What follows belongs to an exercise in optimizing a design on an open flow for small area and a short achievable clock period; a production flow would make more cautious choices.
At most, simulation tests tie the RTL to the original design; equivalence was not proved.
The series may have gaps, and a smaller design here may also do less where the tests do not look.
No functional check of the RTL was part of run 9.

==> design/flow/config.mk <==
export PLATFORM = sky130hd
export DESIGN_NAME = top
export DESIGN_NICKNAME = top
export VERILOG_FILES = /design/flow/design.v
export SDC_FILE = /design/flow/constraint.sdc
export NUM_CORES = 4
export LEC_CHECK = 0
export CAP_MARGIN = 20
export CORE_MARGIN = 2
export CORE_UTILIZATION = 40
export PLACE_DENSITY = 0.6
export SLEW_MARGIN = 20
==> design/flow/constraint.sdc <==
create_clock -name core_clock -period 5.0 [get_ports {clk}]
set_input_delay 1.0000 -clock core_clock [delete_from_list [all_inputs] [get_ports {clk}]]
set_output_delay 1.0000 -clock core_clock [all_outputs]
set_load 0.01 [all_outputs]
==> design/flow/design.v <==
module PE
#(parameter DATA_WIDTH=8)
(
    clk,
    rst_n,
    en_din,
    en_win,
    data_in,
    weights_in,
    data_out,
    ready
);
input clk,rst_n;
input en_din,en_win;
input [DATA_WIDTH-1:0] data_in,weights_in;
output [2*DATA_WIDTH-1:0] data_out;   
output ready;  
wire en;
assign en = en_din & en_win;
reg [4:0] cnt;
always@(posedge clk or negedge rst_n)
begin
    if(!rst_n)
        cnt <= 'd0;
    else if(en)
    begin
        if(cnt == 27)  
            cnt <= 'd0;
        else 
            cnt <= cnt + 1'b1;
    end
    else
        cnt <= 'd0;
end
reg [2*DATA_WIDTH-1:0] sum;
always@(posedge clk or negedge rst_n)
begin
    if(!rst_n)
        sum <= 'd0;
    else if(en)
        begin
            if(cnt == 27)  
                sum <= 'd0; 
            else
                sum <= data_in * weights_in + sum;
        end
end
reg ready;
reg [2*DATA_WIDTH-1:0] data_out;
always@(posedge clk or negedge rst_n)
begin
    if(!rst_n)
    begin
        ready <= 1'b0;
        data_out <= 'd0;
    end
    else if(cnt == 27)
    begin
        ready <= 1'b1;
        data_out <= sum;
    end
    else
        ready <= 1'b0;        
end
endmodule
module input_bus
#(parameter BUS_WIDTH=8)  
(
    clk,
    rst_n,
    data,
    en,              
    data_l0,
    data_l1,
    data_l2,
    en_l0,
    en_l1,
    en_l2
);
input clk,rst_n; 
input en;                            
input [BUS_WIDTH-1:0] data;          
output en_l0,en_l1,en_l2;                            
output [BUS_WIDTH-1:0] data_l0,data_l1,data_l2;      
reg en_l0,en_l1,en_l2;
reg [BUS_WIDTH-1:0] data_l0,data_l1,data_l2;
always@(posedge clk or negedge rst_n)
begin
    if(!rst_n)
    begin
        en_l0 <= 1'b0;
        en_l1 <= 1'b0;
        en_l2 <= 1'b0;
        data_l0 <= 'd0;
        data_l1 <= 'd0;
        data_l2 <= 'd0;
    end
    else
    begin
        en_l0 <= en;
        en_l1 <= en_l0;
        en_l2 <= en_l1;
        data_l0 <= data;
        data_l1 <= data_l0;
        data_l2 <= data_l1;
    end
end
endmodule
module obuffer
#(
parameter DATA_WIDTH=8,  
parameter MEM_DATA_WIDTH=9,    
parameter MEM_ADDR_WIDTH=4    
)  
(
    clk,
    rst_n,
    p0_ready,
    p1_ready,
    p2_ready,
    p0_din,
    p1_din,
    p2_din,
    empty,
    full,
    rd_en,
    data_rdout,
    errout
);
input clk,rst_n;
input p0_ready,p1_ready,p2_ready;
input [2*DATA_WIDTH-1:0] p0_din,p1_din,p2_din;
input rd_en;
output empty,full;
output [2*DATA_WIDTH-1:0] data_rdout;
output errout;  
reg [2*DATA_WIDTH-1:0] mem[MEM_DATA_WIDTH-1:0];
reg [MEM_ADDR_WIDTH:0] wr_ptr, rd_ptr;
wire [MEM_ADDR_WIDTH-1:0] wr_addr,rd_addr;
assign wr_addr[MEM_ADDR_WIDTH-1:0] = wr_ptr[MEM_ADDR_WIDTH-1:0];
assign rd_addr[MEM_ADDR_WIDTH-1:0] = rd_ptr[MEM_ADDR_WIDTH-1:0];
always@(posedge clk or negedge rst_n)
begin
    if(!rst_n)
        wr_ptr <= 'd0;
    else if(!full & (p0_ready | p1_ready | p2_ready))
    begin
        if(wr_ptr[MEM_ADDR_WIDTH-1:0] == MEM_DATA_WIDTH-1)
            wr_ptr <= {~wr_ptr[MEM_ADDR_WIDTH],4'b0000};
        else 
            wr_ptr <= wr_ptr + 1'b1;
    end
end
always@(posedge clk or negedge rst_n)
begin
    if(!rst_n)
        rd_ptr <= 'd0;
    else if(!empty & rd_en)
    begin
        if(rd_ptr[MEM_ADDR_WIDTH-1:0] == MEM_DATA_WIDTH-1)
            rd_ptr <= {~rd_ptr[MEM_ADDR_WIDTH],4'b0000};
        else 
            rd_ptr <= rd_ptr + 1'b1;
    end
end
reg errout;
always@(posedge clk or negedge rst_n)
begin
    if(!rst_n)
        errout <= 1'b0;
    else if(!full & (p0_ready | p1_ready | p2_ready))
    begin
        case({p0_ready,p1_ready,p2_ready})
        3'b000:
            mem[wr_addr] <= mem[wr_addr];
        3'b100:
            mem[wr_addr] <= p0_din;
        3'b010:
            mem[wr_addr] <= p1_din;
        3'b001:
            mem[wr_addr] <= p2_din;
        default:
            errout <= 1'b1;
        endcase
    end
end
reg [2*DATA_WIDTH-1:0] data_rdout;
always@(posedge clk or negedge rst_n)
begin
    if(!rst_n)
        data_rdout <= 'd0;
    else if(!empty & rd_en)
        data_rdout <= mem[rd_addr];
end
assign full = (wr_ptr=={~rd_ptr[MEM_ADDR_WIDTH],rd_ptr[MEM_ADDR_WIDTH-1:0]});
assign empty = (wr_ptr==rd_ptr);
endmodule
module top(
    clk,
    rst_n,
    ifm0,
    ifm1,
    ifm2,
    ifm0_en,
    ifm1_en,
    ifm2_en,
    w0,
    w1,
    w2,
    w0_en,
    w1_en,
    w2_en,
    obf0_rd_en,
    obf1_rd_en,
    obf2_rd_en,
    obf0_empty,
    obf1_empty,
    obf2_empty,
    obf0_full,
    obf1_full,
    obf2_full,
    obf0_err,
    obf1_err,
    obf2_err,
    obf0_out,
    obf1_out,
    obf2_out
);
parameter DATA_WIDTH=8;
input clk,rst_n;
input ifm0_en,ifm1_en,ifm2_en;
input w0_en,w1_en,w2_en;
input [DATA_WIDTH-1:0] ifm0,ifm1,ifm2;
input [DATA_WIDTH-1:0] w0,w1,w2;
input obf0_rd_en,obf1_rd_en,obf2_rd_en;
output obf0_empty,obf1_empty,obf2_empty;
output obf0_full,obf1_full,obf2_full;
output obf0_err,obf1_err,obf2_err;
output [2*DATA_WIDTH-1:0] obf0_out,obf1_out,obf2_out;
wire [DATA_WIDTH-1:0] ifm0_l0,ifm0_l1,ifm0_l2;
wire ifm0_en0,ifm0_en1,ifm0_en2;
input_bus ifm_bus0(
    .clk(clk),
    .rst_n(rst_n),
    .data(ifm0),
    .en(ifm0_en),             
    .data_l0(ifm0_l0),
    .data_l1(ifm0_l1),
    .data_l2(ifm0_l2),
    .en_l0(ifm0_en0),
    .en_l1(ifm0_en1),
    .en_l2(ifm0_en2)
);
wire [DATA_WIDTH-1:0] ifm1_l0,ifm1_l1,ifm1_l2;
wire ifm1_en0,ifm1_en1,ifm1_en2;
input_bus ifm_bus1(
    .clk(clk),
    .rst_n(rst_n),
    .data(ifm1),
    .en(ifm1_en),             
    .data_l0(ifm1_l0),
    .data_l1(ifm1_l1),
    .data_l2(ifm1_l2),
    .en_l0(ifm1_en0),
    .en_l1(ifm1_en1),
    .en_l2(ifm1_en2)
);
wire [DATA_WIDTH-1:0] ifm2_l0,ifm2_l1,ifm2_l2;
wire ifm2_en0,ifm2_en1,ifm2_en2;
input_bus ifm_bus2(
    .clk(clk),
    .rst_n(rst_n),
    .data(ifm2),
    .en(ifm2_en),             
    .data_l0(ifm2_l0),
    .data_l1(ifm2_l1),
    .data_l2(ifm2_l2),
    .en_l0(ifm2_en0),
    .en_l1(ifm2_en1),
    .en_l2(ifm2_en2)
);
wire [DATA_WIDTH-1:0] w0_l0,w0_l1,w0_l2;
wire w0_en0,w0_en1,w0_en2;
input_bus w_bus0(
    .clk(clk),
    .rst_n(rst_n),
    .data(w0),
    .en(w0_en),             
    .data_l0(w0_l0),
    .data_l1(w0_l1),
    .data_l2(w0_l2),
    .en_l0(w0_en0),
    .en_l1(w0_en1),
    .en_l2(w0_en2)
);
wire [DATA_WIDTH-1:0] w1_l0,w1_l1,w1_l2;
wire w1_en0,w1_en1,w1_en2;
input_bus w_bus1(
    .clk(clk),
    .rst_n(rst_n),
    .data(w1),
    .en(w1_en),             
    .data_l0(w1_l0),
    .data_l1(w1_l1),
    .data_l2(w1_l2),
    .en_l0(w1_en0),
    .en_l1(w1_en1),
    .en_l2(w1_en2)
);
wire [DATA_WIDTH-1:0] w2_l0,w2_l1,w2_l2;
wire w2_en0,w2_en1,w2_en2;
input_bus w_bus2(
    .clk(clk),
    .rst_n(rst_n),
    .data(w2),
    .en(w2_en),             
    .data_l0(w2_l0),
    .data_l1(w2_l1),
    .data_l2(w2_l2),
    .en_l0(w2_en0),
    .en_l1(w2_en1),
    .en_l2(w2_en2)
);
wire [2*DATA_WIDTH-1:0] pe00_out,pe01_out,pe02_out,pe10_out,pe11_out,pe12_out,pe20_out,pe21_out,pe22_out;
wire pe00_rdy,pe01_rdy,pe02_rdy,pe10_rdy,pe11_rdy,pe12_rdy,pe20_rdy,pe21_rdy,pe22_rdy;
PE pe00(
    .clk(clk),
    .rst_n(rst_n),
    .en_din(ifm0_en0),
    .en_win(w0_en0),
    .data_in(ifm0_l0),
    .weights_in(w0_l0),
    .data_out(pe00_out),
    .ready(pe00_rdy)
);
PE pe01(
    .clk(clk),
    .rst_n(rst_n),
    .en_din(ifm0_en1),
    .en_win(w1_en0),
    .data_in(ifm0_l1),
    .weights_in(w1_l0),
    .data_out(pe01_out),
    .ready(pe01_rdy)
);
PE pe02(
    .clk(clk),
    .rst_n(rst_n),
    .en_din(ifm0_en2),
    .en_win(w2_en0),
    .data_in(ifm0_l2),
    .weights_in(w2_l0),
    .data_out(pe02_out),
    .ready(pe02_rdy)
);
PE pe10(
    .clk(clk),
    .rst_n(rst_n),
    .en_din(ifm1_en0),
    .en_win(w0_en1),
    .data_in(ifm1_l0),
    .weights_in(w0_l1),
    .data_out(pe10_out),
    .ready(pe10_rdy)
);
PE pe11(
    .clk(clk),
    .rst_n(rst_n),
    .en_din(ifm1_en1),
    .en_win(w1_en1),
    .data_in(ifm1_l1),
    .weights_in(w1_l1),
    .data_out(pe11_out),
    .ready(pe11_rdy)
);
PE pe12(
    .clk(clk),
    .rst_n(rst_n),
    .en_din(ifm1_en2),
    .en_win(w2_en1),
    .data_in(ifm1_l2),
    .weights_in(w2_l1),
    .data_out(pe12_out),
    .ready(pe12_rdy)
);
PE pe20(
    .clk(clk),
    .rst_n(rst_n),
    .en_din(ifm2_en0),
    .en_win(w0_en2),
    .data_in(ifm2_l0),
    .weights_in(w0_l2),
    .data_out(pe20_out),
    .ready(pe20_rdy)
);
PE pe21(
    .clk(clk),
    .rst_n(rst_n),
    .en_din(ifm2_en1),
    .en_win(w1_en2),
    .data_in(ifm2_l1),
    .weights_in(w1_l2),
    .data_out(pe21_out),
    .ready(pe21_rdy)
);
PE pe22(
    .clk(clk),
    .rst_n(rst_n),
    .en_din(ifm2_en2),
    .en_win(w2_en2),
    .data_in(ifm2_l2),
    .weights_in(w2_l2),
    .data_out(pe22_out),
    .ready(pe22_rdy)
);
obuffer obf0(
    .clk(clk),
    .rst_n(rst_n),
    .p0_ready(pe00_rdy),
    .p1_ready(pe10_rdy),
    .p2_ready(pe20_rdy),
    .p0_din(pe00_out),
    .p1_din(pe10_out),
    .p2_din(pe20_out),
    .empty(obf0_empty),
    .full(obf0_full),
    .rd_en(obf0_rd_en),
    .data_rdout(obf0_out),
    .errout(obf0_err)
);
obuffer obf1(
    .clk(clk),
    .rst_n(rst_n),
    .p0_ready(pe01_rdy),
    .p1_ready(pe11_rdy),
    .p2_ready(pe21_rdy),
    .p0_din(pe01_out),
    .p1_din(pe11_out),
    .p2_din(pe21_out),
    .empty(obf1_empty),
    .full(obf1_full),
    .rd_en(obf1_rd_en),
    .data_rdout(obf1_out),
    .errout(obf1_err)
);
obuffer obf2(
    .clk(clk),
    .rst_n(rst_n),
    .p0_ready(pe02_rdy),
    .p1_ready(pe12_rdy),
    .p2_ready(pe22_rdy),
    .p0_din(pe02_out),
    .p1_din(pe12_out),
    .p2_din(pe22_out),
    .empty(obf2_empty),
    .full(obf2_full),
    .rd_en(obf2_rd_en),
    .data_rdout(obf2_out),
    .errout(obf2_err)
);
endmodule
==> design/flow/run.sh <==
#!/bin/bash
# synth_recipe.tcl (not shown) runs the flow's synth.tcl, then flattens the netlist and writes it again
# the make line also repeats each setting of config.mk as NAME=value (left out here)
make -C /OpenROAD-flow-scripts/flow DESIGN_CONFIG=/design/flow/config.mk WORK_HOME=/design/flow/orfs CLKGATE_MAP_FILE= SYNTH_SCRIPT=/design/flow/synth_recipe.tcl finish
Figure 1. Ports around the boundary (run 1).
Scale: 1 px per um. Pins as bars across the die edge, other pins in grey.
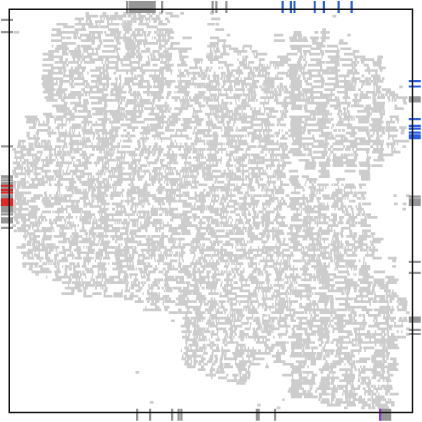
[red] w0 | pins: 8 | direction: input | edge: left
[blue] obf1_out | pins: 16 | direction: output | edge: 9 right, 7 top
[purple] obf2_rd_en | pins: 1 | direction: input | edge: bottom
all pins by edge: 36 top, 33 left, 27 right, 20 bottom
Buffers on Ports: 115
Die Y: 401.9 um
width of the die: 401.9 um

Figure 2. Metal 1 (run 1).
Scale: 1 px per um.
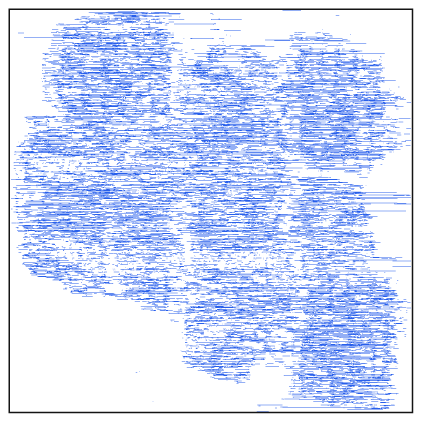
main direction: horizontal
longest straight run: 85.1 um
wire length on this layer: 75.6 mm
share of all routed wire: 44%
nets with wire on the layer: 6579

==> notes.md, run 1 <==
r2r endpoint=pe00.sum[14]; status=no timing/DRC/antenna violations; hold crit path type=primary input to async pin; worst reg2reg setup slack=270 ps; number of global-route vias before repair=46428; FF+latch area=27610 um^2; Post-route DRC=0; MaxCap Viol Count=0; TritonCTS buffer count=113; Synth Instances=6070; Core Box Area=157800 um^2; Longest Clk Path Bufs=3; synthesized area per cell=10.43 um^2; Non-clock inverters=923; Critical Path AT=5390 ps; fraction of area in multi-input gates=0.4413; # rows=146; Synth Area in XOR/XNOR=0.01591; Final Core Density=0.4484; GR Util met2=0.3466; GR peak layer=met2; detailed-router iteration count before antenna repair=9; Worst-Skew Late Latency=760 ps; post-synthesis sequential area ratio=0.4361; # nets final=7012
Figure 3. Signal wires by layer (run 1).
Scale: 1 px per um.
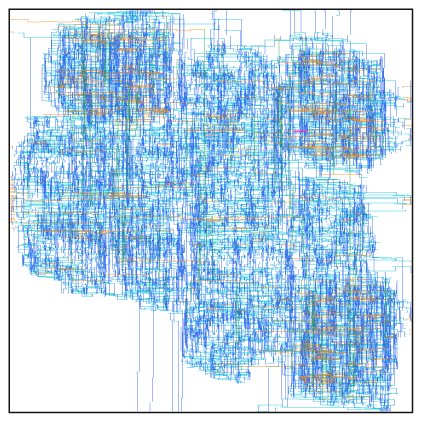
[cyan] M1 | wire length: 75.6 mm
[magenta] M5 | wire length: 12.0 um
[orange] M3 | wire length: 11500 um
[blue] M2 | wire length: 81.1 mm
[green] M4 | wire length: 4590 um
aggregate routed wire length: 172.9 mm
Wirelength per Cell: 20.76 um
All-Layer GR Usage: 0.2144
Vias: 45605

[run 1: critical path, stage by stage (launching register included)]
cell and delay (ps):
dfrtp_1 630, nand2_1 150, fa_1 550, inv_1 50, fa_1 490, fa_1 490, inv_1 50, fa_1 470
inv_1 40, ha_1 370, a21o_1 230, a21o_1 170, a21o_1 180, a221o_1 380, a211o_1 300, o211ai_1 90
[run 1: worst max path at each step]
| stage | from | end | slack (ps) | depth (start not counted) |
|---|---|---|---|---|
| floorplan | ifm_bus1.data_l0[5] | pe10.sum[15] | 620 | 15 |
| global placement | ifm_bus0.data_l0[7] | pe00.sum[14] | 270 | 15 |
| detailed placement | ifm_bus0.data_l0[7] | pe00.sum[14] | 260 | 15 |
| CTS | ifm_bus0.data_l0[7] | pe00.sum[14] | 240 | 15 |
| global route | ifm_bus0.data_l0[4] | pe00.sum[14] | 20 | 15 |
| finish | ifm_bus0.data_l0[7] | pe00.sum[14] | 270 | 15 |
[run 1: cell usage in the layout, fill, tap and decap left out, drive strengths merged, types with 29 or more instances in the layout]
| cell type | netlist | routed |
|---|---|---|
| fa | 450 | 450 |
| ha | 348 | 348 |
| clkdlybuf4s50 | 0 | 114 |
| a22oi | 151 | 151 |
| and2 | 329 | 329 |
| o31ai | 45 | 45 |
| nor2b | 38 | 38 |
| o221ai | 36 | 36 |
| nor3 | 38 | 38 |
| a221oi | 76 | 76 |
| o21ai | 299 | 299 |
| clkbuf | 208 | 168 |
| nand3 | 59 | 59 |
| a21oi | 162 | 162 |
| clkinv | 1 | 29 |
| a31oi | 32 | 32 |
| a21o | 60 | 60 |
| buf | 55 | 119 |
| xor2 | 43 | 43 |
| inv | 922 | 928 |
| mux2 | 30 | 30 |
| and3 | 35 | 35 |
| a211oi | 47 | 47 |
| dfrtp | 585 | 585 |
| nor2 | 207 | 207 |
| xnor2 | 72 | 72 |
| a222oi | 108 | 108 |
| nand2 | 912 | 912 |
| edfxtp | 432 | 432 |
[run 1: cells by family after synthesis]
| kind of cell | count (synthesis) |
|---|---|
| AOI/OAI and AO/OA | 1201 |
| xor gates and xnor gates | 115 |
| adders and majority gates | 798 |
| buffers and inverters | 1186 |
| DFF | 1017 |
| muxes | 48 |
| and+or+nand+nor | 1705 |
Figure 4. The worst timing path (run 1).
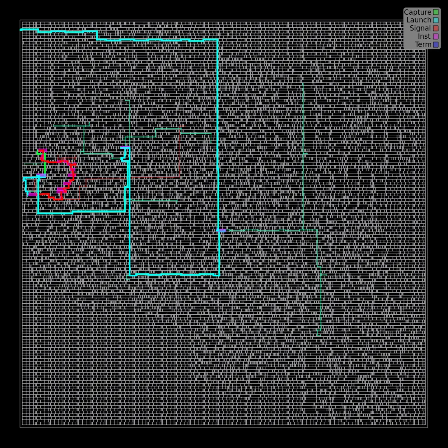

--- run 2 (changed files replaced; the others as in run 1) ---
==> design/flow/design.v <==
module PE
#(parameter DATA_WIDTH=8, parameter EARLY=0)
(
    input clk,
    input rst_n,
    input en,                                    
    input [DATA_WIDTH-1:0] data_in,
    input [DATA_WIDTH-1:0] weights_in,
    output reg [2*DATA_WIDTH-1:0] sum,
    output reg ready
);
reg [4:0] cnt;
wire c27 = (cnt == 5'd27);
always @(posedge clk or negedge rst_n)
begin
    if (!rst_n)
        cnt <= 5'd0;
    else if (en & ~c27)
        cnt <= cnt + 1'b1;
    else
        cnt <= 5'd0;
end
always @(posedge clk or negedge rst_n)
begin
    if (!rst_n)
        ready <= 1'b0;
    else
        ready <= c27;
end
reg [2*DATA_WIDTH-1:0] P;
always @(posedge clk)
    P <= data_in * weights_in;
wire take = en & ~c27;
wire acc;
generate
if (EARLY) begin : g_early
    assign acc = take;
end else begin : g_lag
    reg v;
    always @(posedge clk or negedge rst_n)
    begin
        if (!rst_n)
            v <= 1'b0;
        else
            v <= take;
    end
    assign acc = v;
end
endgenerate
always @(posedge clk or negedge rst_n)
begin
    if (!rst_n)
        sum <= 'd0;
    else
        sum <= (ready ? {2*DATA_WIDTH{1'b0}} : sum) + (acc ? P : {2*DATA_WIDTH{1'b0}});
end
endmodule
module input_bus
#(parameter BUS_WIDTH=8, parameter TAPS=3)
(
    input clk,
    input rst_n,
    input en,
    input [BUS_WIDTH-1:0] data,
    output reg [2:0] en_l,
    output [3*BUS_WIDTH-1:0] data_l
);
always @(posedge clk or negedge rst_n)
begin
    if (!rst_n)
        en_l <= 3'b000;
    else
        en_l <= {en_l[1:0], en};
end
reg [BUS_WIDTH-1:0] d0, d1;
wire [BUS_WIDTH-1:0] d2;
always @(posedge clk)
begin
    d0 <= data;
    d1 <= d0;
end
generate
if (TAPS > 2) begin : g_t2
    reg [BUS_WIDTH-1:0] d2r;
    always @(posedge clk)
        d2r <= d1;
    assign d2 = d2r;
end else begin : g_not2
    assign d2 = {BUS_WIDTH{1'b0}};
end
endgenerate
assign data_l = {d2, d1, d0};
endmodule
module obuffer
#(parameter DATA_WIDTH=8)
(
    input clk,
    input rst_n,
    input p0_ready,
    input p1_ready,
    input p2_ready,
    input [2*DATA_WIDTH-1:0] p0_din,
    input [2*DATA_WIDTH-1:0] p1_din,
    input [2*DATA_WIDTH-1:0] p2_din,
    output reg empty,
    output reg full,
    input rd_en,
    output reg [2*DATA_WIDTH-1:0] data_rdout,
    output reg errout
);
reg [2*DATA_WIDTH-1:0] mem [0:8];
reg [3:0] wr_addr, rd_addr, count;
wire any = p0_ready | p1_ready | p2_ready;
wire two = (p0_ready & p1_ready) | (p0_ready & p2_ready) | (p1_ready & p2_ready);
wire wr = any & ~full;
wire rd = rd_en & ~empty;
wire [2*DATA_WIDTH-1:0] wdata = ({2*DATA_WIDTH{p0_ready}} & p0_din)
                              | ({2*DATA_WIDTH{p1_ready}} & p1_din)
                              | ({2*DATA_WIDTH{p2_ready}} & p2_din);
always @(posedge clk)
    if (wr & ~two)
        mem[wr_addr] <= wdata;
always @(posedge clk or negedge rst_n)
begin
    if (!rst_n) begin
        wr_addr <= 4'd0;
        rd_addr <= 4'd0;
        count <= 4'd0;
        empty <= 1'b1;
        full <= 1'b0;
        errout <= 1'b0;
        data_rdout <= 'd0;
    end else begin
        if (wr)
            wr_addr <= (wr_addr == 4'd8) ? 4'd0 : wr_addr + 1'b1;
        if (rd) begin
            rd_addr <= (rd_addr == 4'd8) ? 4'd0 : rd_addr + 1'b1;
            data_rdout <= mem[rd_addr];
        end
        if (wr & two)
            errout <= 1'b1;
        if (wr & ~rd) begin
            count <= count + 1'b1;
            empty <= 1'b0;
            full <= (count == 4'd8);
        end else if (rd & ~wr) begin
            count <= count - 1'b1;
            empty <= (count == 4'd1);
            full <= 1'b0;
        end
    end
end
endmodule
module top(
    clk,
    rst_n,
    ifm0,
    ifm1,
    ifm2,
    ifm0_en,
    ifm1_en,
    ifm2_en,
    w0,
    w1,
    w2,
    w0_en,
    w1_en,
    w2_en,
    obf0_rd_en,
    obf1_rd_en,
    obf2_rd_en,
    obf0_empty,
    obf1_empty,
    obf2_empty,
    obf0_full,
    obf1_full,
    obf2_full,
    obf0_err,
    obf1_err,
    obf2_err,
    obf0_out,
    obf1_out,
    obf2_out
);
parameter DATA_WIDTH=8;
input clk,rst_n;
input ifm0_en,ifm1_en,ifm2_en;
input w0_en,w1_en,w2_en;
input [DATA_WIDTH-1:0] ifm0,ifm1,ifm2;
input [DATA_WIDTH-1:0] w0,w1,w2;
input obf0_rd_en,obf1_rd_en,obf2_rd_en;
output obf0_empty,obf1_empty,obf2_empty;
output obf0_full,obf1_full,obf2_full;
output obf0_err,obf1_err,obf2_err;
output [2*DATA_WIDTH-1:0] obf0_out,obf1_out,obf2_out;
localparam DW = DATA_WIDTH;
wire [2:0] fen [0:2];
wire [2:0] wen [0:2];
wire [3*DW-1:0] fd [0:2];
wire [3*DW-1:0] wd [0:2];
wire [DW-1:0] ifm_in [0:2];
wire [DW-1:0] w_in [0:2];
wire ifm_en_in [0:2];
wire w_en_in [0:2];
assign ifm_in[0] = ifm0; assign ifm_in[1] = ifm1; assign ifm_in[2] = ifm2;
assign w_in[0] = w0; assign w_in[1] = w1; assign w_in[2] = w2;
assign ifm_en_in[0] = ifm0_en; assign ifm_en_in[1] = ifm1_en; assign ifm_en_in[2] = ifm2_en;
assign w_en_in[0] = w0_en; assign w_en_in[1] = w1_en; assign w_en_in[2] = w2_en;
genvar i, j;
generate
for (i = 0; i < 3; i = i + 1) begin : g_bus
    input_bus #(.BUS_WIDTH(DW), .TAPS(i == 0 ? 3 : 2)) ifm_bus (
        .clk(clk), .rst_n(rst_n), .en(ifm_en_in[i]), .data(ifm_in[i]),
        .en_l(fen[i]), .data_l(fd[i]));
    input_bus #(.BUS_WIDTH(DW), .TAPS(i == 0 ? 3 : 2)) w_bus (
        .clk(clk), .rst_n(rst_n), .en(w_en_in[i]), .data(w_in[i]),
        .en_l(wen[i]), .data_l(wd[i]));
end
endgenerate
wire [2*DW-1:0] pe_sum [0:8];
wire [8:0] pe_rdy;
generate
for (i = 0; i < 3; i = i + 1) begin : g_row
    for (j = 0; j < 3; j = j + 1) begin : g_col
        localparam E = (i > 0) && (j > 0);
        localparam JA = E ? j - 1 : j;
        localparam IB = E ? i - 1 : i;
        PE #(.DATA_WIDTH(DW), .EARLY(E)) pe (
            .clk(clk),
            .rst_n(rst_n),
            .en(fen[i][j] & wen[j][i]),
            .data_in(fd[i][JA*DW +: DW]),
            .weights_in(wd[j][IB*DW +: DW]),
            .sum(pe_sum[3*i+j]),
            .ready(pe_rdy[3*i+j])
        );
    end
end
endgenerate
obuffer #(.DATA_WIDTH(DW)) obf0(
    .clk(clk), .rst_n(rst_n),
    .p0_ready(pe_rdy[0]), .p1_ready(pe_rdy[3]), .p2_ready(pe_rdy[6]),
    .p0_din(pe_sum[0]), .p1_din(pe_sum[3]), .p2_din(pe_sum[6]),
    .empty(obf0_empty), .full(obf0_full), .rd_en(obf0_rd_en),
    .data_rdout(obf0_out), .errout(obf0_err)
);
obuffer #(.DATA_WIDTH(DW)) obf1(
    .clk(clk), .rst_n(rst_n),
    .p0_ready(pe_rdy[1]), .p1_ready(pe_rdy[4]), .p2_ready(pe_rdy[7]),
    .p0_din(pe_sum[1]), .p1_din(pe_sum[4]), .p2_din(pe_sum[7]),
    .empty(obf1_empty), .full(obf1_full), .rd_en(obf1_rd_en),
    .data_rdout(obf1_out), .errout(obf1_err)
);
obuffer #(.DATA_WIDTH(DW)) obf2(
    .clk(clk), .rst_n(rst_n),
    .p0_ready(pe_rdy[2]), .p1_ready(pe_rdy[5]), .p2_ready(pe_rdy[8]),
    .p0_din(pe_sum[2]), .p1_din(pe_sum[5]), .p2_din(pe_sum[8]),
    .empty(obf2_empty), .full(obf2_full), .rd_en(obf2_rd_en),
    .data_rdout(obf2_out), .errout(obf2_err)
);
endmodule
Figure 5. The worst timing path (run 2).
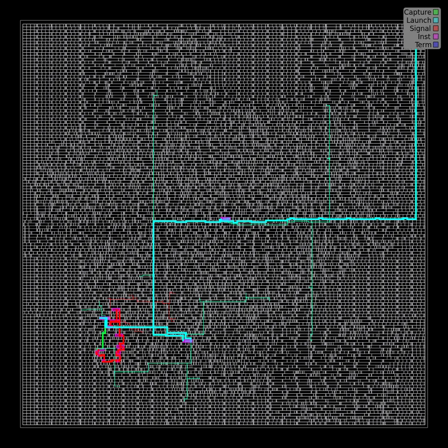
Final Non-Filler Cells: 7468
Final Core Density: 0.4537
min cycle time layout: 4538 ps
Fin Setup TNS: 0 ps
PnR worst setup slack: 462.1 ps

Figure 6. Ports around the boundary (run 2).
Scale: 1 px per um. Pins as bars across the die edge, other pins in grey.
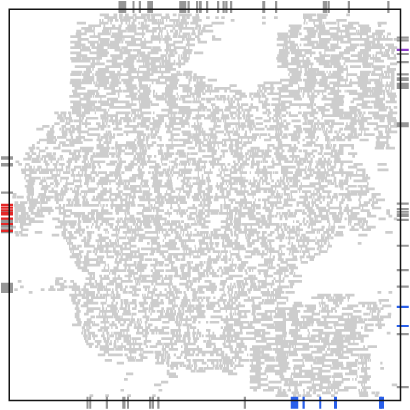
[blue] obf1_out | pins: 16 | direction: output | edge: 14 bottom, 2 right
[red] w0 | pins: 8 | direction: input | edge: left
[purple] obf2_rd_en | pins: 1 | direction: input | edge: right
all pins by edge: 35 top, 28 left, 28 right, 25 bottom

==> run 2 against run 1 <==
Maximum frequency up 4.2%. Worst hold slack better by 54 ps. Sequential share of layout area down 0.25 points. Non-clock buffer count down 65. Critical path depth down 1. Global-route usage down 3.6 points. Cell count down 10%. Clock-buffer cell count down 9. Register-to-register slack better by 190 ps. Final area down 5.3%. Critical path type unchanged.
==> notes.md, run 2 <==
crit path launch=g_bus[1].w_bus.d0[3]; detailed-router iteration count before antenna repair=9; CTS clk-pin slew, worst paths=60 ps; Worst-Skew Late Latency=750 ps; synthesized area=59520 um^2; Longest Clk Path Bufs=3; most frequent cells in the layout=inv_1 (618), and2_1 (618), ha_1 (501); # rows=141; Critical Path Most Common Cell=fa_1; CP max stage cell=dfxtp_1; MaxCap Viol Count=0; Post-route DRC=0; post-synthesis sequential area ratio=0.4361; # nets final=6329; Largest stage delay, worst path=690 ps; worst-path cell chain=and2_1 > fa_1 > fa_1 > fa_1 > inv_1 > fa_1 > inv_1 > ha_1 > or2_2 > a21oi_1 > a21oi_1 > a211oi_1 > a21oi_1 > xnor2_1; Vias=37869; Worst Reg-to-Reg Cells=14; worst reg2reg setup slack=460 ps; All-Layer GR Usage=0.1783; Post-CTS Setup Bufs=0; Die Y=389.8 um; hold crit path type=primary input to async pin; Critical Path AT=5140 ps; Synth Instances=5290; Synthesized Nets=6183; Slew HR=0.2792; status=no timing/DRC/antenna violations; TritonCTS buffer count=113; synthesized area per cell=11.25 um^2; number of global-route vias before repair=39355; Buffers on Ports=115; worst hold slack=197.4 ps; width of the die=389.8 um; Synth async-reset ratio=0.3134; post-CTS resize count=0; aggregate routed wire length=132.8 mm; Wirelength per Cell=17.79 um; r2r endpoint=g_row[1].g_col[1].pe.P[15]; r2r startpoint=g_bus[1].w_bus.d0[3]; Core Box Area=147700 um^2
Figure 7. Sequential cells coloured by instance or generate block (run 2).
Scale: 1.5 px per um. Other sequential cells in the stronger grey, the rest of the logic in the fainter grey.
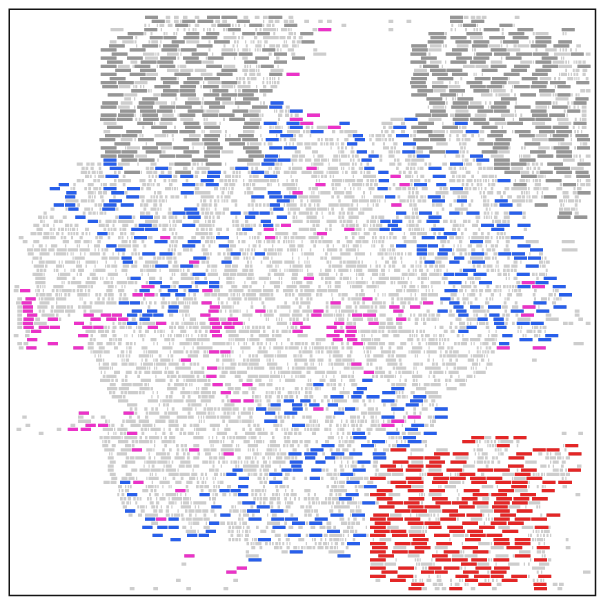
[red] obf1 | flops: 175 | where: lower right
[magenta] g_bus | flops: 130
[blue] g_row | flops: 347
not coloured: 350

[run 2: critical path, delay by kind of cell (launching register included)]
kind                     cells  cell delay, ps
adder cells (fa/ha/maj)      5            2270
AO/OA/AOI/OAI                4             690
flip-flops                   1             690
AND/OR/NAND/NOR              2             560
XOR/XNOR                     1             130
buffers and inverters        2              90
[run 2: worst max-delay path by stage]
stage / to / slack [ps] / cells after the start
2_1_floorplan: g_row[2].g_col[1].pe.P[15] / 770 / 15
3_3_place_gp: g_row[1].g_col[1].pe.P[15] / 510 / 14
3_5_place_dp: g_row[1].g_col[1].pe.P[15] / 450 / 14
4_1_cts: g_row[1].g_col[1].pe.P[15] / 440 / 14
5_1_grt: g_row[1].g_col[1].pe.P[15] / 140 / 14
6_report: g_row[1].g_col[1].pe.P[15] / 460 / 14
[run 2: stage by stage]
step	instances	worst slack (ps)	utilization	instance area, um^2
final	7468	462.1	0.4537	66990
after global routing	7468	142.3	0.4537	66990
after CTS	7466	437.7	0.4535	66970
after detailed placement	7250	451.3	0.4268	63020
after global placement	7250	512.0	0.4268	63020
after floorplan	5290	773.2	-	59520
[run 2: layout make-up]
class | instances | area, um^2 | area share
clock inverters | 57 | 708.2 | 0.01057
repair buffers | 168 | 1599 | 0.02387
well taps | 1930 | 2415 | 0.03605
clock buffers | 159 | 3243 | 0.04841
inverters | 624 | 2342 | 0.03497
diodes | 1 | 2.502 | 0.00003736
multi-input cells | 3527 | 30710 | 0.4585
flip-flops and latches | 1002 | 25970 | 0.3876
[run 2: kinds of logic after synthesis]
family / count (synthesis) / share of synthesized area
mux: 109 / 0.03857
fa+ha+maj: 836 / 0.2176
flops: 1002 / 0.4361
buf+inv: 761 / 0.04824
compound gates: 708 / 0.07588
simple gates: 1631 / 0.1478
xor+xnor: 243 / 0.03575
[run 2: routing by layer]
| metal | up-vias | global-route usage | part of all wire |
|---|---|---|---|
| li1 | 18231 | - | - |
| met1 | 18799 | 0.2421 | 0.46 |
| met2 | 668 | 0.2966 | 0.47 |
| met3 | 167 | 0.02733 | 0.046 |
| met4 | 4 | 0.04891 | 0.023 |
| met5 | - | 0 | 0.00020 |
Figure 8. Signal wires by layer (run 2).
Scale: 1 px per um.
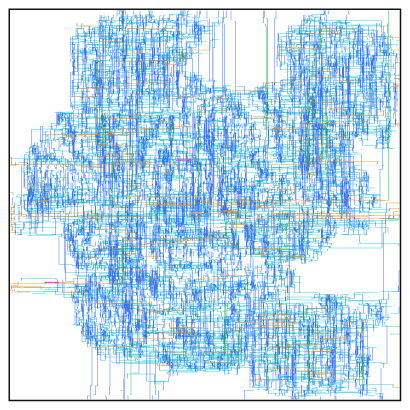

## Run 3: files that changed since run 2, shown whole
==> design/flow/design.v <==
module PE
#(parameter DATA_WIDTH=8)
(
    input clk,
    input rst_n,
    input en,                        
    input en_next,                   
    input [7:0] data_in,
    input [7:0] weights_in,
    output reg [15:0] S,
    output reg [15:0] C,
    output reg ready
);
reg [4:0] cnt;
wire c27 = (cnt == 5'd27);
always @(posedge clk)
begin
    if (en & ~c27)
        cnt <= cnt + 1'b1;
    else
        cnt <= 5'd0;
end
reg take, clr;
always @(posedge clk or negedge rst_n)
begin
    if (!rst_n) begin
        ready <= 1'b0;
        take <= 1'b0;
        clr <= 1'b1;
    end else begin
        ready <= c27;
        clr <= c27;
        take <= en_next & ~(en & (cnt == 5'd26));
    end
end
wire [63:0] pp;
genvar gi, gj;
generate
for (gi = 0; gi < 8; gi = gi + 1) begin : g_pp
    for (gj = 0; gj < 8; gj = gj + 1) begin : g_ppj
        assign pp[gi*8+gj] = data_in[gi] & weights_in[gj] & take;
    end
end
endgenerate
wire [15:0] s0 = clr ? 16'd0 : S;
wire [15:0] c0 = clr ? 16'd0 : C;
wire t1 = pp[7] ^ pp[14];
wire t2 = pp[7] & pp[14];
wire t3 = pp[15] ^ pp[22];
wire t4 = pp[15] & pp[22];
wire t5 = pp[4] ^ pp[11];
wire t6 = pp[4] & pp[11];
wire t7 = pp[5] ^ pp[12] ^ pp[19];
wire t8 = (pp[5] & pp[12]) | (pp[5] & pp[19]) | (pp[12] & pp[19]);
wire t9 = pp[26] ^ pp[33];
wire t10 = pp[26] & pp[33];
wire t11 = pp[6] ^ pp[13] ^ pp[20];
wire t12 = (pp[6] & pp[13]) | (pp[6] & pp[20]) | (pp[13] & pp[20]);
wire t13 = pp[27] ^ pp[34] ^ pp[41];
wire t14 = (pp[27] & pp[34]) | (pp[27] & pp[41]) | (pp[34] & pp[41]);
wire t15 = pp[48] ^ s0[6];
wire t16 = pp[48] & s0[6];
wire t17 = t1 ^ pp[21] ^ pp[28];
wire t18 = (t1 & pp[21]) | (t1 & pp[28]) | (pp[21] & pp[28]);
wire t19 = pp[35] ^ pp[42] ^ pp[49];
wire t20 = (pp[35] & pp[42]) | (pp[35] & pp[49]) | (pp[42] & pp[49]);
wire t21 = pp[56] ^ s0[7] ^ c0[7];
wire t22 = (pp[56] & s0[7]) | (pp[56] & c0[7]) | (s0[7] & c0[7]);
wire t23 = t3 ^ pp[29] ^ pp[36];
wire t24 = (t3 & pp[29]) | (t3 & pp[36]) | (pp[29] & pp[36]);
wire t25 = pp[43] ^ pp[50] ^ pp[57];
wire t26 = (pp[43] & pp[50]) | (pp[43] & pp[57]) | (pp[50] & pp[57]);
wire t27 = s0[8] ^ c0[8] ^ t2;
wire t28 = (s0[8] & c0[8]) | (s0[8] & t2) | (c0[8] & t2);
wire t29 = pp[23] ^ pp[30] ^ pp[37];
wire t30 = (pp[23] & pp[30]) | (pp[23] & pp[37]) | (pp[30] & pp[37]);
wire t31 = pp[44] ^ pp[51] ^ pp[58];
wire t32 = (pp[44] & pp[51]) | (pp[44] & pp[58]) | (pp[51] & pp[58]);
wire t33 = s0[9] ^ c0[9] ^ t4;
wire t34 = (s0[9] & c0[9]) | (s0[9] & t4) | (c0[9] & t4);
wire t35 = pp[31] ^ pp[38] ^ pp[45];
wire t36 = (pp[31] & pp[38]) | (pp[31] & pp[45]) | (pp[38] & pp[45]);
wire t37 = pp[52] ^ pp[59] ^ s0[10];
wire t38 = (pp[52] & pp[59]) | (pp[52] & s0[10]) | (pp[59] & s0[10]);
wire t39 = pp[39] ^ pp[46] ^ pp[53];
wire t40 = (pp[39] & pp[46]) | (pp[39] & pp[53]) | (pp[46] & pp[53]);
wire t41 = pp[2] ^ pp[9];
wire t42 = pp[2] & pp[9];
wire t43 = pp[3] ^ pp[10] ^ pp[17];
wire t44 = (pp[3] & pp[10]) | (pp[3] & pp[17]) | (pp[10] & pp[17]);
wire t45 = pp[24] ^ s0[3];
wire t46 = pp[24] & s0[3];
wire t47 = t5 ^ pp[18] ^ pp[25];
wire t48 = (t5 & pp[18]) | (t5 & pp[25]) | (pp[18] & pp[25]);
wire t49 = pp[32] ^ s0[4] ^ c0[4];
wire t50 = (pp[32] & s0[4]) | (pp[32] & c0[4]) | (s0[4] & c0[4]);
wire t51 = t7 ^ t9 ^ pp[40];
wire t52 = (t7 & t9) | (t7 & pp[40]) | (t9 & pp[40]);
wire t53 = s0[5] ^ c0[5] ^ t6;
wire t54 = (s0[5] & c0[5]) | (s0[5] & t6) | (c0[5] & t6);
wire t55 = t11 ^ t13 ^ t15;
wire t56 = (t11 & t13) | (t11 & t15) | (t13 & t15);
wire t57 = c0[6] ^ t8 ^ t10;
wire t58 = (c0[6] & t8) | (c0[6] & t10) | (t8 & t10);
wire t59 = t17 ^ t19 ^ t21;
wire t60 = (t17 & t19) | (t17 & t21) | (t19 & t21);
wire t61 = t12 ^ t14 ^ t16;
wire t62 = (t12 & t14) | (t12 & t16) | (t14 & t16);
wire t63 = t23 ^ t25 ^ t27;
wire t64 = (t23 & t25) | (t23 & t27) | (t25 & t27);
wire t65 = t18 ^ t20 ^ t22;
wire t66 = (t18 & t20) | (t18 & t22) | (t20 & t22);
wire t67 = t29 ^ t31 ^ t33;
wire t68 = (t29 & t31) | (t29 & t33) | (t31 & t33);
wire t69 = t24 ^ t26 ^ t28;
wire t70 = (t24 & t26) | (t24 & t28) | (t26 & t28);
wire t71 = t35 ^ t37 ^ c0[10];
wire t72 = (t35 & t37) | (t35 & c0[10]) | (t37 & c0[10]);
wire t73 = t30 ^ t32 ^ t34;
wire t74 = (t30 & t32) | (t30 & t34) | (t32 & t34);
wire t75 = t39 ^ pp[60] ^ s0[11];
wire t76 = (t39 & pp[60]) | (t39 & s0[11]) | (pp[60] & s0[11]);
wire t77 = c0[11] ^ t36 ^ t38;
wire t78 = (c0[11] & t36) | (c0[11] & t38) | (t36 & t38);
wire t79 = pp[47] ^ pp[54] ^ pp[61];
wire t80 = (pp[47] & pp[54]) | (pp[47] & pp[61]) | (pp[54] & pp[61]);
wire t81 = s0[12] ^ c0[12] ^ t40;
wire t82 = (s0[12] & c0[12]) | (s0[12] & t40) | (c0[12] & t40);
wire t83 = pp[55] ^ pp[62] ^ s0[13];
wire t84 = (pp[55] & pp[62]) | (pp[55] & s0[13]) | (pp[62] & s0[13]);
wire t85 = pp[1] ^ pp[8];
wire t86 = pp[1] & pp[8];
wire t87 = t41 ^ pp[16] ^ s0[2];
wire t88 = (t41 & pp[16]) | (t41 & s0[2]) | (pp[16] & s0[2]);
wire t89 = t43 ^ t45 ^ c0[3];
wire t90 = (t43 & t45) | (t43 & c0[3]) | (t45 & c0[3]);
wire t91 = t47 ^ t49 ^ t44;
wire t92 = (t47 & t49) | (t47 & t44) | (t49 & t44);
wire t93 = t51 ^ t53 ^ t48;
wire t94 = (t51 & t53) | (t51 & t48) | (t53 & t48);
wire t95 = t55 ^ t57 ^ t52;
wire t96 = (t55 & t57) | (t55 & t52) | (t57 & t52);
wire t97 = t59 ^ t61 ^ t56;
wire t98 = (t59 & t61) | (t59 & t56) | (t61 & t56);
wire t99 = t63 ^ t65 ^ t60;
wire t100 = (t63 & t65) | (t63 & t60) | (t65 & t60);
wire t101 = t67 ^ t69 ^ t64;
wire t102 = (t67 & t69) | (t67 & t64) | (t69 & t64);
wire t103 = t71 ^ t73 ^ t68;
wire t104 = (t71 & t73) | (t71 & t68) | (t73 & t68);
wire t105 = t75 ^ t77 ^ t72;
wire t106 = (t75 & t77) | (t75 & t72) | (t77 & t72);
wire t107 = t79 ^ t81 ^ t76;
wire t108 = (t79 & t81) | (t79 & t76) | (t81 & t76);
wire t109 = t83 ^ c0[13] ^ t80;
wire t110 = (t83 & c0[13]) | (t83 & t80) | (c0[13] & t80);
wire t111 = pp[63] ^ s0[14] ^ c0[14];
wire t112 = (pp[63] & s0[14]) | (pp[63] & c0[14]) | (s0[14] & c0[14]);
wire t113 = pp[0] ^ s0[0];
wire t114 = pp[0] & s0[0];
wire t115 = t85 ^ s0[1] ^ c0[1];
wire t116 = (t85 & s0[1]) | (t85 & c0[1]) | (s0[1] & c0[1]);
wire t117 = t87 ^ c0[2] ^ t86;
wire t118 = (t87 & c0[2]) | (t87 & t86) | (c0[2] & t86);
wire t119 = t89 ^ t42 ^ t88;
wire t120 = (t89 & t42) | (t89 & t88) | (t42 & t88);
wire t121 = t91 ^ t46 ^ t90;
wire t122 = (t91 & t46) | (t91 & t90) | (t46 & t90);
wire t123 = t93 ^ t50 ^ t92;
wire t124 = (t93 & t50) | (t93 & t92) | (t50 & t92);
wire t125 = t95 ^ t54 ^ t94;
wire t126 = (t95 & t54) | (t95 & t94) | (t54 & t94);
wire t127 = t97 ^ t58 ^ t96;
wire t128 = (t97 & t58) | (t97 & t96) | (t58 & t96);
wire t129 = t99 ^ t62 ^ t98;
wire t130 = (t99 & t62) | (t99 & t98) | (t62 & t98);
wire t131 = t101 ^ t66 ^ t100;
wire t132 = (t101 & t66) | (t101 & t100) | (t66 & t100);
wire t133 = t103 ^ t70 ^ t102;
wire t134 = (t103 & t70) | (t103 & t102) | (t70 & t102);
wire t135 = t105 ^ t74 ^ t104;
wire t136 = (t105 & t74) | (t105 & t104) | (t74 & t104);
wire t137 = t107 ^ t78 ^ t106;
wire t138 = (t107 & t78) | (t107 & t106) | (t78 & t106);
wire t139 = t109 ^ t82 ^ t108;
wire t140 = (t109 & t82) | (t109 & t108) | (t82 & t108);
wire t141 = t111 ^ t84 ^ t110;
wire t142 = (t111 & t84) | (t111 & t110) | (t84 & t110);
wire t143 = s0[15] ^ c0[15] ^ t112;
wire t144 = (s0[15] & c0[15]) | (s0[15] & t112) | (c0[15] & t112);
wire [15:0] s_n = {t143, t141, t139, t137, t135, t133, t131, t129, t127, t125, t123, t121, t119, t117, t115, t113};
wire [15:0] c_n = {t142, t140, t138, t136, t134, t132, t130, t128, t126, t124, t122, t120, t118, t116, t114, c0[0]};
always @(posedge clk)
begin
    S <= s_n;
    C <= c_n;
end
endmodule
module input_bus
#(parameter BUS_WIDTH=8, parameter TAPS=3)
(
    input clk,
    input rst_n,
    input en,
    input [BUS_WIDTH-1:0] data,
    output reg [2:0] en_l,
    output [3*BUS_WIDTH-1:0] data_l
);
always @(posedge clk or negedge rst_n)
begin
    if (!rst_n)
        en_l <= 3'b000;
    else
        en_l <= {en_l[1:0], en};
end
reg [BUS_WIDTH-1:0] d0, d1;
wire [BUS_WIDTH-1:0] d2;
always @(posedge clk)
begin
    d0 <= data;
    d1 <= d0;
end
generate
if (TAPS > 2) begin : g_t2
    reg [BUS_WIDTH-1:0] d2r;
    always @(posedge clk)
        d2r <= d1;
    assign d2 = d2r;
end else begin : g_not2
    assign d2 = {BUS_WIDTH{1'b0}};
end
endgenerate
assign data_l = {d2, d1, d0};
endmodule
module obuffer
#(parameter DATA_WIDTH=8)
(
    input clk,
    input rst_n,
    input p0_ready,
    input p1_ready,
    input p2_ready,
    input [2*DATA_WIDTH-1:0] p0_s,
    input [2*DATA_WIDTH-1:0] p0_c,
    input [2*DATA_WIDTH-1:0] p1_s,
    input [2*DATA_WIDTH-1:0] p1_c,
    input [2*DATA_WIDTH-1:0] p2_s,
    input [2*DATA_WIDTH-1:0] p2_c,
    output reg empty,
    output reg full,
    input rd_en,
    output reg [2*DATA_WIDTH-1:0] data_rdout,
    output reg errout
);
reg [2*DATA_WIDTH-1:0] mem [0:8];
reg [3:0] wr_addr, rd_addr, count;
wire any = p0_ready | p1_ready | p2_ready;
wire two = (p0_ready & p1_ready) | (p0_ready & p2_ready) | (p1_ready & p2_ready);
wire wr = any & ~full;
wire rd = rd_en & ~empty;
wire [3:0] count_inc = count + 1'b1;
wire [3:0] count_dec = count - 1'b1;
wire count_is8 = (count == 4'd8);
wire count_is1 = (count == 4'd1);
wire [2*DATA_WIDTH-1:0] ws = ({2*DATA_WIDTH{p0_ready}} & p0_s)
                           | ({2*DATA_WIDTH{p1_ready}} & p1_s)
                           | ({2*DATA_WIDTH{p2_ready}} & p2_s);
wire [2*DATA_WIDTH-1:0] wc = ({2*DATA_WIDTH{p0_ready}} & p0_c)
                           | ({2*DATA_WIDTH{p1_ready}} & p1_c)
                           | ({2*DATA_WIDTH{p2_ready}} & p2_c);
wire [2*DATA_WIDTH-1:0] wdata = ws + wc;
always @(posedge clk)
    if (wr & ~two)
        mem[wr_addr] <= wdata;
always @(posedge clk or negedge rst_n)
begin
    if (!rst_n) begin
        wr_addr <= 4'd0;
        rd_addr <= 4'd0;
        count <= 4'd0;
        empty <= 1'b1;
        full <= 1'b0;
        errout <= 1'b0;
        data_rdout <= 'd0;
    end else begin
        if (wr)
            wr_addr <= (wr_addr == 4'd8) ? 4'd0 : wr_addr + 1'b1;
        if (rd) begin
            rd_addr <= (rd_addr == 4'd8) ? 4'd0 : rd_addr + 1'b1;
            data_rdout <= mem[rd_addr];
        end
        if (wr & two)
            errout <= 1'b1;
        if (wr & ~rd) begin
            count <= count_inc;
            empty <= 1'b0;
            full <= count_is8;
        end else if (rd & ~wr) begin
            count <= count_dec;
            empty <= count_is1;
            full <= 1'b0;
        end
    end
end
endmodule
module top(
    clk,
    rst_n,
    ifm0,
    ifm1,
    ifm2,
    ifm0_en,
    ifm1_en,
    ifm2_en,
    w0,
    w1,
    w2,
    w0_en,
    w1_en,
    w2_en,
    obf0_rd_en,
    obf1_rd_en,
    obf2_rd_en,
    obf0_empty,
    obf1_empty,
    obf2_empty,
    obf0_full,
    obf1_full,
    obf2_full,
    obf0_err,
    obf1_err,
    obf2_err,
    obf0_out,
    obf1_out,
    obf2_out
);
parameter DATA_WIDTH=8;
input clk,rst_n;
input ifm0_en,ifm1_en,ifm2_en;
input w0_en,w1_en,w2_en;
input [DATA_WIDTH-1:0] ifm0,ifm1,ifm2;
input [DATA_WIDTH-1:0] w0,w1,w2;
input obf0_rd_en,obf1_rd_en,obf2_rd_en;
output obf0_empty,obf1_empty,obf2_empty;
output obf0_full,obf1_full,obf2_full;
output obf0_err,obf1_err,obf2_err;
output [2*DATA_WIDTH-1:0] obf0_out,obf1_out,obf2_out;
localparam DW = DATA_WIDTH;
wire [2:0] fen [0:2];
wire [2:0] wen [0:2];
wire [3*DW-1:0] fd [0:2];
wire [3*DW-1:0] wd [0:2];
wire [DW-1:0] ifm_in [0:2];
wire [DW-1:0] w_in [0:2];
wire ifm_en_in [0:2];
wire w_en_in [0:2];
assign ifm_in[0] = ifm0; assign ifm_in[1] = ifm1; assign ifm_in[2] = ifm2;
assign w_in[0] = w0; assign w_in[1] = w1; assign w_in[2] = w2;
assign ifm_en_in[0] = ifm0_en; assign ifm_en_in[1] = ifm1_en; assign ifm_en_in[2] = ifm2_en;
assign w_en_in[0] = w0_en; assign w_en_in[1] = w1_en; assign w_en_in[2] = w2_en;
genvar i, j;
generate
for (i = 0; i < 3; i = i + 1) begin : g_bus
    input_bus #(.BUS_WIDTH(DW), .TAPS(3)) ifm_bus (
        .clk(clk), .rst_n(rst_n), .en(ifm_en_in[i]), .data(ifm_in[i]),
        .en_l(fen[i]), .data_l(fd[i]));
    input_bus #(.BUS_WIDTH(DW), .TAPS(3)) w_bus (
        .clk(clk), .rst_n(rst_n), .en(w_en_in[i]), .data(w_in[i]),
        .en_l(wen[i]), .data_l(wd[i]));
end
endgenerate
wire [2*DW-1:0] pe_s [0:8];
wire [2*DW-1:0] pe_c [0:8];
wire [8:0] pe_rdy;
generate
for (i = 0; i < 3; i = i + 1) begin : g_row
    for (j = 0; j < 3; j = j + 1) begin : g_col
        wire fn = (j == 0) ? ifm_en_in[i] : fen[i][(j == 0 ? 0 : j - 1)];
        wire wn = (i == 0) ? w_en_in[j] : wen[j][(i == 0 ? 0 : i - 1)];
        PE #(.DATA_WIDTH(DW)) pe (
            .clk(clk),
            .rst_n(rst_n),
            .en(fen[i][j] & wen[j][i]),
            .en_next(fn & wn),
            .data_in(fd[i][j*DW +: DW]),
            .weights_in(wd[j][i*DW +: DW]),
            .S(pe_s[3*i+j]),
            .C(pe_c[3*i+j]),
            .ready(pe_rdy[3*i+j])
        );
    end
end
endgenerate
obuffer #(.DATA_WIDTH(DW)) obf0(
    .clk(clk), .rst_n(rst_n),
    .p0_ready(pe_rdy[0]), .p1_ready(pe_rdy[3]), .p2_ready(pe_rdy[6]),
    .p0_s(pe_s[0]), .p0_c(pe_c[0]), .p1_s(pe_s[3]), .p1_c(pe_c[3]),
    .p2_s(pe_s[6]), .p2_c(pe_c[6]),
    .empty(obf0_empty), .full(obf0_full), .rd_en(obf0_rd_en),
    .data_rdout(obf0_out), .errout(obf0_err)
);
obuffer #(.DATA_WIDTH(DW)) obf1(
    .clk(clk), .rst_n(rst_n),
    .p0_ready(pe_rdy[1]), .p1_ready(pe_rdy[4]), .p2_ready(pe_rdy[7]),
    .p0_s(pe_s[1]), .p0_c(pe_c[1]), .p1_s(pe_s[4]), .p1_c(pe_c[4]),
    .p2_s(pe_s[7]), .p2_c(pe_c[7]),
    .empty(obf1_empty), .full(obf1_full), .rd_en(obf1_rd_en),
    .data_rdout(obf1_out), .errout(obf1_err)
);
obuffer #(.DATA_WIDTH(DW)) obf2(
    .clk(clk), .rst_n(rst_n),
    .p0_ready(pe_rdy[2]), .p1_ready(pe_rdy[5]), .p2_ready(pe_rdy[8]),
    .p0_s(pe_s[2]), .p0_c(pe_c[2]), .p1_s(pe_s[5]), .p1_c(pe_c[5]),
    .p2_s(pe_s[8]), .p2_c(pe_c[8]),
    .empty(obf2_empty), .full(obf2_full), .rd_en(obf2_rd_en),
    .data_rdout(obf2_out), .errout(obf2_err)
);
endmodule
==> design/flow/config.mk <==
export PLATFORM = sky130hd
export DESIGN_NAME = top
export DESIGN_NICKNAME = top
export VERILOG_FILES = /design/flow/design.v
export SDC_FILE = /design/flow/constraint.sdc
export NUM_CORES = 4
export LEC_CHECK = 0
export CAP_MARGIN = 20
export CORE_MARGIN = 2
export CORE_UTILIZATION = 40
export PLACE_DENSITY = 0.6
export SETUP_SLACK_MARGIN = 2.0
export SLEW_MARGIN = 20
Figure 9. Signal wires by layer (run 3).
Scale: 1 px per um.
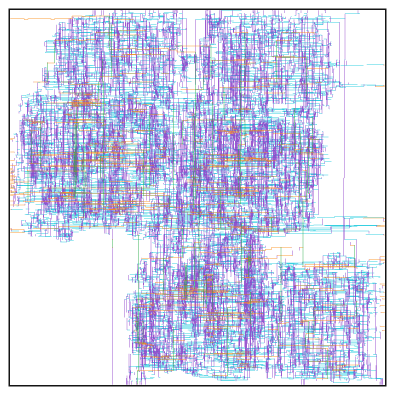
[orange] M3 | wire length: 8380 um
[cyan] M1 | wire length: 59.7 mm
[purple] M2 | wire length: 66.2 mm
[green] M4 | wire length: 3150 um

Figure 10. Ports around the boundary (run 3).
Scale: 1 px per um. Pins as bars across the die edge, other pins in grey.
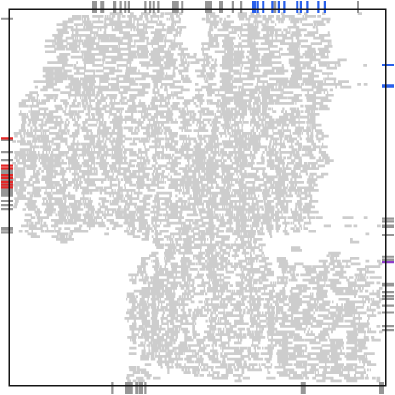
[purple] obf2_rd_en | pins: 1 | direction: input | edge: right
[blue] obf1_out | pins: 16 | direction: output | edge: 13 top, 3 right
[red] w0 | pins: 8 | direction: input | edge: left
all pins by edge: 44 top, 33 left, 21 right, 18 bottom
Die Y: 374.9 um
width of the die: 374.9 um

==> run 3 against run 2 <==
Maximum frequency increased by 42%. Wire length rose by 3.5%. Core utilization increased by 3.2 points. Highest routed layer is now met4. Still clean. First-iteration DRC count rose by 37%. Critical path depth is 5 lower. Non-clock buffer count increased by 154.
==> notes.md, run 3 <==
Vias=34839; Core Box Area=137000 um^2; share of cells above drive strength 1=0.2190; die area=140600 um^2; H-tree levels=3; Area growth, synth to finish=20.75%; Post-CTS Setup Bufs=96; Largest stage delay, worst path=530 ps; Seq cells post-synth=1038; status=no timing/DRC/antenna violations; worst slew pin tran=1103 ps; Wirelength per Cell=20.73 um; Slew HR=0.2649; most frequent cells in the layout=inv_1 (543), edfxtp_1 (432), fa_1 (417); min cycle time layout=3193 ps; Synth Instances=4477; Buffers on Ports=115; aggregate routed wire length=137.5 mm; Synth async-reset ratio=0.1329; hold crit path type=primary input to async pin; Critical Path AT=3780 ps; Synthesized Nets=5271; delay-heaviest family, CP=adder cells; synthesized area=55040 um^2; Post-Place Cells=6241; Worst Reg-to-Reg Cells=9; synthesized area per cell=12.29 um^2; # rows=136; r2r endpoint=g_row[0].g_col[1].pe.S[7]; Vias/cell=5.253; CTS Sinks=1038; worst-path cell chain=buf_12 > and3_4 > ha_4 > inv_2 > fa_1 > inv_2 > fa_1 > fa_1 > fa_2; r2r startpoint=g_row[0].g_col[1].pe.take; FF+latch area=26010 um^2; TritonCTS buffer count=113; Fin Setup TNS=0 ps; Netlist cell types=64; TritonCTS clock tree=built; Synth warnings=4; post-CTS resize count=351; CTS clk-pin slew, worst paths=60 ps; leading cell type in the layout, fill and taps excluded=inv_1; All-Layer GR Usage=0.1970; CP max stage cell=fa_1; Critical Path Most Common Cell=fa_1; post-synthesis sequential area ratio=0.4689; Longest Clk Path Bufs=3; Multi-input gate area=28290 um^2; MaxCap Viol Count=0; Worst-Skew Late Latency=750 ps; worst path bufs/invs=3; number of global-route vias before repair=36586; top_reg_cell synth=dfxtp_1; detailed-router iteration count before antenna repair=9; # nets final=5529; final setup fails=0; worst reg2reg setup slack=1810 ps; Post-route DRC=0
Figure 11. The worst timing path (run 3).
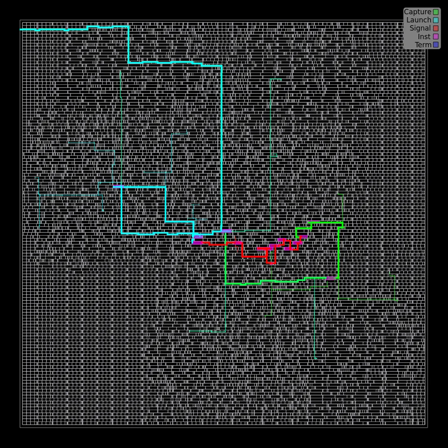
PnR worst setup slack: 1807 ps
Final Non-Filler Cells: 6632
Final Core Density: 0.4852

## run 3: changes by cell type in the layout (fill, tap and decap cells not counted), sizes merged, moves of 107 or more
cell / change
and2: -591
ha: -327
and3: +311
fa: +228
dfxtp: +212
dfrtp: -185
nand3: +150
buf: +139
xnor2: -123
nand2: -117
a21oi: -110
nand2b: +107
## run 3: routing by layer
layer | share of wire | routed length, um | track usage
met1 | 0.43 | 59740 | 0.2740
met4 | 0.023 | 3152 | 0.05919
met2 | 0.48 | 66200 | 0.3205
met5 | 0 | 0 | 0
met3 | 0.061 | 8376 | 0.02834
## run 3: worst max path at each step
stage | from | end | slack [ps] | cells past startpoint
after floorplan | g_row[0].g_col[0].pe.take | g_row[0].g_col[0].pe.S[8] | 1920 | 10
after global placement | g_row[2].g_col[1].pe.take | g_row[2].g_col[1].pe.S[6] | 1400 | 7
after detailed placement | g_row[2].g_col[1].pe.take | g_row[2].g_col[1].pe.S[6] | 1270 | 7
after CTS | g_row[0].g_col[2].pe.take | g_row[0].g_col[2].pe.S[8] | 1840 | 8
after global routing | g_row[0].g_col[1].pe.take | g_row[0].g_col[1].pe.S[7] | 1750 | 9
final | g_row[0].g_col[1].pe.take | g_row[0].g_col[1].pe.S[7] | 1810 | 9
## run 3: cell type report
class                   count  area share
multi-input cells        2637      0.4257
repair buffers            322     0.05539
flip-flops and latches   1038      0.3913
well taps                1794     0.03377
diodes                      3   0.0001130
inverters                 623     0.03519
clock inverters            59     0.01051
clock buffers             156     0.04803
## run 3: kinds of logic (layout without fill, tap and decap cells)
logic type      Yosys count  in the layout  synth area share
mux                     105            105           0.04105
compound gates          422            422           0.05103
simple gates           1278           1278            0.1246
xor+xnor                 94             97           0.01496
flops                  1038           1038            0.4689
fa+ha+maj               735            735            0.2436
buf+inv                 805           1160           0.05579
other cells               0              3                 0
## run 3: per-stage QoR
stage	hold WS [ps]	util	worst slack (ps)	cell area [um^2]
after CTS	130.1	0.4704	1844	64440
final	154.8	0.4852	1807	66460
after detailed placement	410.0	0.4242	1274	58110
after global routing	160.6	0.4852	1755	66460
after floorplan	348.5	-	1924	55270
after global placement	408.5	0.4242	1397	58110
Figure 12. Sequential cells coloured by instance or generate block (run 3).
Scale: 2 px per um. Other sequential cells in the stronger grey, the rest of the logic in the fainter grey.
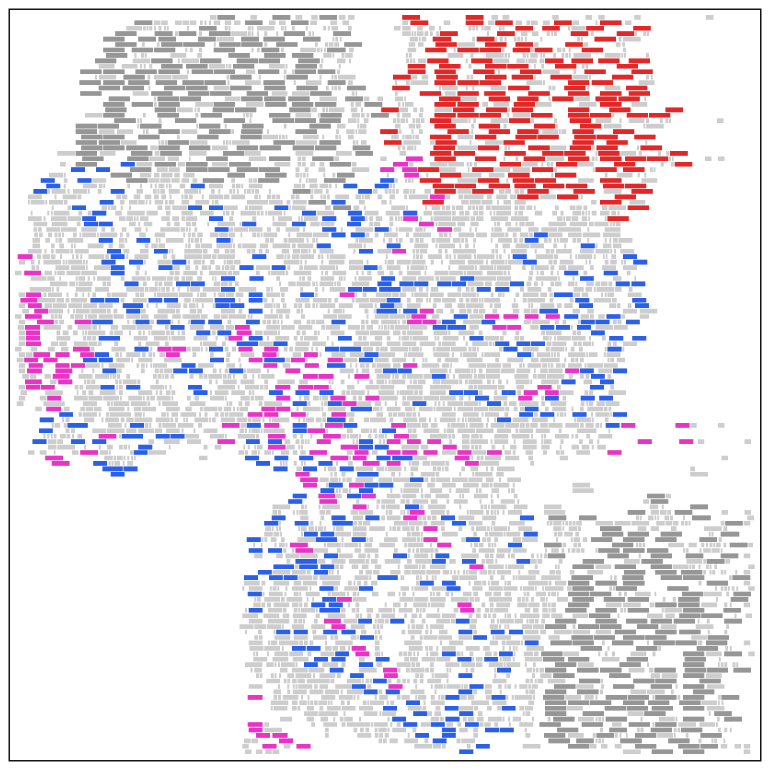

--- run 4 (diff from run 3) ---
--- a/design/flow/config.mk
+++ b/design/flow/config.mk
@@ -9,5 +9,4 @@
 export CORE_MARGIN = 2
 export CORE_UTILIZATION = 40
 export PLACE_DENSITY = 0.6
-export SETUP_SLACK_MARGIN = 2.0
 export SLEW_MARGIN = 20
Figure 13. Sequential cells coloured by instance or generate block (run 4).
Scale: 2 px per um. Other sequential cells in the stronger grey, the rest of the logic in the fainter grey.
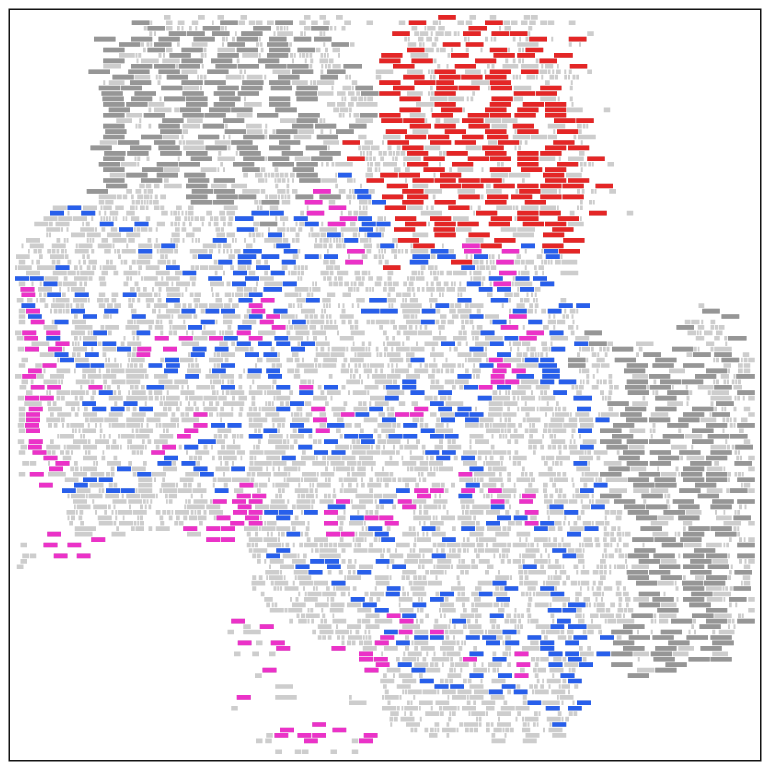
[magenta] g_bus | flops: 162
[blue] g_row | flops: 351
[red] obf1 | flops: 175
not coloured: 350

Figure 14. Metal 1 (run 4).
Scale: 1 px per um.
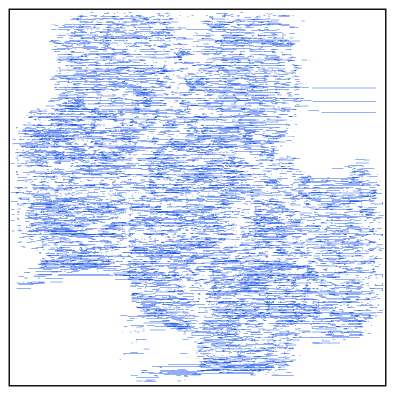
share of all routed wire: 42%
longest straight run: 69.0 um
main direction: horizontal
nets with wire on the layer: 4942

==> run 4 against run 3 <==
Worst setup slack lost 650 ps. Die area is the same. Non-clock buffer count shrank 165. Flip-flop and latch count is the same. Register-to-register slack lost 650 ps. First-iteration DRC count shrank 3.7%. Clock skew shrank 14 ps. Clock-buffer cell count shrank 14. Largest cell class unchanged. Highest routed layer is now met5.
==> notes.md, run 4 <==
diode count=0; Post-Place Worst Slack=1163 ps; Seq cells post-synth=1038; Slew HR=0.2564; mux share of post-synthesis cell area=0.04105; CTS clk-pin slew, worst paths=60 ps; Critical Path AT=4230 ps; Core Box Area=137000 um^2; Synthesized Nets=5271; Longest Clk Path Bufs=3; Synth Instances=4477; Netlist cell types=64; Buffers on Ports=115; final setup fails=0; PnR worst setup slack=1160 ps; status=no timing/DRC/antenna violations; width of the die=374.9 um; global routing usage on met3=0.02678; GR Util met2=0.3315; All-Layer GR Usage=0.1934; Synth Area in XOR/XNOR=0.01496; Post-route DRC=0; Wirelength per Cell=20.40 um; Synth warnings=4; synthesized area per cell=12.29 um^2; # nets final=5359; Vias=33493; TritonCTS buffer count=111; Post-Synth Adder-Cell Area=0.2436
Figure 15. The worst timing path (run 4).
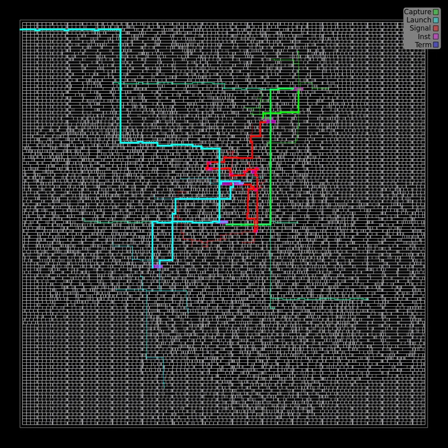
Final Core Density: 0.4519
Final Non-Filler Cells: 6455

[run 4: cell count changes in the layout (fill, tap and decap cells not counted), moves of 29 or more]
cell,change
and3_4,-75
fa_1,+144
inv_2,-74
dfxtp_2,-43
ha_4,-40
inv_1,+74
dfxtp_1,+57
fa_2,-144
buf_6,-49
buf_4,-58
ha_1,+45
nand3_1,+29
and3_1,+75
[run 4: cell type report]
cell class	instances	area [um^2]
repair buffers	157	1480
clock inverters	67	845.8
well taps	1794	2245
inverters	623	2338
clock buffers	142	3004
flip-flops and latches	1038	25810
fillers	12400	75080
multi-input cells	2634	26180
[run 4: layer usage]
layer / part of all wire / up-vias
met4: 0.035 / 2
met2: 0.50 / 891
met1: 0.42 / 17087
li1: - / 15276
met5: 0.000076 / -
met3: 0.047 / 237
[run 4: worst paths after layout]
path                                             from                         end  slack [ps]  cells after the start
max                        g_row[0].g_col[1].pe.ready             obf1.mem[8][14]        1160                     10
min                                             rst_n  g_row[0].g_col[2].pe.ready         180                      1
max reg2reg                g_row[0].g_col[1].pe.ready             obf1.mem[8][14]        1160                     10
min reg2reg                    g_bus[2].w_bus.en_l[1]      g_bus[2].w_bus.en_l[2]         430                      0
max in group asynchronous                       rst_n             obf0.rd_addr[0]        3740                      2
min in group core_clock        g_bus[2].w_bus.en_l[1]      g_bus[2].w_bus.en_l[2]         430                      0
[run 4: worst max-delay path, cell delays in order, from the launching register on]
cell	delay, ps
dfrtp_1	500
buf_4	290
a222oi_1	500
inv_1	90
ha_1	260
a211oi_1	330
o21ai_1	160
a31o_2	270
a2111oi_0	410
a21oi_1	100
xor2_1	580
[run 4: kinds of logic after synthesis]
group,count (synthesis)
and+or+nand+nor,1278
DFF,1038
adders and majority gates,735
xor gates and xnor gates,94
muxes,105
buffers and inverters,805
AOI/OAI and AO/OA,422
[run 4: stage by stage]
step	instance area, um^2	hold slack, ps
6_report	61900	175.2
5_1_grt	61900	155.4
4_1_cts	61900	139.8
3_5_place_dp	58050	419.0
3_3_place_gp	58050	414.7
2_1_floorplan	55040	348.5
Figure 16. Ports around the boundary (run 4).
Scale: 1 px per um. Pins as bars across the die edge, other pins in grey.
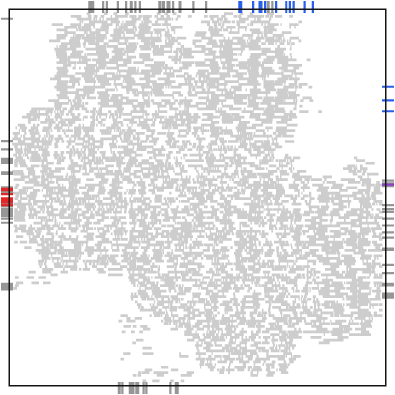

==> run 5: a larger rewrite; changed files in full <==
==> design/flow/design.v <==
module PE
#(parameter DATA_WIDTH=8, parameter EARLY=0)
(
    input clk,
    input rst_n,
    input en0,                       
    input en1,                       
    input en2,                       
    input [7:0] data_in,
    input [7:0] weights_in,
    output reg [15:0] S,
    output reg [15:0] C,
    output reg ready
);
reg [4:0] cnt;
wire c27 = (cnt == 5'd27);
always @(posedge clk)
begin
    if (en0 & ~c27)
        cnt <= cnt + 1'b1;
    else
        cnt <= 5'd0;
end
wire take_next;
generate
if (EARLY) begin : g_early
    assign take_next = en2 & ~(en1 & en0 & (cnt == 5'd25));
end else begin : g_lag
    assign take_next = en1 & ~(en0 & (cnt == 5'd26));
end
endgenerate
reg take, clr;
always @(posedge clk or negedge rst_n)
begin
    if (!rst_n) begin
        ready <= 1'b0;
        take <= 1'b0;
        clr <= 1'b1;
    end else begin
        ready <= c27;
        clr <= c27;
        take <= take_next;
    end
end
wire [7:0] ag = data_in & {8{take}};
wire [63:0] pp;
genvar gi, gj;
generate
for (gi = 0; gi < 8; gi = gi + 1) begin : g_pp
    for (gj = 0; gj < 8; gj = gj + 1) begin : g_ppj
        assign pp[gi*8+gj] = ag[gi] & weights_in[gj];
    end
end
endgenerate
wire u1 = pp[6] ^ pp[13];
wire u2 = pp[6] & pp[13];
wire u3 = pp[7] ^ pp[14] ^ pp[21];
wire u4 = (pp[7] & pp[14]) | (pp[7] & pp[21]) | (pp[14] & pp[21]);
wire u5 = pp[28] ^ pp[35];
wire u6 = pp[28] & pp[35];
wire u7 = pp[15] ^ pp[22] ^ pp[29];
wire u8 = (pp[15] & pp[22]) | (pp[15] & pp[29]) | (pp[22] & pp[29]);
wire u9 = pp[36] ^ pp[43];
wire u10 = pp[36] & pp[43];
wire u11 = pp[23] ^ pp[30] ^ pp[37];
wire u12 = (pp[23] & pp[30]) | (pp[23] & pp[37]) | (pp[30] & pp[37]);
wire u13 = pp[4] ^ pp[11];
wire u14 = pp[4] & pp[11];
wire u15 = pp[5] ^ pp[12] ^ pp[19];
wire u16 = (pp[5] & pp[12]) | (pp[5] & pp[19]) | (pp[12] & pp[19]);
wire u17 = pp[26] ^ pp[33];
wire u18 = pp[26] & pp[33];
wire u19 = u1 ^ pp[20] ^ pp[27];
wire u20 = (u1 & pp[20]) | (u1 & pp[27]) | (pp[20] & pp[27]);
wire u21 = pp[34] ^ pp[41] ^ pp[48];
wire u22 = (pp[34] & pp[41]) | (pp[34] & pp[48]) | (pp[41] & pp[48]);
wire u23 = u3 ^ u5 ^ pp[42];
wire u24 = (u3 & u5) | (u3 & pp[42]) | (u5 & pp[42]);
wire u25 = pp[49] ^ pp[56] ^ u2;
wire u26 = (pp[49] & pp[56]) | (pp[49] & u2) | (pp[56] & u2);
wire u27 = u7 ^ u9 ^ pp[50];
wire u28 = (u7 & u9) | (u7 & pp[50]) | (u9 & pp[50]);
wire u29 = pp[57] ^ u4 ^ u6;
wire u30 = (pp[57] & u4) | (pp[57] & u6) | (u4 & u6);
wire u31 = u11 ^ pp[44] ^ pp[51];
wire u32 = (u11 & pp[44]) | (u11 & pp[51]) | (pp[44] & pp[51]);
wire u33 = pp[58] ^ u8 ^ u10;
wire u34 = (pp[58] & u8) | (pp[58] & u10) | (u8 & u10);
wire u35 = pp[31] ^ pp[38] ^ pp[45];
wire u36 = (pp[31] & pp[38]) | (pp[31] & pp[45]) | (pp[38] & pp[45]);
wire u37 = pp[52] ^ pp[59] ^ u12;
wire u38 = (pp[52] & pp[59]) | (pp[52] & u12) | (pp[59] & u12);
wire u39 = pp[39] ^ pp[46] ^ pp[53];
wire u40 = (pp[39] & pp[46]) | (pp[39] & pp[53]) | (pp[46] & pp[53]);
wire u41 = pp[3] ^ pp[10];
wire u42 = pp[3] & pp[10];
wire u43 = u13 ^ pp[18] ^ pp[25];
wire u44 = (u13 & pp[18]) | (u13 & pp[25]) | (pp[18] & pp[25]);
wire u45 = u15 ^ u17 ^ pp[40];
wire u46 = (u15 & u17) | (u15 & pp[40]) | (u17 & pp[40]);
wire u47 = u19 ^ u21 ^ u16;
wire u48 = (u19 & u21) | (u19 & u16) | (u21 & u16);
wire u49 = u23 ^ u25 ^ u20;
wire u50 = (u23 & u25) | (u23 & u20) | (u25 & u20);
wire u51 = u27 ^ u29 ^ u24;
wire u52 = (u27 & u29) | (u27 & u24) | (u29 & u24);
wire u53 = u31 ^ u33 ^ u28;
wire u54 = (u31 & u33) | (u31 & u28) | (u33 & u28);
wire u55 = u35 ^ u37 ^ u32;
wire u56 = (u35 & u37) | (u35 & u32) | (u37 & u32);
wire u57 = u39 ^ pp[60] ^ u36;
wire u58 = (u39 & pp[60]) | (u39 & u36) | (pp[60] & u36);
wire u59 = pp[47] ^ pp[54] ^ pp[61];
wire u60 = (pp[47] & pp[54]) | (pp[47] & pp[61]) | (pp[54] & pp[61]);
wire [39:0] m_n;
assign m_n[0] = pp[0];
assign m_n[1] = pp[1];
assign m_n[2] = pp[8];
assign m_n[3] = pp[2];
assign m_n[4] = pp[9];
assign m_n[5] = pp[16];
assign m_n[6] = u41;
assign m_n[7] = pp[17];
assign m_n[8] = pp[24];
assign m_n[9] = u43;
assign m_n[10] = pp[32];
assign m_n[11] = u42;
assign m_n[12] = u45;
assign m_n[13] = u14;
assign m_n[14] = u44;
assign m_n[15] = u47;
assign m_n[16] = u18;
assign m_n[17] = u46;
assign m_n[18] = u49;
assign m_n[19] = u22;
assign m_n[20] = u48;
assign m_n[21] = u51;
assign m_n[22] = u26;
assign m_n[23] = u50;
assign m_n[24] = u53;
assign m_n[25] = u30;
assign m_n[26] = u52;
assign m_n[27] = u55;
assign m_n[28] = u34;
assign m_n[29] = u54;
assign m_n[30] = u57;
assign m_n[31] = u38;
assign m_n[32] = u56;
assign m_n[33] = u59;
assign m_n[34] = u40;
assign m_n[35] = u58;
assign m_n[36] = pp[55];
assign m_n[37] = pp[62];
assign m_n[38] = u60;
assign m_n[39] = pp[63];
reg [39:0] M;
always @(posedge clk)
    M <= m_n;
wire [15:0] s0 = clr ? 16'd0 : S;
wire [15:0] c0 = clr ? 16'd0 : C;
wire t1 = M[3] ^ M[4];
wire t2 = M[3] & M[4];
wire t3 = M[6] ^ M[7] ^ M[8];
wire t4 = (M[6] & M[7]) | (M[6] & M[8]) | (M[7] & M[8]);
wire t5 = M[9] ^ M[10] ^ M[11];
wire t6 = (M[9] & M[10]) | (M[9] & M[11]) | (M[10] & M[11]);
wire t7 = M[12] ^ M[13] ^ M[14];
wire t8 = (M[12] & M[13]) | (M[12] & M[14]) | (M[13] & M[14]);
wire t9 = M[15] ^ M[16] ^ M[17];
wire t10 = (M[15] & M[16]) | (M[15] & M[17]) | (M[16] & M[17]);
wire t11 = M[18] ^ M[19] ^ M[20];
wire t12 = (M[18] & M[19]) | (M[18] & M[20]) | (M[19] & M[20]);
wire t13 = M[21] ^ M[22] ^ M[23];
wire t14 = (M[21] & M[22]) | (M[21] & M[23]) | (M[22] & M[23]);
wire t15 = M[24] ^ M[25] ^ M[26];
wire t16 = (M[24] & M[25]) | (M[24] & M[26]) | (M[25] & M[26]);
wire t17 = M[27] ^ M[28] ^ M[29];
wire t18 = (M[27] & M[28]) | (M[27] & M[29]) | (M[28] & M[29]);
wire t19 = M[30] ^ M[31] ^ M[32];
wire t20 = (M[30] & M[31]) | (M[30] & M[32]) | (M[31] & M[32]);
wire t21 = M[33] ^ M[34] ^ M[35];
wire t22 = (M[33] & M[34]) | (M[33] & M[35]) | (M[34] & M[35]);
wire t23 = M[36] ^ M[37] ^ M[38];
wire t24 = (M[36] & M[37]) | (M[36] & M[38]) | (M[37] & M[38]);
wire t25 = M[1] ^ M[2];
wire t26 = M[1] & M[2];
wire t27 = t1 ^ M[5] ^ s0[2];
wire t28 = (t1 & M[5]) | (t1 & s0[2]) | (M[5] & s0[2]);
wire t29 = t3 ^ s0[3] ^ c0[3];
wire t30 = (t3 & s0[3]) | (t3 & c0[3]) | (s0[3] & c0[3]);
wire t31 = t5 ^ s0[4] ^ c0[4];
wire t32 = (t5 & s0[4]) | (t5 & c0[4]) | (s0[4] & c0[4]);
wire t33 = t7 ^ s0[5] ^ c0[5];
wire t34 = (t7 & s0[5]) | (t7 & c0[5]) | (s0[5] & c0[5]);
wire t35 = t9 ^ s0[6] ^ c0[6];
wire t36 = (t9 & s0[6]) | (t9 & c0[6]) | (s0[6] & c0[6]);
wire t37 = t11 ^ s0[7] ^ c0[7];
wire t38 = (t11 & s0[7]) | (t11 & c0[7]) | (s0[7] & c0[7]);
wire t39 = t13 ^ s0[8] ^ c0[8];
wire t40 = (t13 & s0[8]) | (t13 & c0[8]) | (s0[8] & c0[8]);
wire t41 = t15 ^ s0[9] ^ c0[9];
wire t42 = (t15 & s0[9]) | (t15 & c0[9]) | (s0[9] & c0[9]);
wire t43 = t17 ^ s0[10] ^ c0[10];
wire t44 = (t17 & s0[10]) | (t17 & c0[10]) | (s0[10] & c0[10]);
wire t45 = t19 ^ s0[11] ^ c0[11];
wire t46 = (t19 & s0[11]) | (t19 & c0[11]) | (s0[11] & c0[11]);
wire t47 = t21 ^ s0[12] ^ c0[12];
wire t48 = (t21 & s0[12]) | (t21 & c0[12]) | (s0[12] & c0[12]);
wire t49 = t23 ^ s0[13] ^ c0[13];
wire t50 = (t23 & s0[13]) | (t23 & c0[13]) | (s0[13] & c0[13]);
wire t51 = M[39] ^ s0[14] ^ c0[14];
wire t52 = (M[39] & s0[14]) | (M[39] & c0[14]) | (s0[14] & c0[14]);
wire t53 = M[0] ^ s0[0];
wire t54 = M[0] & s0[0];
wire t55 = t25 ^ s0[1] ^ c0[1];
wire t56 = (t25 & s0[1]) | (t25 & c0[1]) | (s0[1] & c0[1]);
wire t57 = t27 ^ c0[2] ^ t26;
wire t58 = (t27 & c0[2]) | (t27 & t26) | (c0[2] & t26);
wire t59 = t29 ^ t2 ^ t28;
wire t60 = (t29 & t2) | (t29 & t28) | (t2 & t28);
wire t61 = t31 ^ t4 ^ t30;
wire t62 = (t31 & t4) | (t31 & t30) | (t4 & t30);
wire t63 = t33 ^ t6 ^ t32;
wire t64 = (t33 & t6) | (t33 & t32) | (t6 & t32);
wire t65 = t35 ^ t8 ^ t34;
wire t66 = (t35 & t8) | (t35 & t34) | (t8 & t34);
wire t67 = t37 ^ t10 ^ t36;
wire t68 = (t37 & t10) | (t37 & t36) | (t10 & t36);
wire t69 = t39 ^ t12 ^ t38;
wire t70 = (t39 & t12) | (t39 & t38) | (t12 & t38);
wire t71 = t41 ^ t14 ^ t40;
wire t72 = (t41 & t14) | (t41 & t40) | (t14 & t40);
wire t73 = t43 ^ t16 ^ t42;
wire t74 = (t43 & t16) | (t43 & t42) | (t16 & t42);
wire t75 = t45 ^ t18 ^ t44;
wire t76 = (t45 & t18) | (t45 & t44) | (t18 & t44);
wire t77 = t47 ^ t20 ^ t46;
wire t78 = (t47 & t20) | (t47 & t46) | (t20 & t46);
wire t79 = t49 ^ t22 ^ t48;
wire t80 = (t49 & t22) | (t49 & t48) | (t22 & t48);
wire t81 = t51 ^ t24 ^ t50;
wire t82 = (t51 & t24) | (t51 & t50) | (t24 & t50);
wire t83 = s0[15] ^ c0[15] ^ t52;
wire t84 = (s0[15] & c0[15]) | (s0[15] & t52) | (c0[15] & t52);
wire [15:0] s_n = {t83, t81, t79, t77, t75, t73, t71, t69, t67, t65, t63, t61, t59, t57, t55, t53};
wire [15:0] c_n = {t82, t80, t78, t76, t74, t72, t70, t68, t66, t64, t62, t60, t58, t56, t54, c0[0]};
always @(posedge clk)
begin
    S <= s_n;
    C <= c_n;
end
endmodule
module input_bus
#(parameter BUS_WIDTH=8, parameter TAPS=3)
(
    input clk,
    input rst_n,
    input en,
    input [BUS_WIDTH-1:0] data,
    output reg [2:0] en_l,
    output [3*BUS_WIDTH-1:0] data_l
);
always @(posedge clk or negedge rst_n)
begin
    if (!rst_n)
        en_l <= 3'b000;
    else
        en_l <= {en_l[1:0], en};
end
reg [BUS_WIDTH-1:0] d0, d1;
wire [BUS_WIDTH-1:0] d2;
always @(posedge clk)
begin
    d0 <= data;
    d1 <= d0;
end
generate
if (TAPS > 2) begin : g_t2
    reg [BUS_WIDTH-1:0] d2r;
    always @(posedge clk)
        d2r <= d1;
    assign d2 = d2r;
end else begin : g_not2
    assign d2 = {BUS_WIDTH{1'b0}};
end
endgenerate
assign data_l = {d2, d1, d0};
endmodule
module obuffer
#(parameter DATA_WIDTH=8)
(
    input clk,
    input rst_n,
    input p0_ready,
    input p1_ready,
    input p2_ready,
    input [2*DATA_WIDTH-1:0] p0_s,
    input [2*DATA_WIDTH-1:0] p0_c,
    input [2*DATA_WIDTH-1:0] p1_s,
    input [2*DATA_WIDTH-1:0] p1_c,
    input [2*DATA_WIDTH-1:0] p2_s,
    input [2*DATA_WIDTH-1:0] p2_c,
    output reg empty,
    output reg full,
    input rd_en,
    output reg [2*DATA_WIDTH-1:0] data_rdout,
    output reg errout
);
localparam DW2 = 2*DATA_WIDTH;
reg [DW2-1:0] mem [0:8];
reg [3:0] wr_addr, rd_addr, count;
wire any = p0_ready | p1_ready | p2_ready;
wire two = (p0_ready & p1_ready) | (p0_ready & p2_ready) | (p1_ready & p2_ready);
wire wr = any & ~full;
wire rd = rd_en & ~empty;
reg [DW2-1:0] ps, pc;
reg [3:0] pend_addr;
reg pend;
always @(posedge clk)
begin
    ps <= ({DW2{p0_ready}} & p0_s) | ({DW2{p1_ready}} & p1_s) | ({DW2{p2_ready}} & p2_s);
    pc <= ({DW2{p0_ready}} & p0_c) | ({DW2{p1_ready}} & p1_c) | ({DW2{p2_ready}} & p2_c);
    pend_addr <= wr_addr;
end
wire [DW2-1:0] pdata = ps + pc;
always @(posedge clk)
    if (pend)
        mem[pend_addr] <= pdata;
wire [DW2-1:0] rdata = (pend && (pend_addr == rd_addr)) ? pdata : mem[rd_addr];
wire [3:0] count_inc = count + 1'b1;
wire [3:0] count_dec = count - 1'b1;
wire [3:0] count_n = wr ? count_inc : count;
wire [3:0] count_r = empty ? count_n : (wr ? count : count_dec);
wire empty_n = wr ? 1'b0 : empty;
wire empty_r = empty ? empty_n : (wr ? 1'b0 : (count == 4'd1));
wire full_n = wr ? (count == 4'd8) : full;
wire full_r = empty ? full_n : 1'b0;
always @(posedge clk or negedge rst_n)
begin
    if (!rst_n) begin
        wr_addr <= 4'd0;
        rd_addr <= 4'd0;
        count <= 4'd0;
        empty <= 1'b1;
        full <= 1'b0;
        errout <= 1'b0;
        pend <= 1'b0;
        data_rdout <= 'd0;
    end else begin
        pend <= wr & ~two;
        if (wr)
            wr_addr <= (wr_addr == 4'd8) ? 4'd0 : wr_addr + 1'b1;
        if (rd) begin
            rd_addr <= (rd_addr == 4'd8) ? 4'd0 : rd_addr + 1'b1;
            data_rdout <= rdata;
        end
        if (wr & two)
            errout <= 1'b1;
        count <= rd_en ? count_r : count_n;
        empty <= rd_en ? empty_r : empty_n;
        full <= rd_en ? full_r : full_n;
    end
end
endmodule
module top(
    clk,
    rst_n,
    ifm0,
    ifm1,
    ifm2,
    ifm0_en,
    ifm1_en,
    ifm2_en,
    w0,
    w1,
    w2,
    w0_en,
    w1_en,
    w2_en,
    obf0_rd_en,
    obf1_rd_en,
    obf2_rd_en,
    obf0_empty,
    obf1_empty,
    obf2_empty,
    obf0_full,
    obf1_full,
    obf2_full,
    obf0_err,
    obf1_err,
    obf2_err,
    obf0_out,
    obf1_out,
    obf2_out
);
parameter DATA_WIDTH=8;
input clk,rst_n;
input ifm0_en,ifm1_en,ifm2_en;
input w0_en,w1_en,w2_en;
input [DATA_WIDTH-1:0] ifm0,ifm1,ifm2;
input [DATA_WIDTH-1:0] w0,w1,w2;
input obf0_rd_en,obf1_rd_en,obf2_rd_en;
output obf0_empty,obf1_empty,obf2_empty;
output obf0_full,obf1_full,obf2_full;
output obf0_err,obf1_err,obf2_err;
output [2*DATA_WIDTH-1:0] obf0_out,obf1_out,obf2_out;
localparam DW = DATA_WIDTH;
wire [2:0] fen [0:2];
wire [2:0] wen [0:2];
wire [3*DW-1:0] fd [0:2];
wire [3*DW-1:0] wd [0:2];
wire [DW-1:0] ifm_in [0:2];
wire [DW-1:0] w_in [0:2];
wire ifm_en_in [0:2];
wire w_en_in [0:2];
assign ifm_in[0] = ifm0; assign ifm_in[1] = ifm1; assign ifm_in[2] = ifm2;
assign w_in[0] = w0; assign w_in[1] = w1; assign w_in[2] = w2;
assign ifm_en_in[0] = ifm0_en; assign ifm_en_in[1] = ifm1_en; assign ifm_en_in[2] = ifm2_en;
assign w_en_in[0] = w0_en; assign w_en_in[1] = w1_en; assign w_en_in[2] = w2_en;
wire [3:0] fe [0:2];
wire [3:0] we [0:2];
genvar i, j;
generate
for (i = 0; i < 3; i = i + 1) begin : g_bus
    input_bus #(.BUS_WIDTH(DW), .TAPS(i == 0 ? 3 : 2)) ifm_bus (
        .clk(clk), .rst_n(rst_n), .en(ifm_en_in[i]), .data(ifm_in[i]),
        .en_l(fen[i]), .data_l(fd[i]));
    input_bus #(.BUS_WIDTH(DW), .TAPS(i == 0 ? 3 : 2)) w_bus (
        .clk(clk), .rst_n(rst_n), .en(w_en_in[i]), .data(w_in[i]),
        .en_l(wen[i]), .data_l(wd[i]));
    assign fe[i] = {fen[i], ifm_en_in[i]};
    assign we[i] = {wen[i], w_en_in[i]};
end
endgenerate
wire [2*DW-1:0] pe_s [0:8];
wire [2*DW-1:0] pe_c [0:8];
wire [8:0] pe_rdy;
generate
for (i = 0; i < 3; i = i + 1) begin : g_row
    for (j = 0; j < 3; j = j + 1) begin : g_col
        localparam E = (i > 0) && (j > 0);
        localparam JA = E ? j - 1 : j;
        localparam IB = E ? i - 1 : i;
        PE #(.DATA_WIDTH(DW), .EARLY(E)) pe (
            .clk(clk),
            .rst_n(rst_n),
            .en0(fe[i][j+1] & we[j][i+1]),
            .en1(fe[i][j] & we[j][i]),
            .en2(fe[i][E ? j-1 : 0] & we[j][E ? i-1 : 0]),
            .data_in(fd[i][JA*DW +: DW]),
            .weights_in(wd[j][IB*DW +: DW]),
            .S(pe_s[3*i+j]),
            .C(pe_c[3*i+j]),
            .ready(pe_rdy[3*i+j])
        );
    end
end
endgenerate
obuffer #(.DATA_WIDTH(DW)) obf0(
    .clk(clk), .rst_n(rst_n),
    .p0_ready(pe_rdy[0]), .p1_ready(pe_rdy[3]), .p2_ready(pe_rdy[6]),
    .p0_s(pe_s[0]), .p0_c(pe_c[0]), .p1_s(pe_s[3]), .p1_c(pe_c[3]),
    .p2_s(pe_s[6]), .p2_c(pe_c[6]),
    .empty(obf0_empty), .full(obf0_full), .rd_en(obf0_rd_en),
    .data_rdout(obf0_out), .errout(obf0_err)
);
obuffer #(.DATA_WIDTH(DW)) obf1(
    .clk(clk), .rst_n(rst_n),
    .p0_ready(pe_rdy[1]), .p1_ready(pe_rdy[4]), .p2_ready(pe_rdy[7]),
    .p0_s(pe_s[1]), .p0_c(pe_c[1]), .p1_s(pe_s[4]), .p1_c(pe_c[4]),
    .p2_s(pe_s[7]), .p2_c(pe_c[7]),
    .empty(obf1_empty), .full(obf1_full), .rd_en(obf1_rd_en),
    .data_rdout(obf1_out), .errout(obf1_err)
);
obuffer #(.DATA_WIDTH(DW)) obf2(
    .clk(clk), .rst_n(rst_n),
    .p0_ready(pe_rdy[2]), .p1_ready(pe_rdy[5]), .p2_ready(pe_rdy[8]),
    .p0_s(pe_s[2]), .p0_c(pe_c[2]), .p1_s(pe_s[5]), .p1_c(pe_c[5]),
    .p2_s(pe_s[8]), .p2_c(pe_c[8]),
    .empty(obf2_empty), .full(obf2_full), .rd_en(obf2_rd_en),
    .data_rdout(obf2_out), .errout(obf2_err)
);
endmodule
==> design/flow/config.mk <==
export PLATFORM = sky130hd
export DESIGN_NAME = top
export DESIGN_NICKNAME = top
export VERILOG_FILES = /design/flow/design.v
export SDC_FILE = /design/flow/constraint.sdc
export NUM_CORES = 4
export LEC_CHECK = 0
export CAP_MARGIN = 20
export CORE_MARGIN = 2
export CORE_UTILIZATION = 40
export PLACE_DENSITY = 0.6
export SETUP_SLACK_MARGIN = 2.4
export SLEW_MARGIN = 20
Figure 17. Ports around the boundary (run 5).
Scale: 1 px per um. Pins as bars across the die edge, other pins in grey.
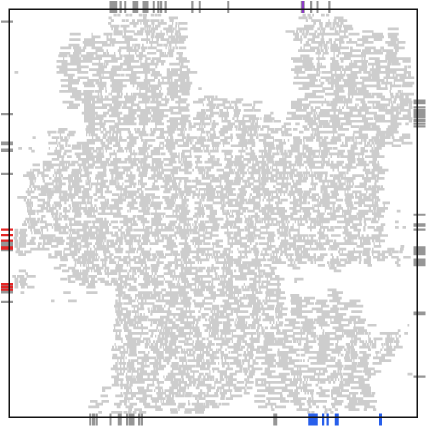
[blue] obf1_out | pins: 16 | direction: output | edge: bottom
[purple] obf2_rd_en | pins: 1 | direction: input | edge: top
[red] w0 | pins: 8 | direction: input | edge: left
all pins by edge: 32 bottom, 32 right, 27 top, 25 left
Die Y: 406.4 um
width of the die: 406.4 um

Figure 18. Sequential cells coloured by instance or generate block (run 5).
Scale: 1.5 px per um. Other sequential cells in the stronger grey, the rest of the logic in the fainter grey.
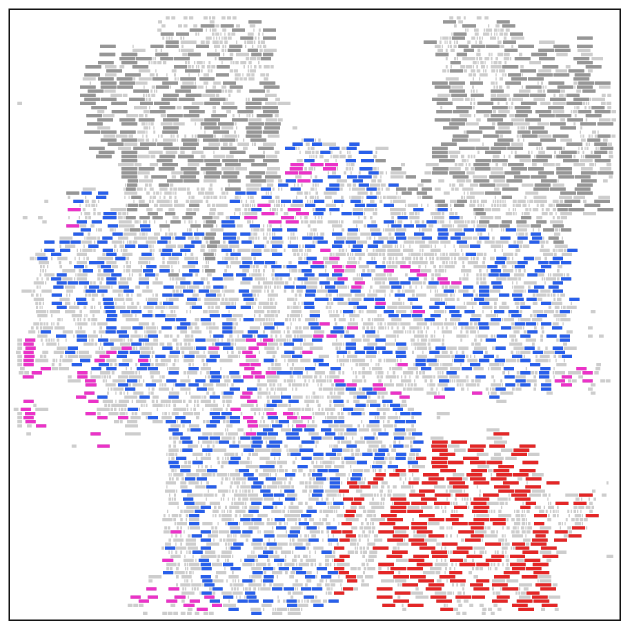
[magenta] g_bus | flops: 130
[blue] g_row | flops: 711
[red] obf1 | flops: 211

==> run 5 against run 4 <==
Critical endpoint is now obf2.data_rdout[13]. Synthesized area rose by 18%. Critical path depth is the same. Global-route usage is 0.99 points lower. Synthesized cell count increased by 14%. Still clean on timing, DRC and antenna. Register-to-register slack improved by 1300 ps. Flip-flop and latch count rose by 436. Core utilization up 1.5 points. Via count grew 13%.
==> notes.md, run 5 <==
synthesized area=64770 um^2; number of global-route vias before repair=39721; post-synthesis sequential area ratio=0.5335; Slew HR=0.2831; worst hold slack=130.4 ps; # rows=147; detailed-router iteration count before antenna repair=9; largest family of logic cells by synthesized area=adder cells; Synth Instances=5098; Multi-input gate area=27190 um^2; status=no timing/DRC/antenna violations; Seq cells post-synth=1474; CTS clk-pin slew, worst paths=60 ps; Area growth, synth to finish=15.85%; TritonCTS clock tree=built; Synth async-reset ratio=0.09566; share of cells above drive strength 1=0.1188; Post-Place Worst Slack=1884 ps; simple-gate area share of the yosys netlist=0.1092; Core Box Area=160800 um^2; mux share of post-synthesis cell area=0.04186; hold crit path type=primary input to async pin; Critical Path AT=3300 ps; Vias/cell=5.009; die area=165100 um^2; MaxCap Viol Count=0; aggregate routed wire length=148.2 mm; Design Area, Final=75030 um^2; met1 Track Usage GR=0.2553; Final Core Density=0.4667; synthesized area per cell=12.70 um^2; Vias=37987; final setup fails=0; complex-gate fraction of the synthesized area=0.04291; DP Area=68400 um^2; Buffers on Ports=115; r2r startpoint=obf2.ps[1]; # nets final=6065; GR Util met2=0.2944; Netlist cell types=70; Longest Clk Path Bufs=3; Synth warnings=6; Post-Synth Adder-Cell Area=0.2047; leading cell type in the layout, fill and taps excluded=dfxtp_1; H-tree levels=4; FF+latch area=34630 um^2; most frequent cells in the layout=dfxtp_1 (879), inv_1 (715), fa_1 (559); Fin Setup TNS=0 ps; worst slew pin tran=1074 ps; Post-route DRC=0; CTS Sinks=1474
Figure 19. The worst timing path (run 5).
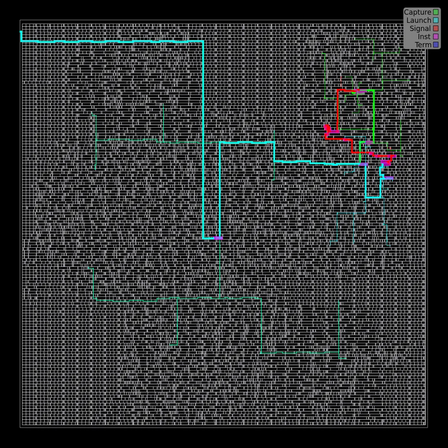
min cycle time layout: 2582 ps
PnR worst setup slack: 2418 ps

==> run 5: kinds of logic after synthesis <==
| kind of cell | count (synthesis) |
|---|---|
| AOI/OAI and AO/OA | 391 |
| muxes | 150 |
| adders and majority gates | 723 |
| DFF | 1474 |
| buffers and inverters | 930 |
| and+or+nand+nor | 1330 |
| xor gates and xnor gates | 100 |
==> run 5: layer usage <==
| layer | routed length (um) | vias to the layer above |
|---|---|---|
| met5 | 0 | - |
| met4 | 3575 | 0 |
| met3 | 8582 | 243 |
| met2 | 69710 | 1071 |
| met1 | 66290 | 19357 |
| li1 | - | 17316 |
==> run 5: critical path, cell delays in order (launching register included) <==
cell	delay [ps]
dfxtp_2	320
ha_4	160
fa_2	340
a211oi_2	210
o21bai_2	130
a311o_2	410
buf_6	130
a21o_1	170
a21oi_4	200
xnor2_4	110
a221o_1	300
==> run 5: what timing repair did <==
item                                    in CTS  in global routing
gates resized for setup                    158                 49
pin swaps                                   12                 17
setup buffers                               35                 19
endpoints found under the setup margin     304                152
cloned                                       1                  3
==> run 5: metrics by stage <==
stage,instances
CTS,7560
global route,7582
global placement,7223
detailed placement,7223
finish,7583
floorplan,5098
==> run 5: final cells by class <==
class                      count  area share
timing repair buffer         237     0.02893
clock buffer                 214     0.06003
sequential                  1474      0.4615
inverter                     715     0.03577
tap                         2160     0.03602
antenna                        1  0.00003335
clock inverter                87     0.01534
multi-input combinational   2695      0.3623
==> run 5: worst paths after layout <==
check	endpoint	slack, ps
setup / recovery	obf2.data_rdout[13]	2420
hold / removal	obf1.count[0]	130
setup reg to reg	obf2.data_rdout[13]	2420
hold reg to reg	g_bus[1].w_bus.en_l[2]	400
max in group asynchronous	g_row[0].g_col[0].pe.take	3810
min in group core_clock	g_bus[1].w_bus.en_l[2]	400
Figure 20. Signal wires by layer (run 5).
Scale: 1 px per um.
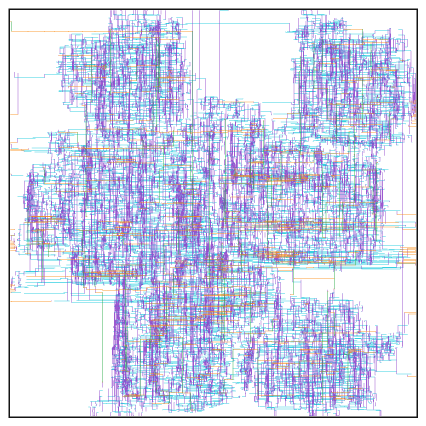

--- run 6 (diff from run 5) ---
--- a/design/flow/config.mk
+++ b/design/flow/config.mk
@@ -8,6 +8,7 @@
 export CAP_MARGIN = 20
 export CORE_MARGIN = 2
 export CORE_UTILIZATION = 40
+export CTS_BUF_LIST = sky130_fd_sc_hd__clkbuf_8
 export PLACE_DENSITY = 0.6
 export SETUP_SLACK_MARGIN = 2.4
 export SLEW_MARGIN = 20
Figure 21. Signal wires by layer (run 6).
Scale: 1 px per um.
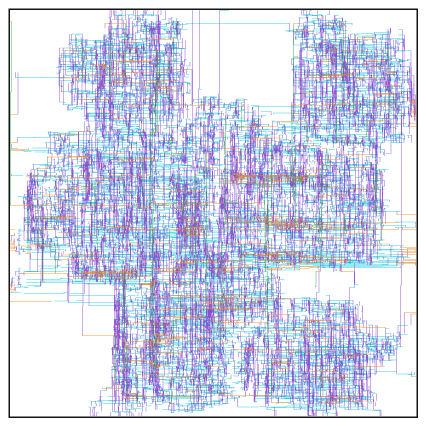
[purple] M2 | wire length: 70.2 mm
[orange] M3 | wire length: 9100 um
[green] M4 | wire length: 3450 um
[cyan] M1 | wire length: 66.6 mm
All-Layer GR Usage: 0.1847
aggregate routed wire length: 149.3 mm
Vias: 38586
Wirelength per Cell: 19.23 um

Figure 22. Sequential cells coloured by instance or generate block (run 6).
Scale: 1.5 px per um. Other sequential cells in the stronger grey, the rest of the logic in the fainter grey.
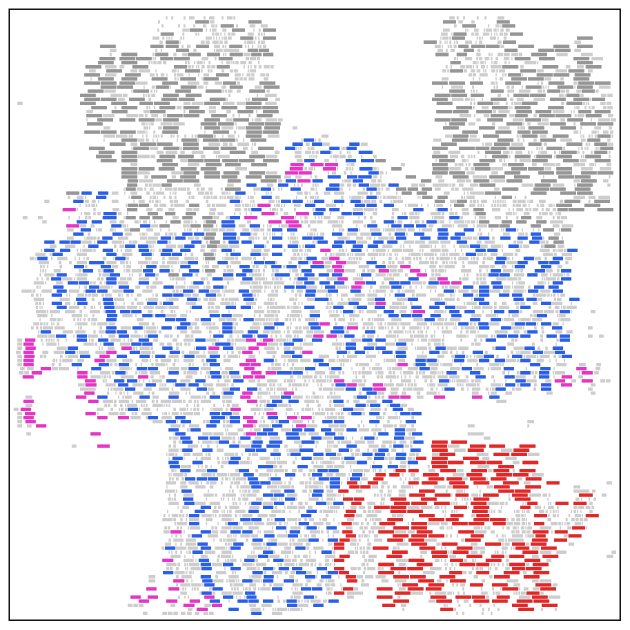
[magenta] g_bus | flops: 130
[blue] g_row | flops: 711
[red] obf1 | flops: 211
not coloured: 422

==> run 6 against run 5 <==
Non-clock buffer count rose by 28. Critical path type unchanged. Clock-buffer cell count rose by 91. Maximum frequency fell by 3.1%.
==> notes.md, run 6 <==
Post-route DRC=0; # nets final=6172; initial antenna violation count=6; worst reg2reg setup slack=2340 ps; top cells by count, synth=dfxtp_1 (901), inv_1 (715), fa_1 (561); Largest stage delay, worst path=390 ps; Area growth, synth to finish=15.28%; status=no timing/DRC/antenna violations; Fin Setup TNS=0 ps; # rows=147; synthesized area=64770 um^2; fin crit share=0.5327; MaxCap Viol Count=0; CP max stage cell=a311oi_1; die area=165100 um^2; number of global-route vias before repair=40556; Final ANT Viol Nets=0; Synthesized Nets=5880; final setup fails=0; Critical Path AT=3510 ps; TritonCTS clock tree=built; hold crit path type=flip-flop to flip-flop; Synth async-reset ratio=0.09566; worst path bufs/invs=1; Largest register FFs=360; most frequent cells in the layout=dfxtp_1 (875), inv_1 (769), fa_1 (560); CTS Sinks=1474; post-synthesis sequential area ratio=0.5335; detailed-router iteration count before antenna repair=8; total grt overflow=0; Synth Instances=5098; Synth warnings=6; Longest Clk Path Bufs=3; H-tree levels=4; WS Path Type=flip-flop to flip-flop; Netlist cell types=70; CTS clk-pin slew, worst paths=70 ps; delay-heaviest family, CP=compound AO/OA/AOI/OAI gates; synthesized area per cell=12.70 um^2; Die Y=406.4 um; Initial Utilization=0.4029; Worst-Skew Late Latency=980 ps; min cycle time layout=2664 ps; top_reg_cell synth=dfxtp_1; worst slew pin tran=1062 ps; worst hold slack=395.5 ps; Core Box Area=160800 um^2; share of cells above drive strength 1=0.1495; leading cell type in the layout, fill and taps excluded=dfxtp_1; Seq cells post-synth=1474; Buffers on Ports=115; width of the die=406.4 um; TritonCTS buffer count=239; Vias/cell=4.968; worst-path cell chain=ha_1 > a21o_1 > a21oi_1 > nor2b_1 > a311oi_1 > o21ai_0 > xor2_2 > buf_4 > a221o_1; Slew HR=0.2910
Figure 23. Ports around the boundary (run 6).
Scale: 1 px per um. Pins as bars across the die edge, other pins in grey.
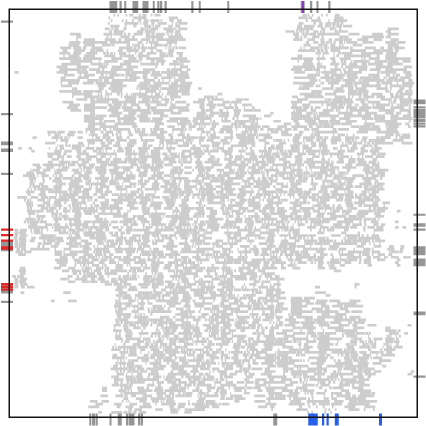
[blue] obf1_out | pins: 16 | direction: output | edge: bottom
[purple] obf2_rd_en | pins: 1 | direction: input | edge: top
[red] w0 | pins: 8 | direction: input | edge: left
all pins by edge: 32 bottom, 32 right, 27 top, 25 left

[run 6: final timing paths]
| path | startpoint | end | cells past startpoint |
|---|---|---|---|
| max in group asynchronous | rst_n | g_row[0].g_col[0].pe.take | 3 |
| worst max register to register | obf1.pc[7] | obf1.data_rdout[14] | 9 |
| worst min-delay path | g_bus[1].w_bus.en_l[1] | g_bus[1].w_bus.en_l[2] | 0 |
| min in group asynchronous | rst_n | obf1.count[0] | 2 |
| worst min register to register | g_bus[1].w_bus.en_l[1] | g_bus[1].w_bus.en_l[2] | 0 |
| worst max-delay path | obf1.pc[7] | obf1.data_rdout[14] | 9 |
[run 6: layer usage]
layer / track usage / routed length (um) / vias up
li1: - / - / 17590
met1: 0.2537 / 66610 / 19622
met2: 0.2969 / 70160 / 1148
met3: 0.03466 / 9104 / 226
met4: 0.05679 / 3447 / 0
met5: 0 / 0 / -
[run 6: cell type report]
type	instances	area (um^2)
multi-input cells	2695	27140
flip-flops and latches	1474	34640
diodes	2	5.005
repair buffers	265	2261
clock buffers	305	4198
clock inverters	151	1041
inverters	715	2684
well taps	2160	2703
fillers	14493	86090
[run 6: cell families after synthesis]
kind of cell             Yosys count  share of synthesized area
buffers and inverters            930                    0.05429
multiplexers                     150                    0.04186
adder cells (fa/ha/maj)          723                     0.2047
AND/OR/NAND/NOR                 1330                     0.1092
flip-flops                      1474                     0.5335
XOR/XNOR                         100                    0.01352
AO/OA/AOI/OAI                    391                    0.04291
[run 6: timing repair]
item                                    CTS  global route
endpoints found under the setup margin  300           169
setup buffers                            55            26
gates resized for setup                 328            49
pin swaps                                11             9
hold buffers                              1             0
hold endpoints to repair                 12             0
cloned                                    1             2
[run 6: per-stage QoR]
step	instances	setup slack (ps)	util	cell area, um^2
CTS	7736	2119	0.4615	74180
detailed placement	7223	1884	0.4255	68400
floorplan	5098	2404	-	64770
finish	7767	2337	0.4645	74660
global placement	7223	1957	0.4255	68400
global route	7766	2262	0.4644	74660
Figure 24. The worst timing path (run 6).
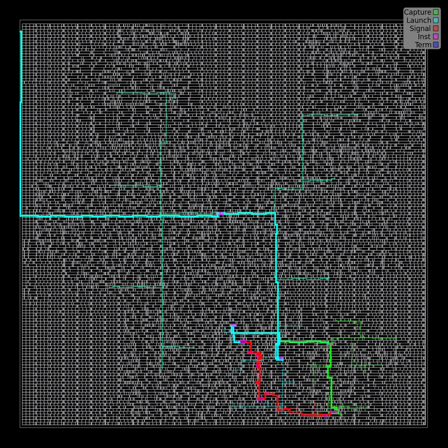

--- run 7 (diff from run 6) ---
--- a/design/flow/config.mk
+++ b/design/flow/config.mk
@@ -8,7 +8,8 @@
 export CAP_MARGIN = 20
 export CORE_MARGIN = 2
 export CORE_UTILIZATION = 40
-export CTS_BUF_LIST = sky130_fd_sc_hd__clkbuf_8
+export CTS_CLUSTER_DIAMETER = 100
+export CTS_CLUSTER_SIZE = 30
 export PLACE_DENSITY = 0.6
 export SETUP_SLACK_MARGIN = 2.4
 export SLEW_MARGIN = 20
Figure 25. The worst timing path (run 7).
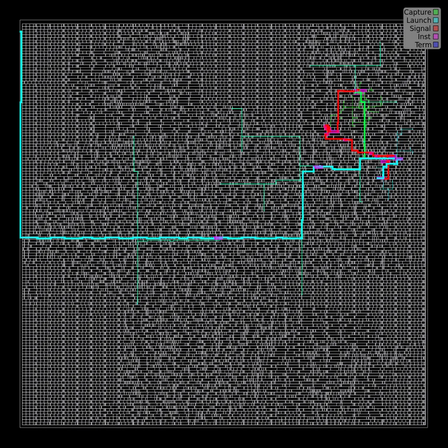
PnR worst setup slack: 2409 ps
Final Non-Filler Cells: 7395
min cycle time layout: 2591 ps
Final Core Density: 0.4436

Figure 26. Ports around the boundary (run 7).
Scale: 1 px per um. Pins as bars across the die edge, other pins in grey.
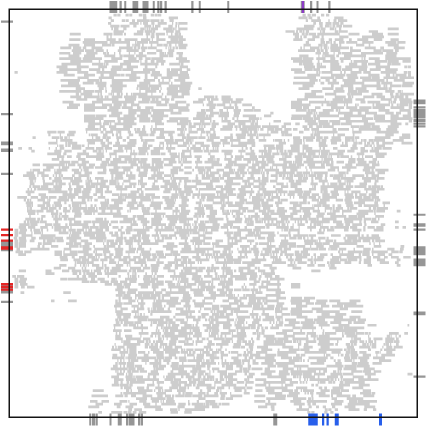
[red] w0 | pins: 8 | direction: input | edge: left
[purple] obf2_rd_en | pins: 1 | direction: input | edge: top
[blue] obf1_out | pins: 16 | direction: output | edge: bottom

Figure 27. Metal 1 (run 7).
Scale: 1 px per um.
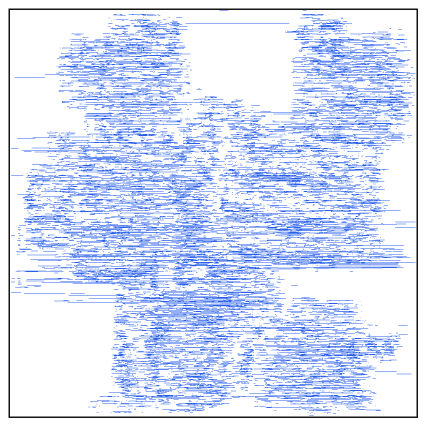
wire length on this layer: 65.7 mm
main direction: horizontal
share of all routed wire: 45%
longest straight run: 104 um
nets with wire on the layer: 5566
met1 Track Usage GR: 0.2530
aggregate routed wire length: 145.2 mm
Vias: 37075

==> run 7 against run 6 <==
Critical path depth up 1. Synthesized cell count unchanged. Worst setup slack better by 73 ps. Sequential share of layout area up 2.2 points. Core utilization down 2.1 points. First-iteration DRC count down 2.9%. Maximum frequency up 2.8%. Worst hold slack worse by 210 ps.
==> notes.md, run 7 <==
status=no timing/DRC/antenna violations; Post-route DRC=0; uppermost routed layer=met4; H-tree levels=2; Synthesized Nets=5880; TritonCTS clock tree=built; number of global-route vias before repair=38677; die area=165100 um^2; Worst-Skew Late Latency=750 ps; TritonCTS buffer count=60; Critical Path AT=3210 ps; # fillers=14727; Longest Clk Path Bufs=3; Vias/cell=5.014; Area growth, synth to finish=10.11%; Slew HR=0.3072; WS Path Type=flip-flop to flip-flop; CTS clk-pin slew, worst paths=110 ps; top cells by count, synth=dfxtp_1 (901), inv_1 (715), fa_1 (561); Buffers on Ports=115; final setup fails=0; worst slew pin tran=1038 ps; synthesized area=64770 um^2; crit path launch=obf2.ps[1]; most frequent cells in the layout=dfxtp_1 (876), inv_1 (715), fa_1 (560); Seq cells post-synth=1474; top_reg_cell synth=dfxtp_1; Synth Instances=5098; met3 routed WL=7.526 mm; CTS Hold Bufs=0; detailed-router iteration count before antenna repair=9; Die Y=406.4 um; # nets final=5972; Initial Utilization=0.4029; Largest register FFs=360; share of cells above drive strength 1=0.08691; Worst Reg-to-Reg Cells=10; WL met1=65.72 mm; MaxCap Viol Count=0; r2r startpoint=obf2.ps[1]; met2 WL=68.95 mm
==> run 7: cell count changes in the layout (fill, tap and decap cells not counted), sizes merged, moves of 8 or more <==
cell         delta
clkbuf        -212
clkinv         -64
inv            -60
dlygate4sd2    +53
buf            -79
bufinv          -8
==> run 7: path summary, 6_finish.rpt <==
check                      slack [ps]                        end
setup / recovery                 2410        obf2.data_rdout[13]
hold / removal                    190              obf1.count[2]
setup reg to reg                 2410        obf2.data_rdout[13]
hold reg to reg                   410     g_bus[1].w_bus.en_l[2]
max in group asynchronous        3670  g_row[0].g_col[0].pe.take
min in group core_clock           410     g_bus[1].w_bus.en_l[2]
==> run 7: metrics by stage <==
step | setup WS (ps) | hold slack [ps] | util | instance area (um^2)
after floorplan | 2404 | 359.4 | - | 64770
after global placement | 1957 | 376.8 | 0.4255 | 68400
after detailed placement | 1884 | 386.2 | 0.4255 | 68400
after CTS | 2329 | 202.5 | 0.4407 | 70840
after global routing | 2288 | 232.1 | 0.4436 | 71320
final | 2409 | 185.1 | 0.4436 | 71320
==> run 7: layer usage <==
layer  global-route usage  up-vias
met1               0.2530    18998
li1                     -    17015
met3              0.02326      155
met5                    0        -
met4              0.04100        0
met2               0.2925      907
==> run 7: area by class of cell <==
cell class                 count  area, um^2  share of cell area
clock buffer                  90        1657             0.02323
clock inverter                17       260.3            0.003649
inverter                     715        2684             0.03763
multi-input combinational   2695       27140              0.3806
sequential                  1474       34640              0.4857
tap                         2160        2703             0.03790
timing repair buffer         244        2235             0.03133
==> run 7: cells by family (layout without fill, tap and decap cells) <==
kind of cell	Yosys count	count (layout)	synth area share
muxes	150	150	0.04186
xor gates and xnor gates	100	100	0.01352
DFF	1474	1474	0.5335
AOI/OAI and AO/OA	391	391	0.04291
adders and majority gates	723	723	0.2047
buffers and inverters	930	1066	0.05429
and+or+nand+nor	1330	1331	0.1092
==> run 7: repair_timing <==
action,4_1_cts,5_1_grt
cloned,1,3
gates resized for setup,142,46
endpoints found under the setup margin,303,158
buffers inserted,37,23
pin swaps,11,12
==> run 7: critical path: stages, from the launching register on <==
cell and delay [ps]:
dfxtp_2 340, ha_4 160, fa_2 340, a211oi_2 210
o21bai_2 130, a311o_2 410, buf_6 130, a21o_1 170
a21oi_4 200, xnor2_4 100, a221o_1 300
Figure 28. Signal wires by layer (run 7).
Scale: 1 px per um.
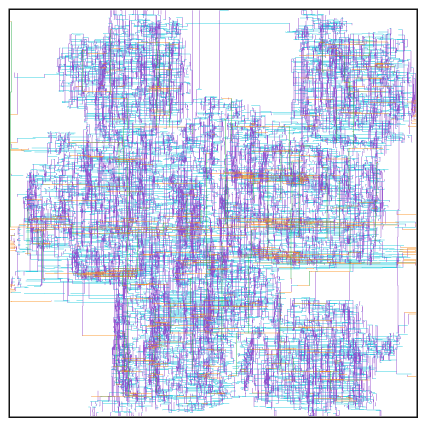

--- run 8 (diff from run 7) ---
--- a/design/flow/config.mk
+++ b/design/flow/config.mk
@@ -8,8 +8,5 @@
 export CAP_MARGIN = 20
 export CORE_MARGIN = 2
 export CORE_UTILIZATION = 40
-export CTS_CLUSTER_DIAMETER = 100
-export CTS_CLUSTER_SIZE = 30
 export PLACE_DENSITY = 0.6
-export SETUP_SLACK_MARGIN = 2.4
 export SLEW_MARGIN = 20
Figure 29. Signal wires by layer (run 8).
Scale: 1 px per um.
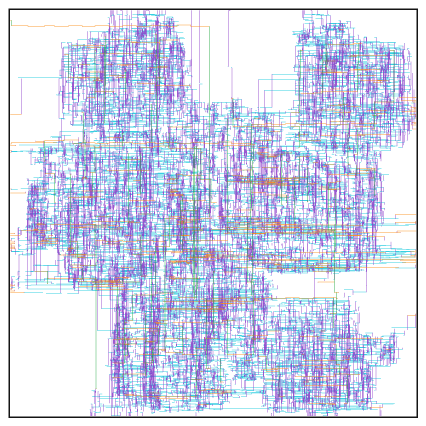
[cyan] M1 | wire length: 65.5 mm
[green] M4 | wire length: 4020 um
[purple] M2 | wire length: 68.5 mm
[orange] M3 | wire length: 8400 um

Figure 30. Ports around the boundary (run 8).
Scale: 1 px per um. Pins as bars across the die edge, other pins in grey.
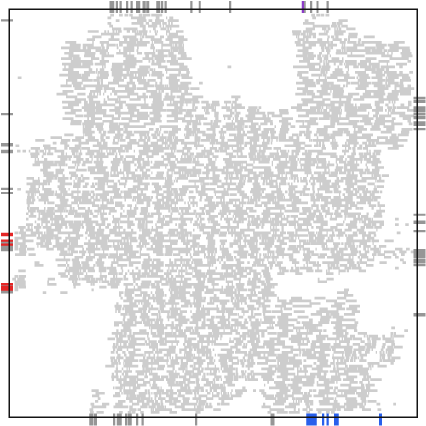
[purple] obf2_rd_en | pins: 1 | direction: input | edge: top
[red] w0 | pins: 8 | direction: input | edge: left
[blue] obf1_out | pins: 16 | direction: output | edge: bottom

Figure 31. The worst timing path (run 8).
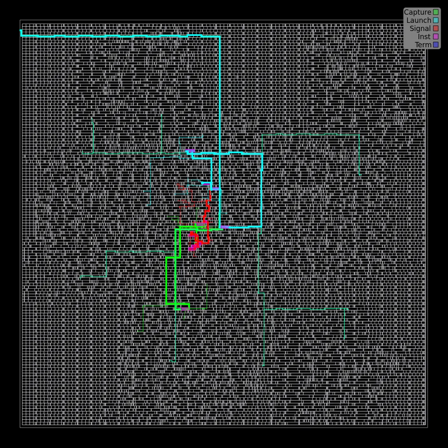
Final Non-Filler Cells: 7515
min cycle time layout: 3136 ps

==> run 8 against run 7 <==
Still clean on timing, DRC and antenna. Cell count grew 1.6%. Register-to-register slack lost 550 ps. Wire length grew 0.88%. Clock-buffer cell count grew 135. Flip-flop and latch count is the same. Via count grew 1.5%. Maximum frequency shrank 17%. Worst hold slack gained 63 ps. Highest routed layer unchanged.
==> notes.md, run 8 <==
status=no timing/DRC/antenna violations; CTS Hold Bufs=0; leading cell type in the layout, fill and taps excluded=dfxtp_1; H-tree levels=4; largest family of logic cells by synthesized area=adder cells; worst-path cell chain=buf_4 > nand3_1 > fa_1 > inv_1 > fa_1 > fa_1; top cells by count, synth=dfxtp_1 (901), inv_1 (715), fa_1 (561); detailed-router iteration count before antenna repair=9; MaxCap Viol Count=0; Worst Reg-to-Reg Cells=6; mux share of post-synthesis cell area=0.04186; Fin Setup TNS=0 ps; Critical Path AT=3810 ps; met3 routed WL=8.396 mm; post-CTS resize count=0; hold crit path type=primary input to async pin; worst path bufs/invs=2; simple-gate area share of the yosys netlist=0.1092; All-Layer GR Usage=0.1823; total grt overflow=0; TritonCTS buffer count=158; top_reg_cell synth=dfxtp_1; worst slew pin tran=1076 ps; Post-route DRC=0
run 8: cell types whose count changed in the layout (fill, tap and decap cells not counted), sizes merged, moves of 3 or more:
cell,delta
clkbuf,+129
clkdlybuf4s50,+57
clkdlybuf4s15,-3
buf,-57
bufinv,+6
clkinv,+40
diode,+3
dlygate4sd2,-53
run 8: kinds of logic (layout without fill, tap and decap cells):
group / Yosys count / count (layout)
flops: 1474 / 1474
simple gates: 1330 / 1330
buf+inv: 930 / 1184
fa+ha+maj: 723 / 723
compound gates: 391 / 391
mux: 150 / 150
xor+xnor: 100 / 100
other cells: 0 / 3
run 8: worst register-to-register path, delay by kind of cell, from the launching register on:
kind,cells,cell delay (ps)
adder cells (fa/ha/maj),3,1550
buffers and inverters,2,420
flip-flops,1,920
AND/OR/NAND/NOR,1,130
run 8: worst max-delay path by stage:
stage / from / to / slack [ps] / cells past startpoint
after floorplan: g_row[2].g_col[1].pe.take / g_row[2].g_col[1].pe.M[21] / 2360 / 7
after global placement: g_row[2].g_col[0].pe.take / g_row[2].g_col[0].pe.M[18] / 1960 / 6
after detailed placement: obf2_rd_en / obf2.count[3] / 1900 / 6
after CTS: g_row[2].g_col[0].pe.take / g_row[2].g_col[0].pe.M[18] / 1900 / 6
after global routing: g_row[2].g_col[0].pe.take / g_row[2].g_col[0].pe.M[18] / 1660 / 6
final: g_row[2].g_col[0].pe.take / g_row[2].g_col[0].pe.M[18] / 1860 / 6
run 8: final cells by class:
class	count	area, um^2
fillers	14428	86930
flip-flops and latches	1474	34560
clock inverters	62	782.0
repair buffers	182	1662
clock buffers	225	4591
multi-input cells	2694	26830
inverters	715	2684
diodes	3	7.507
well taps	2160	2703
run 8: per-stage QoR:
stage / utilization / std cells / setup slack (ps) / hold slack [ps] / cell area (um^2)
final: 0.4592 / 7515 / 1864 / 248.1 / 73820
after global routing: 0.4592 / 7513 / 1660 / 253.5 / 73810
after CTS: 0.4590 / 7511 / 1899 / 232.1 / 73780
after detailed placement: 0.4256 / 7224 / 1899 / 394.4 / 68410
after global placement: 0.4256 / 7224 / 1961 / 381.8 / 68410
after floorplan: - / 5098 / 2363 / 359.4 / 64770
Figure 32. Metal 1 (run 8).
Scale: 1 px per um.
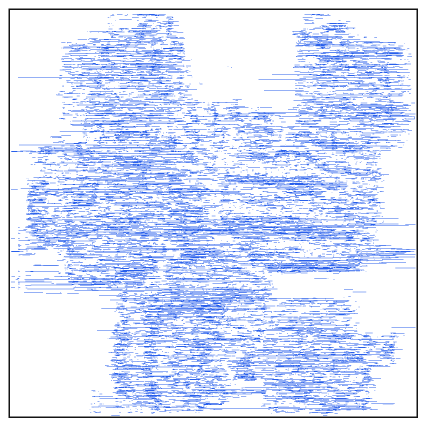

==> run 9: too many edits to list; what changed since run 8 <==
design/flow/design.v: 483 -> 491 lines; modules unchanged: 0
  PE: edited, 252 -> 252 lines
  input_bus: edited, 36 -> 29 lines
  obuffer: edited, 76 -> 81 lines
  top: edited, 119 -> 129 lines
==> module input_bus as of run 9 <==
module input_bus
#(parameter BUS_WIDTH=8, parameter DTAPS=3)
(
    input clk,
    input rst_n,
    input en,
    input [BUS_WIDTH-1:0] data,
    output reg [2:0] en_l,
    output [DTAPS*BUS_WIDTH-1:0] data_l
);
always @(posedge clk or negedge rst_n)
begin
    if (!rst_n)
        en_l <= 3'b000;
    else
        en_l <= {en_l[1:0], en};
end
reg [DTAPS*BUS_WIDTH-1:0] d;
generate
if (DTAPS > 1) begin : g_chain
    always @(posedge clk)
        d <= {d[(DTAPS-1)*BUS_WIDTH-1:0], data};
end else begin : g_one
    always @(posedge clk)
        d <= data;
end
endgenerate
assign data_l = d;
endmodule
--- a/design/flow/config.mk
+++ b/design/flow/config.mk
@@ -9,4 +9,7 @@
 export CORE_MARGIN = 2
 export CORE_UTILIZATION = 40
+export CTS_CLUSTER_DIAMETER = 80
+export CTS_CLUSTER_SIZE = 20
 export PLACE_DENSITY = 0.6
+export SETUP_SLACK_MARGIN = 2.8
 export SLEW_MARGIN = 20
Figure 33. Metal 1 (run 9).
Scale: 1 px per um.
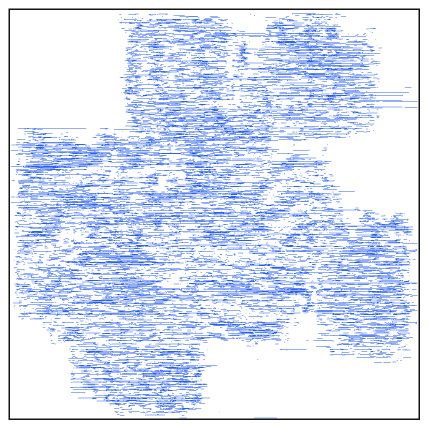
wire length on this layer: 63.9 mm
longest straight run: 113 um
met1 Track Usage GR: 0.2354
Vias: 36735
aggregate routed wire length: 144.7 mm

Figure 34. Sequential cells coloured by instance or generate block (run 9).
Scale: 1.5 px per um. Other sequential cells in the stronger grey, the rest of the logic in the fainter grey.
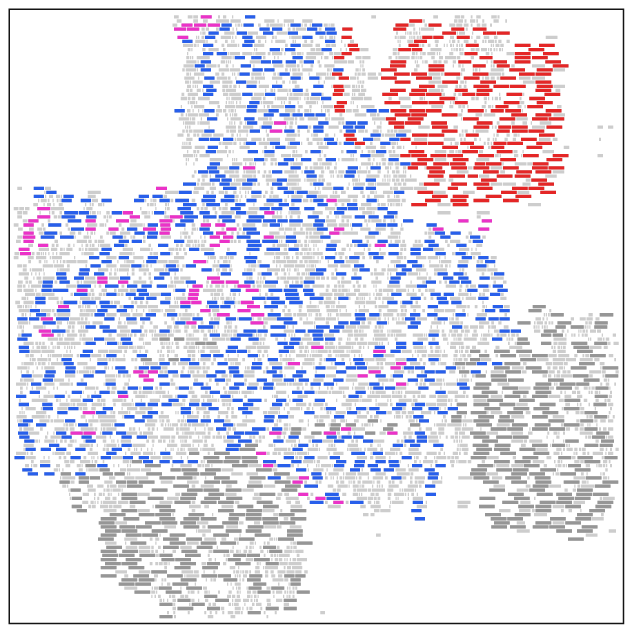
[blue] g_row | flops: 774
[magenta] g_bus | flops: 106
[red] obf1 | flops: 205 | where: upper right
not coloured: 410

Figure 35. The worst timing path (run 9).
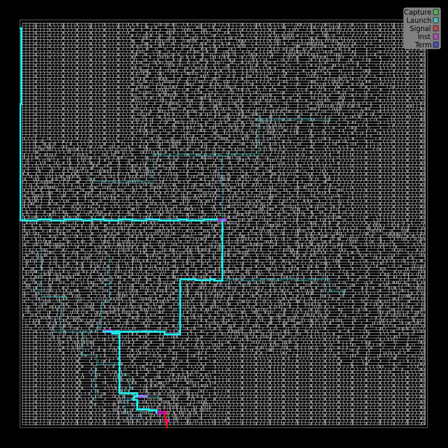
Final Non-Filler Cells: 7635
PnR worst setup slack: 2623 ps
Final Core Density: 0.4636
min cycle time layout: 2377 ps

==> run 9 against run 8 <==
Still clean. Core utilization increased by 0.44 points. Final area increased by 2.1%. Worst setup slack improved by 760 ps. Critical endpoint is now obf0_empty. Largest cell class unchanged. Highest routed layer is now met5.
==> notes.md, run 9 <==
status=no timing/DRC/antenna violations; worst reg2reg setup slack=2620 ps; All-Layer GR Usage=0.1747; Synth warnings=7; WS Path Type=flip-flop to primary output; met3 routed WL=6.002 mm; Largest stage delay, worst path=550 ps; worst-path cell chain=buf_6; most frequent cells in the layout=dfxtp_1 (817), inv_1 (674), fa_1 (539); Area growth, synth to finish=15.14%; uppermost routed layer=met5; Synth async-reset ratio=0.1365; CP max stage cell=dfstp_2; final setup fails=0; GR Util met2=0.2895; # nets final=6159; total grt overflow=0; die area=166900 um^2; Post-CTS Setup Bufs=141; CTS Sinks=1495; detailed-router iteration count before antenna repair=9; worst slew pin tran=1188 ps; Core Box Area=162600 um^2; width of the die=408.5 um; Netlist cell types=65; Critical Path AT=1380 ps; Largest register FFs=360; CTS clk-pin slew, worst paths=90 ps; GR peak layer=met2; Post-route DRC=0; Slew HR=0.2046; worst path bufs/invs=1; initial antenna violation count=9; # fillers=14617; global routing usage on met3=0.02640; Post-Place Worst Slack=2165 ps; TritonCTS buffer count=97; Vias/cell=4.811; share of cells above drive strength 1=0.1729; Synthesized Nets=5808; fin crit share=0.4755; top_reg_cell synth=dfxtp_1
==> run 9: changes by cell type in the layout (fill, tap and decap cells not counted), moves of 61 or more <==
cell	previous run	this run
buf_4	66	222
dfxtp_1	901	817
and2_1	29	423
nand3_1	194	37
dfrtp_2	3	64
and3_1	324	2
==> run 9: cell type report <==
type / instances / area (um^2) / share of cell area
Antenna cell: 5 / 12.51 / 0.0001660
Clock buffer: 142 / 2754 / 0.03654
Clock inverter: 38 / 452.9 / 0.006010
Inverter: 708 / 2658 / 0.03526
Multi-Input combinational cell: 2672 / 27640 / 0.3667
Sequential cell: 1495 / 35520 / 0.4713
Tap cell: 2175 / 2721 / 0.03611
Timing Repair Buffer: 400 / 3611 / 0.04791
==> run 9: cell families after synthesis <==
kind of cell             share of synthesized area
buffers and inverters                      0.05218
AO/OA/AOI/OAI                              0.04282
multiplexers                               0.03911
flip-flops                                  0.5391
adder cells (fa/ha/maj)                     0.2038
XOR/XNOR                                   0.01271
AND/OR/NAND/NOR                             0.1103
==> run 9: through the flow <==
| stage | util | hold slack [ps] | cell area, um^2 | cells |
|---|---|---|---|---|
| 2_1_floorplan | - | 323.0 | 65670 | 5023 |
| 3_3_place_gp | 0.4257 | 369.4 | 69210 | 7214 |
| 3_5_place_dp | 0.4257 | 368.2 | 69210 | 7214 |
| 4_1_cts | 0.4552 | 271.7 | 74000 | 7538 |
| 5_1_grt | 0.4636 | 295.3 | 75370 | 7635 |
| 6_report | 0.4636 | 272.8 | 75370 | 7635 |
==> run 9: worst paths after layout <==
path / startpoint / end / cells after the start
setup / recovery: obf0.empty / obf0_empty / 1
hold / removal: rst_n / obf2.data_rdout[11] / 1
setup reg to reg: g_row[1].g_col[1].pe.ready / obf1.plo[7] / 11
hold reg to reg: g_bus[0].ifm_bus.d[2] / g_bus[0].ifm_bus.d[10] / 0
max in group asynchronous: rst_n / g_row[0].g_col[0].pe.ag[1] / 2
min in group core_clock: g_bus[0].ifm_bus.d[2] / g_bus[0].ifm_bus.d[10] / 0

static timing again, ports no longer ideal:
How much do the figures lean on ideal ports? The routed layouts below were timed once more, with nothing changed but the port constraints.
Step 1 assumes that a clkbuf_16 drives the clock port and a buf_2 every other input.
Step 2 adds t to the input delays and takes it off the output delays; t is the mean of the earliest and latest rising clock arrival at the registers after step 1. Input paths then give back, and output paths get back, about the clock's delay inside the block.
Three values: no drivers, after step 1, after step 2; two values: the first two.
| run | t (ns) | slack for setup (ns) | hold slack, ns | worst setup path at the end | worst slew at a driven data input, ns |
|---|---|---|---|---|---|
| run 1 | 0.809 | 0.270 / 0.270 / 0.270 | 0.144 / 0.108 / 0.414 | register to register | 0.11 |
| run 2 | 0.799 | 0.462 / 0.462 / 0.462 | 0.197 / 0.166 / 0.376 | register to register | 0.17 |
| run 3 | 0.802 | 1.807 / 1.807 / 1.468 | 0.155 / 0.109 / 0.371 | input to register | 0.13 |
| run 4 | 0.790 | 1.160 / 1.160 / 1.160 | 0.175 / 0.137 / 0.433 | register to register | 0.08 |
| run 5 | 0.881 | 2.418 / 2.385 / 1.998 | 0.130 / 0.081 / 0.396 | input to register | 0.13 |
| run 6 | 1.018 | 2.337 / 2.298 / 1.964 | 0.396 / 0.396 / 0.396 | input to register | 0.12 |
| run 7 | 0.800 | 2.409 / 2.404 / 1.999 | 0.185 / 0.144 / 0.410 | input to register | 0.15 |
| run 8 | 0.863 | 1.864 / 1.864 / 1.864 | 0.248 / 0.203 / 0.395 | register to register | 0.19 |
| run 9 | 0.787 | 2.623 / 2.545 / 2.263 | 0.273 / 0.246 / 0.349 | input to register | 0.15 |
After both steps every run listed still meets setup and hold. For run 5, which loses most, drivers alone change the setup slack by -0.033 ns; drivers and shift together by -0.420 ns.
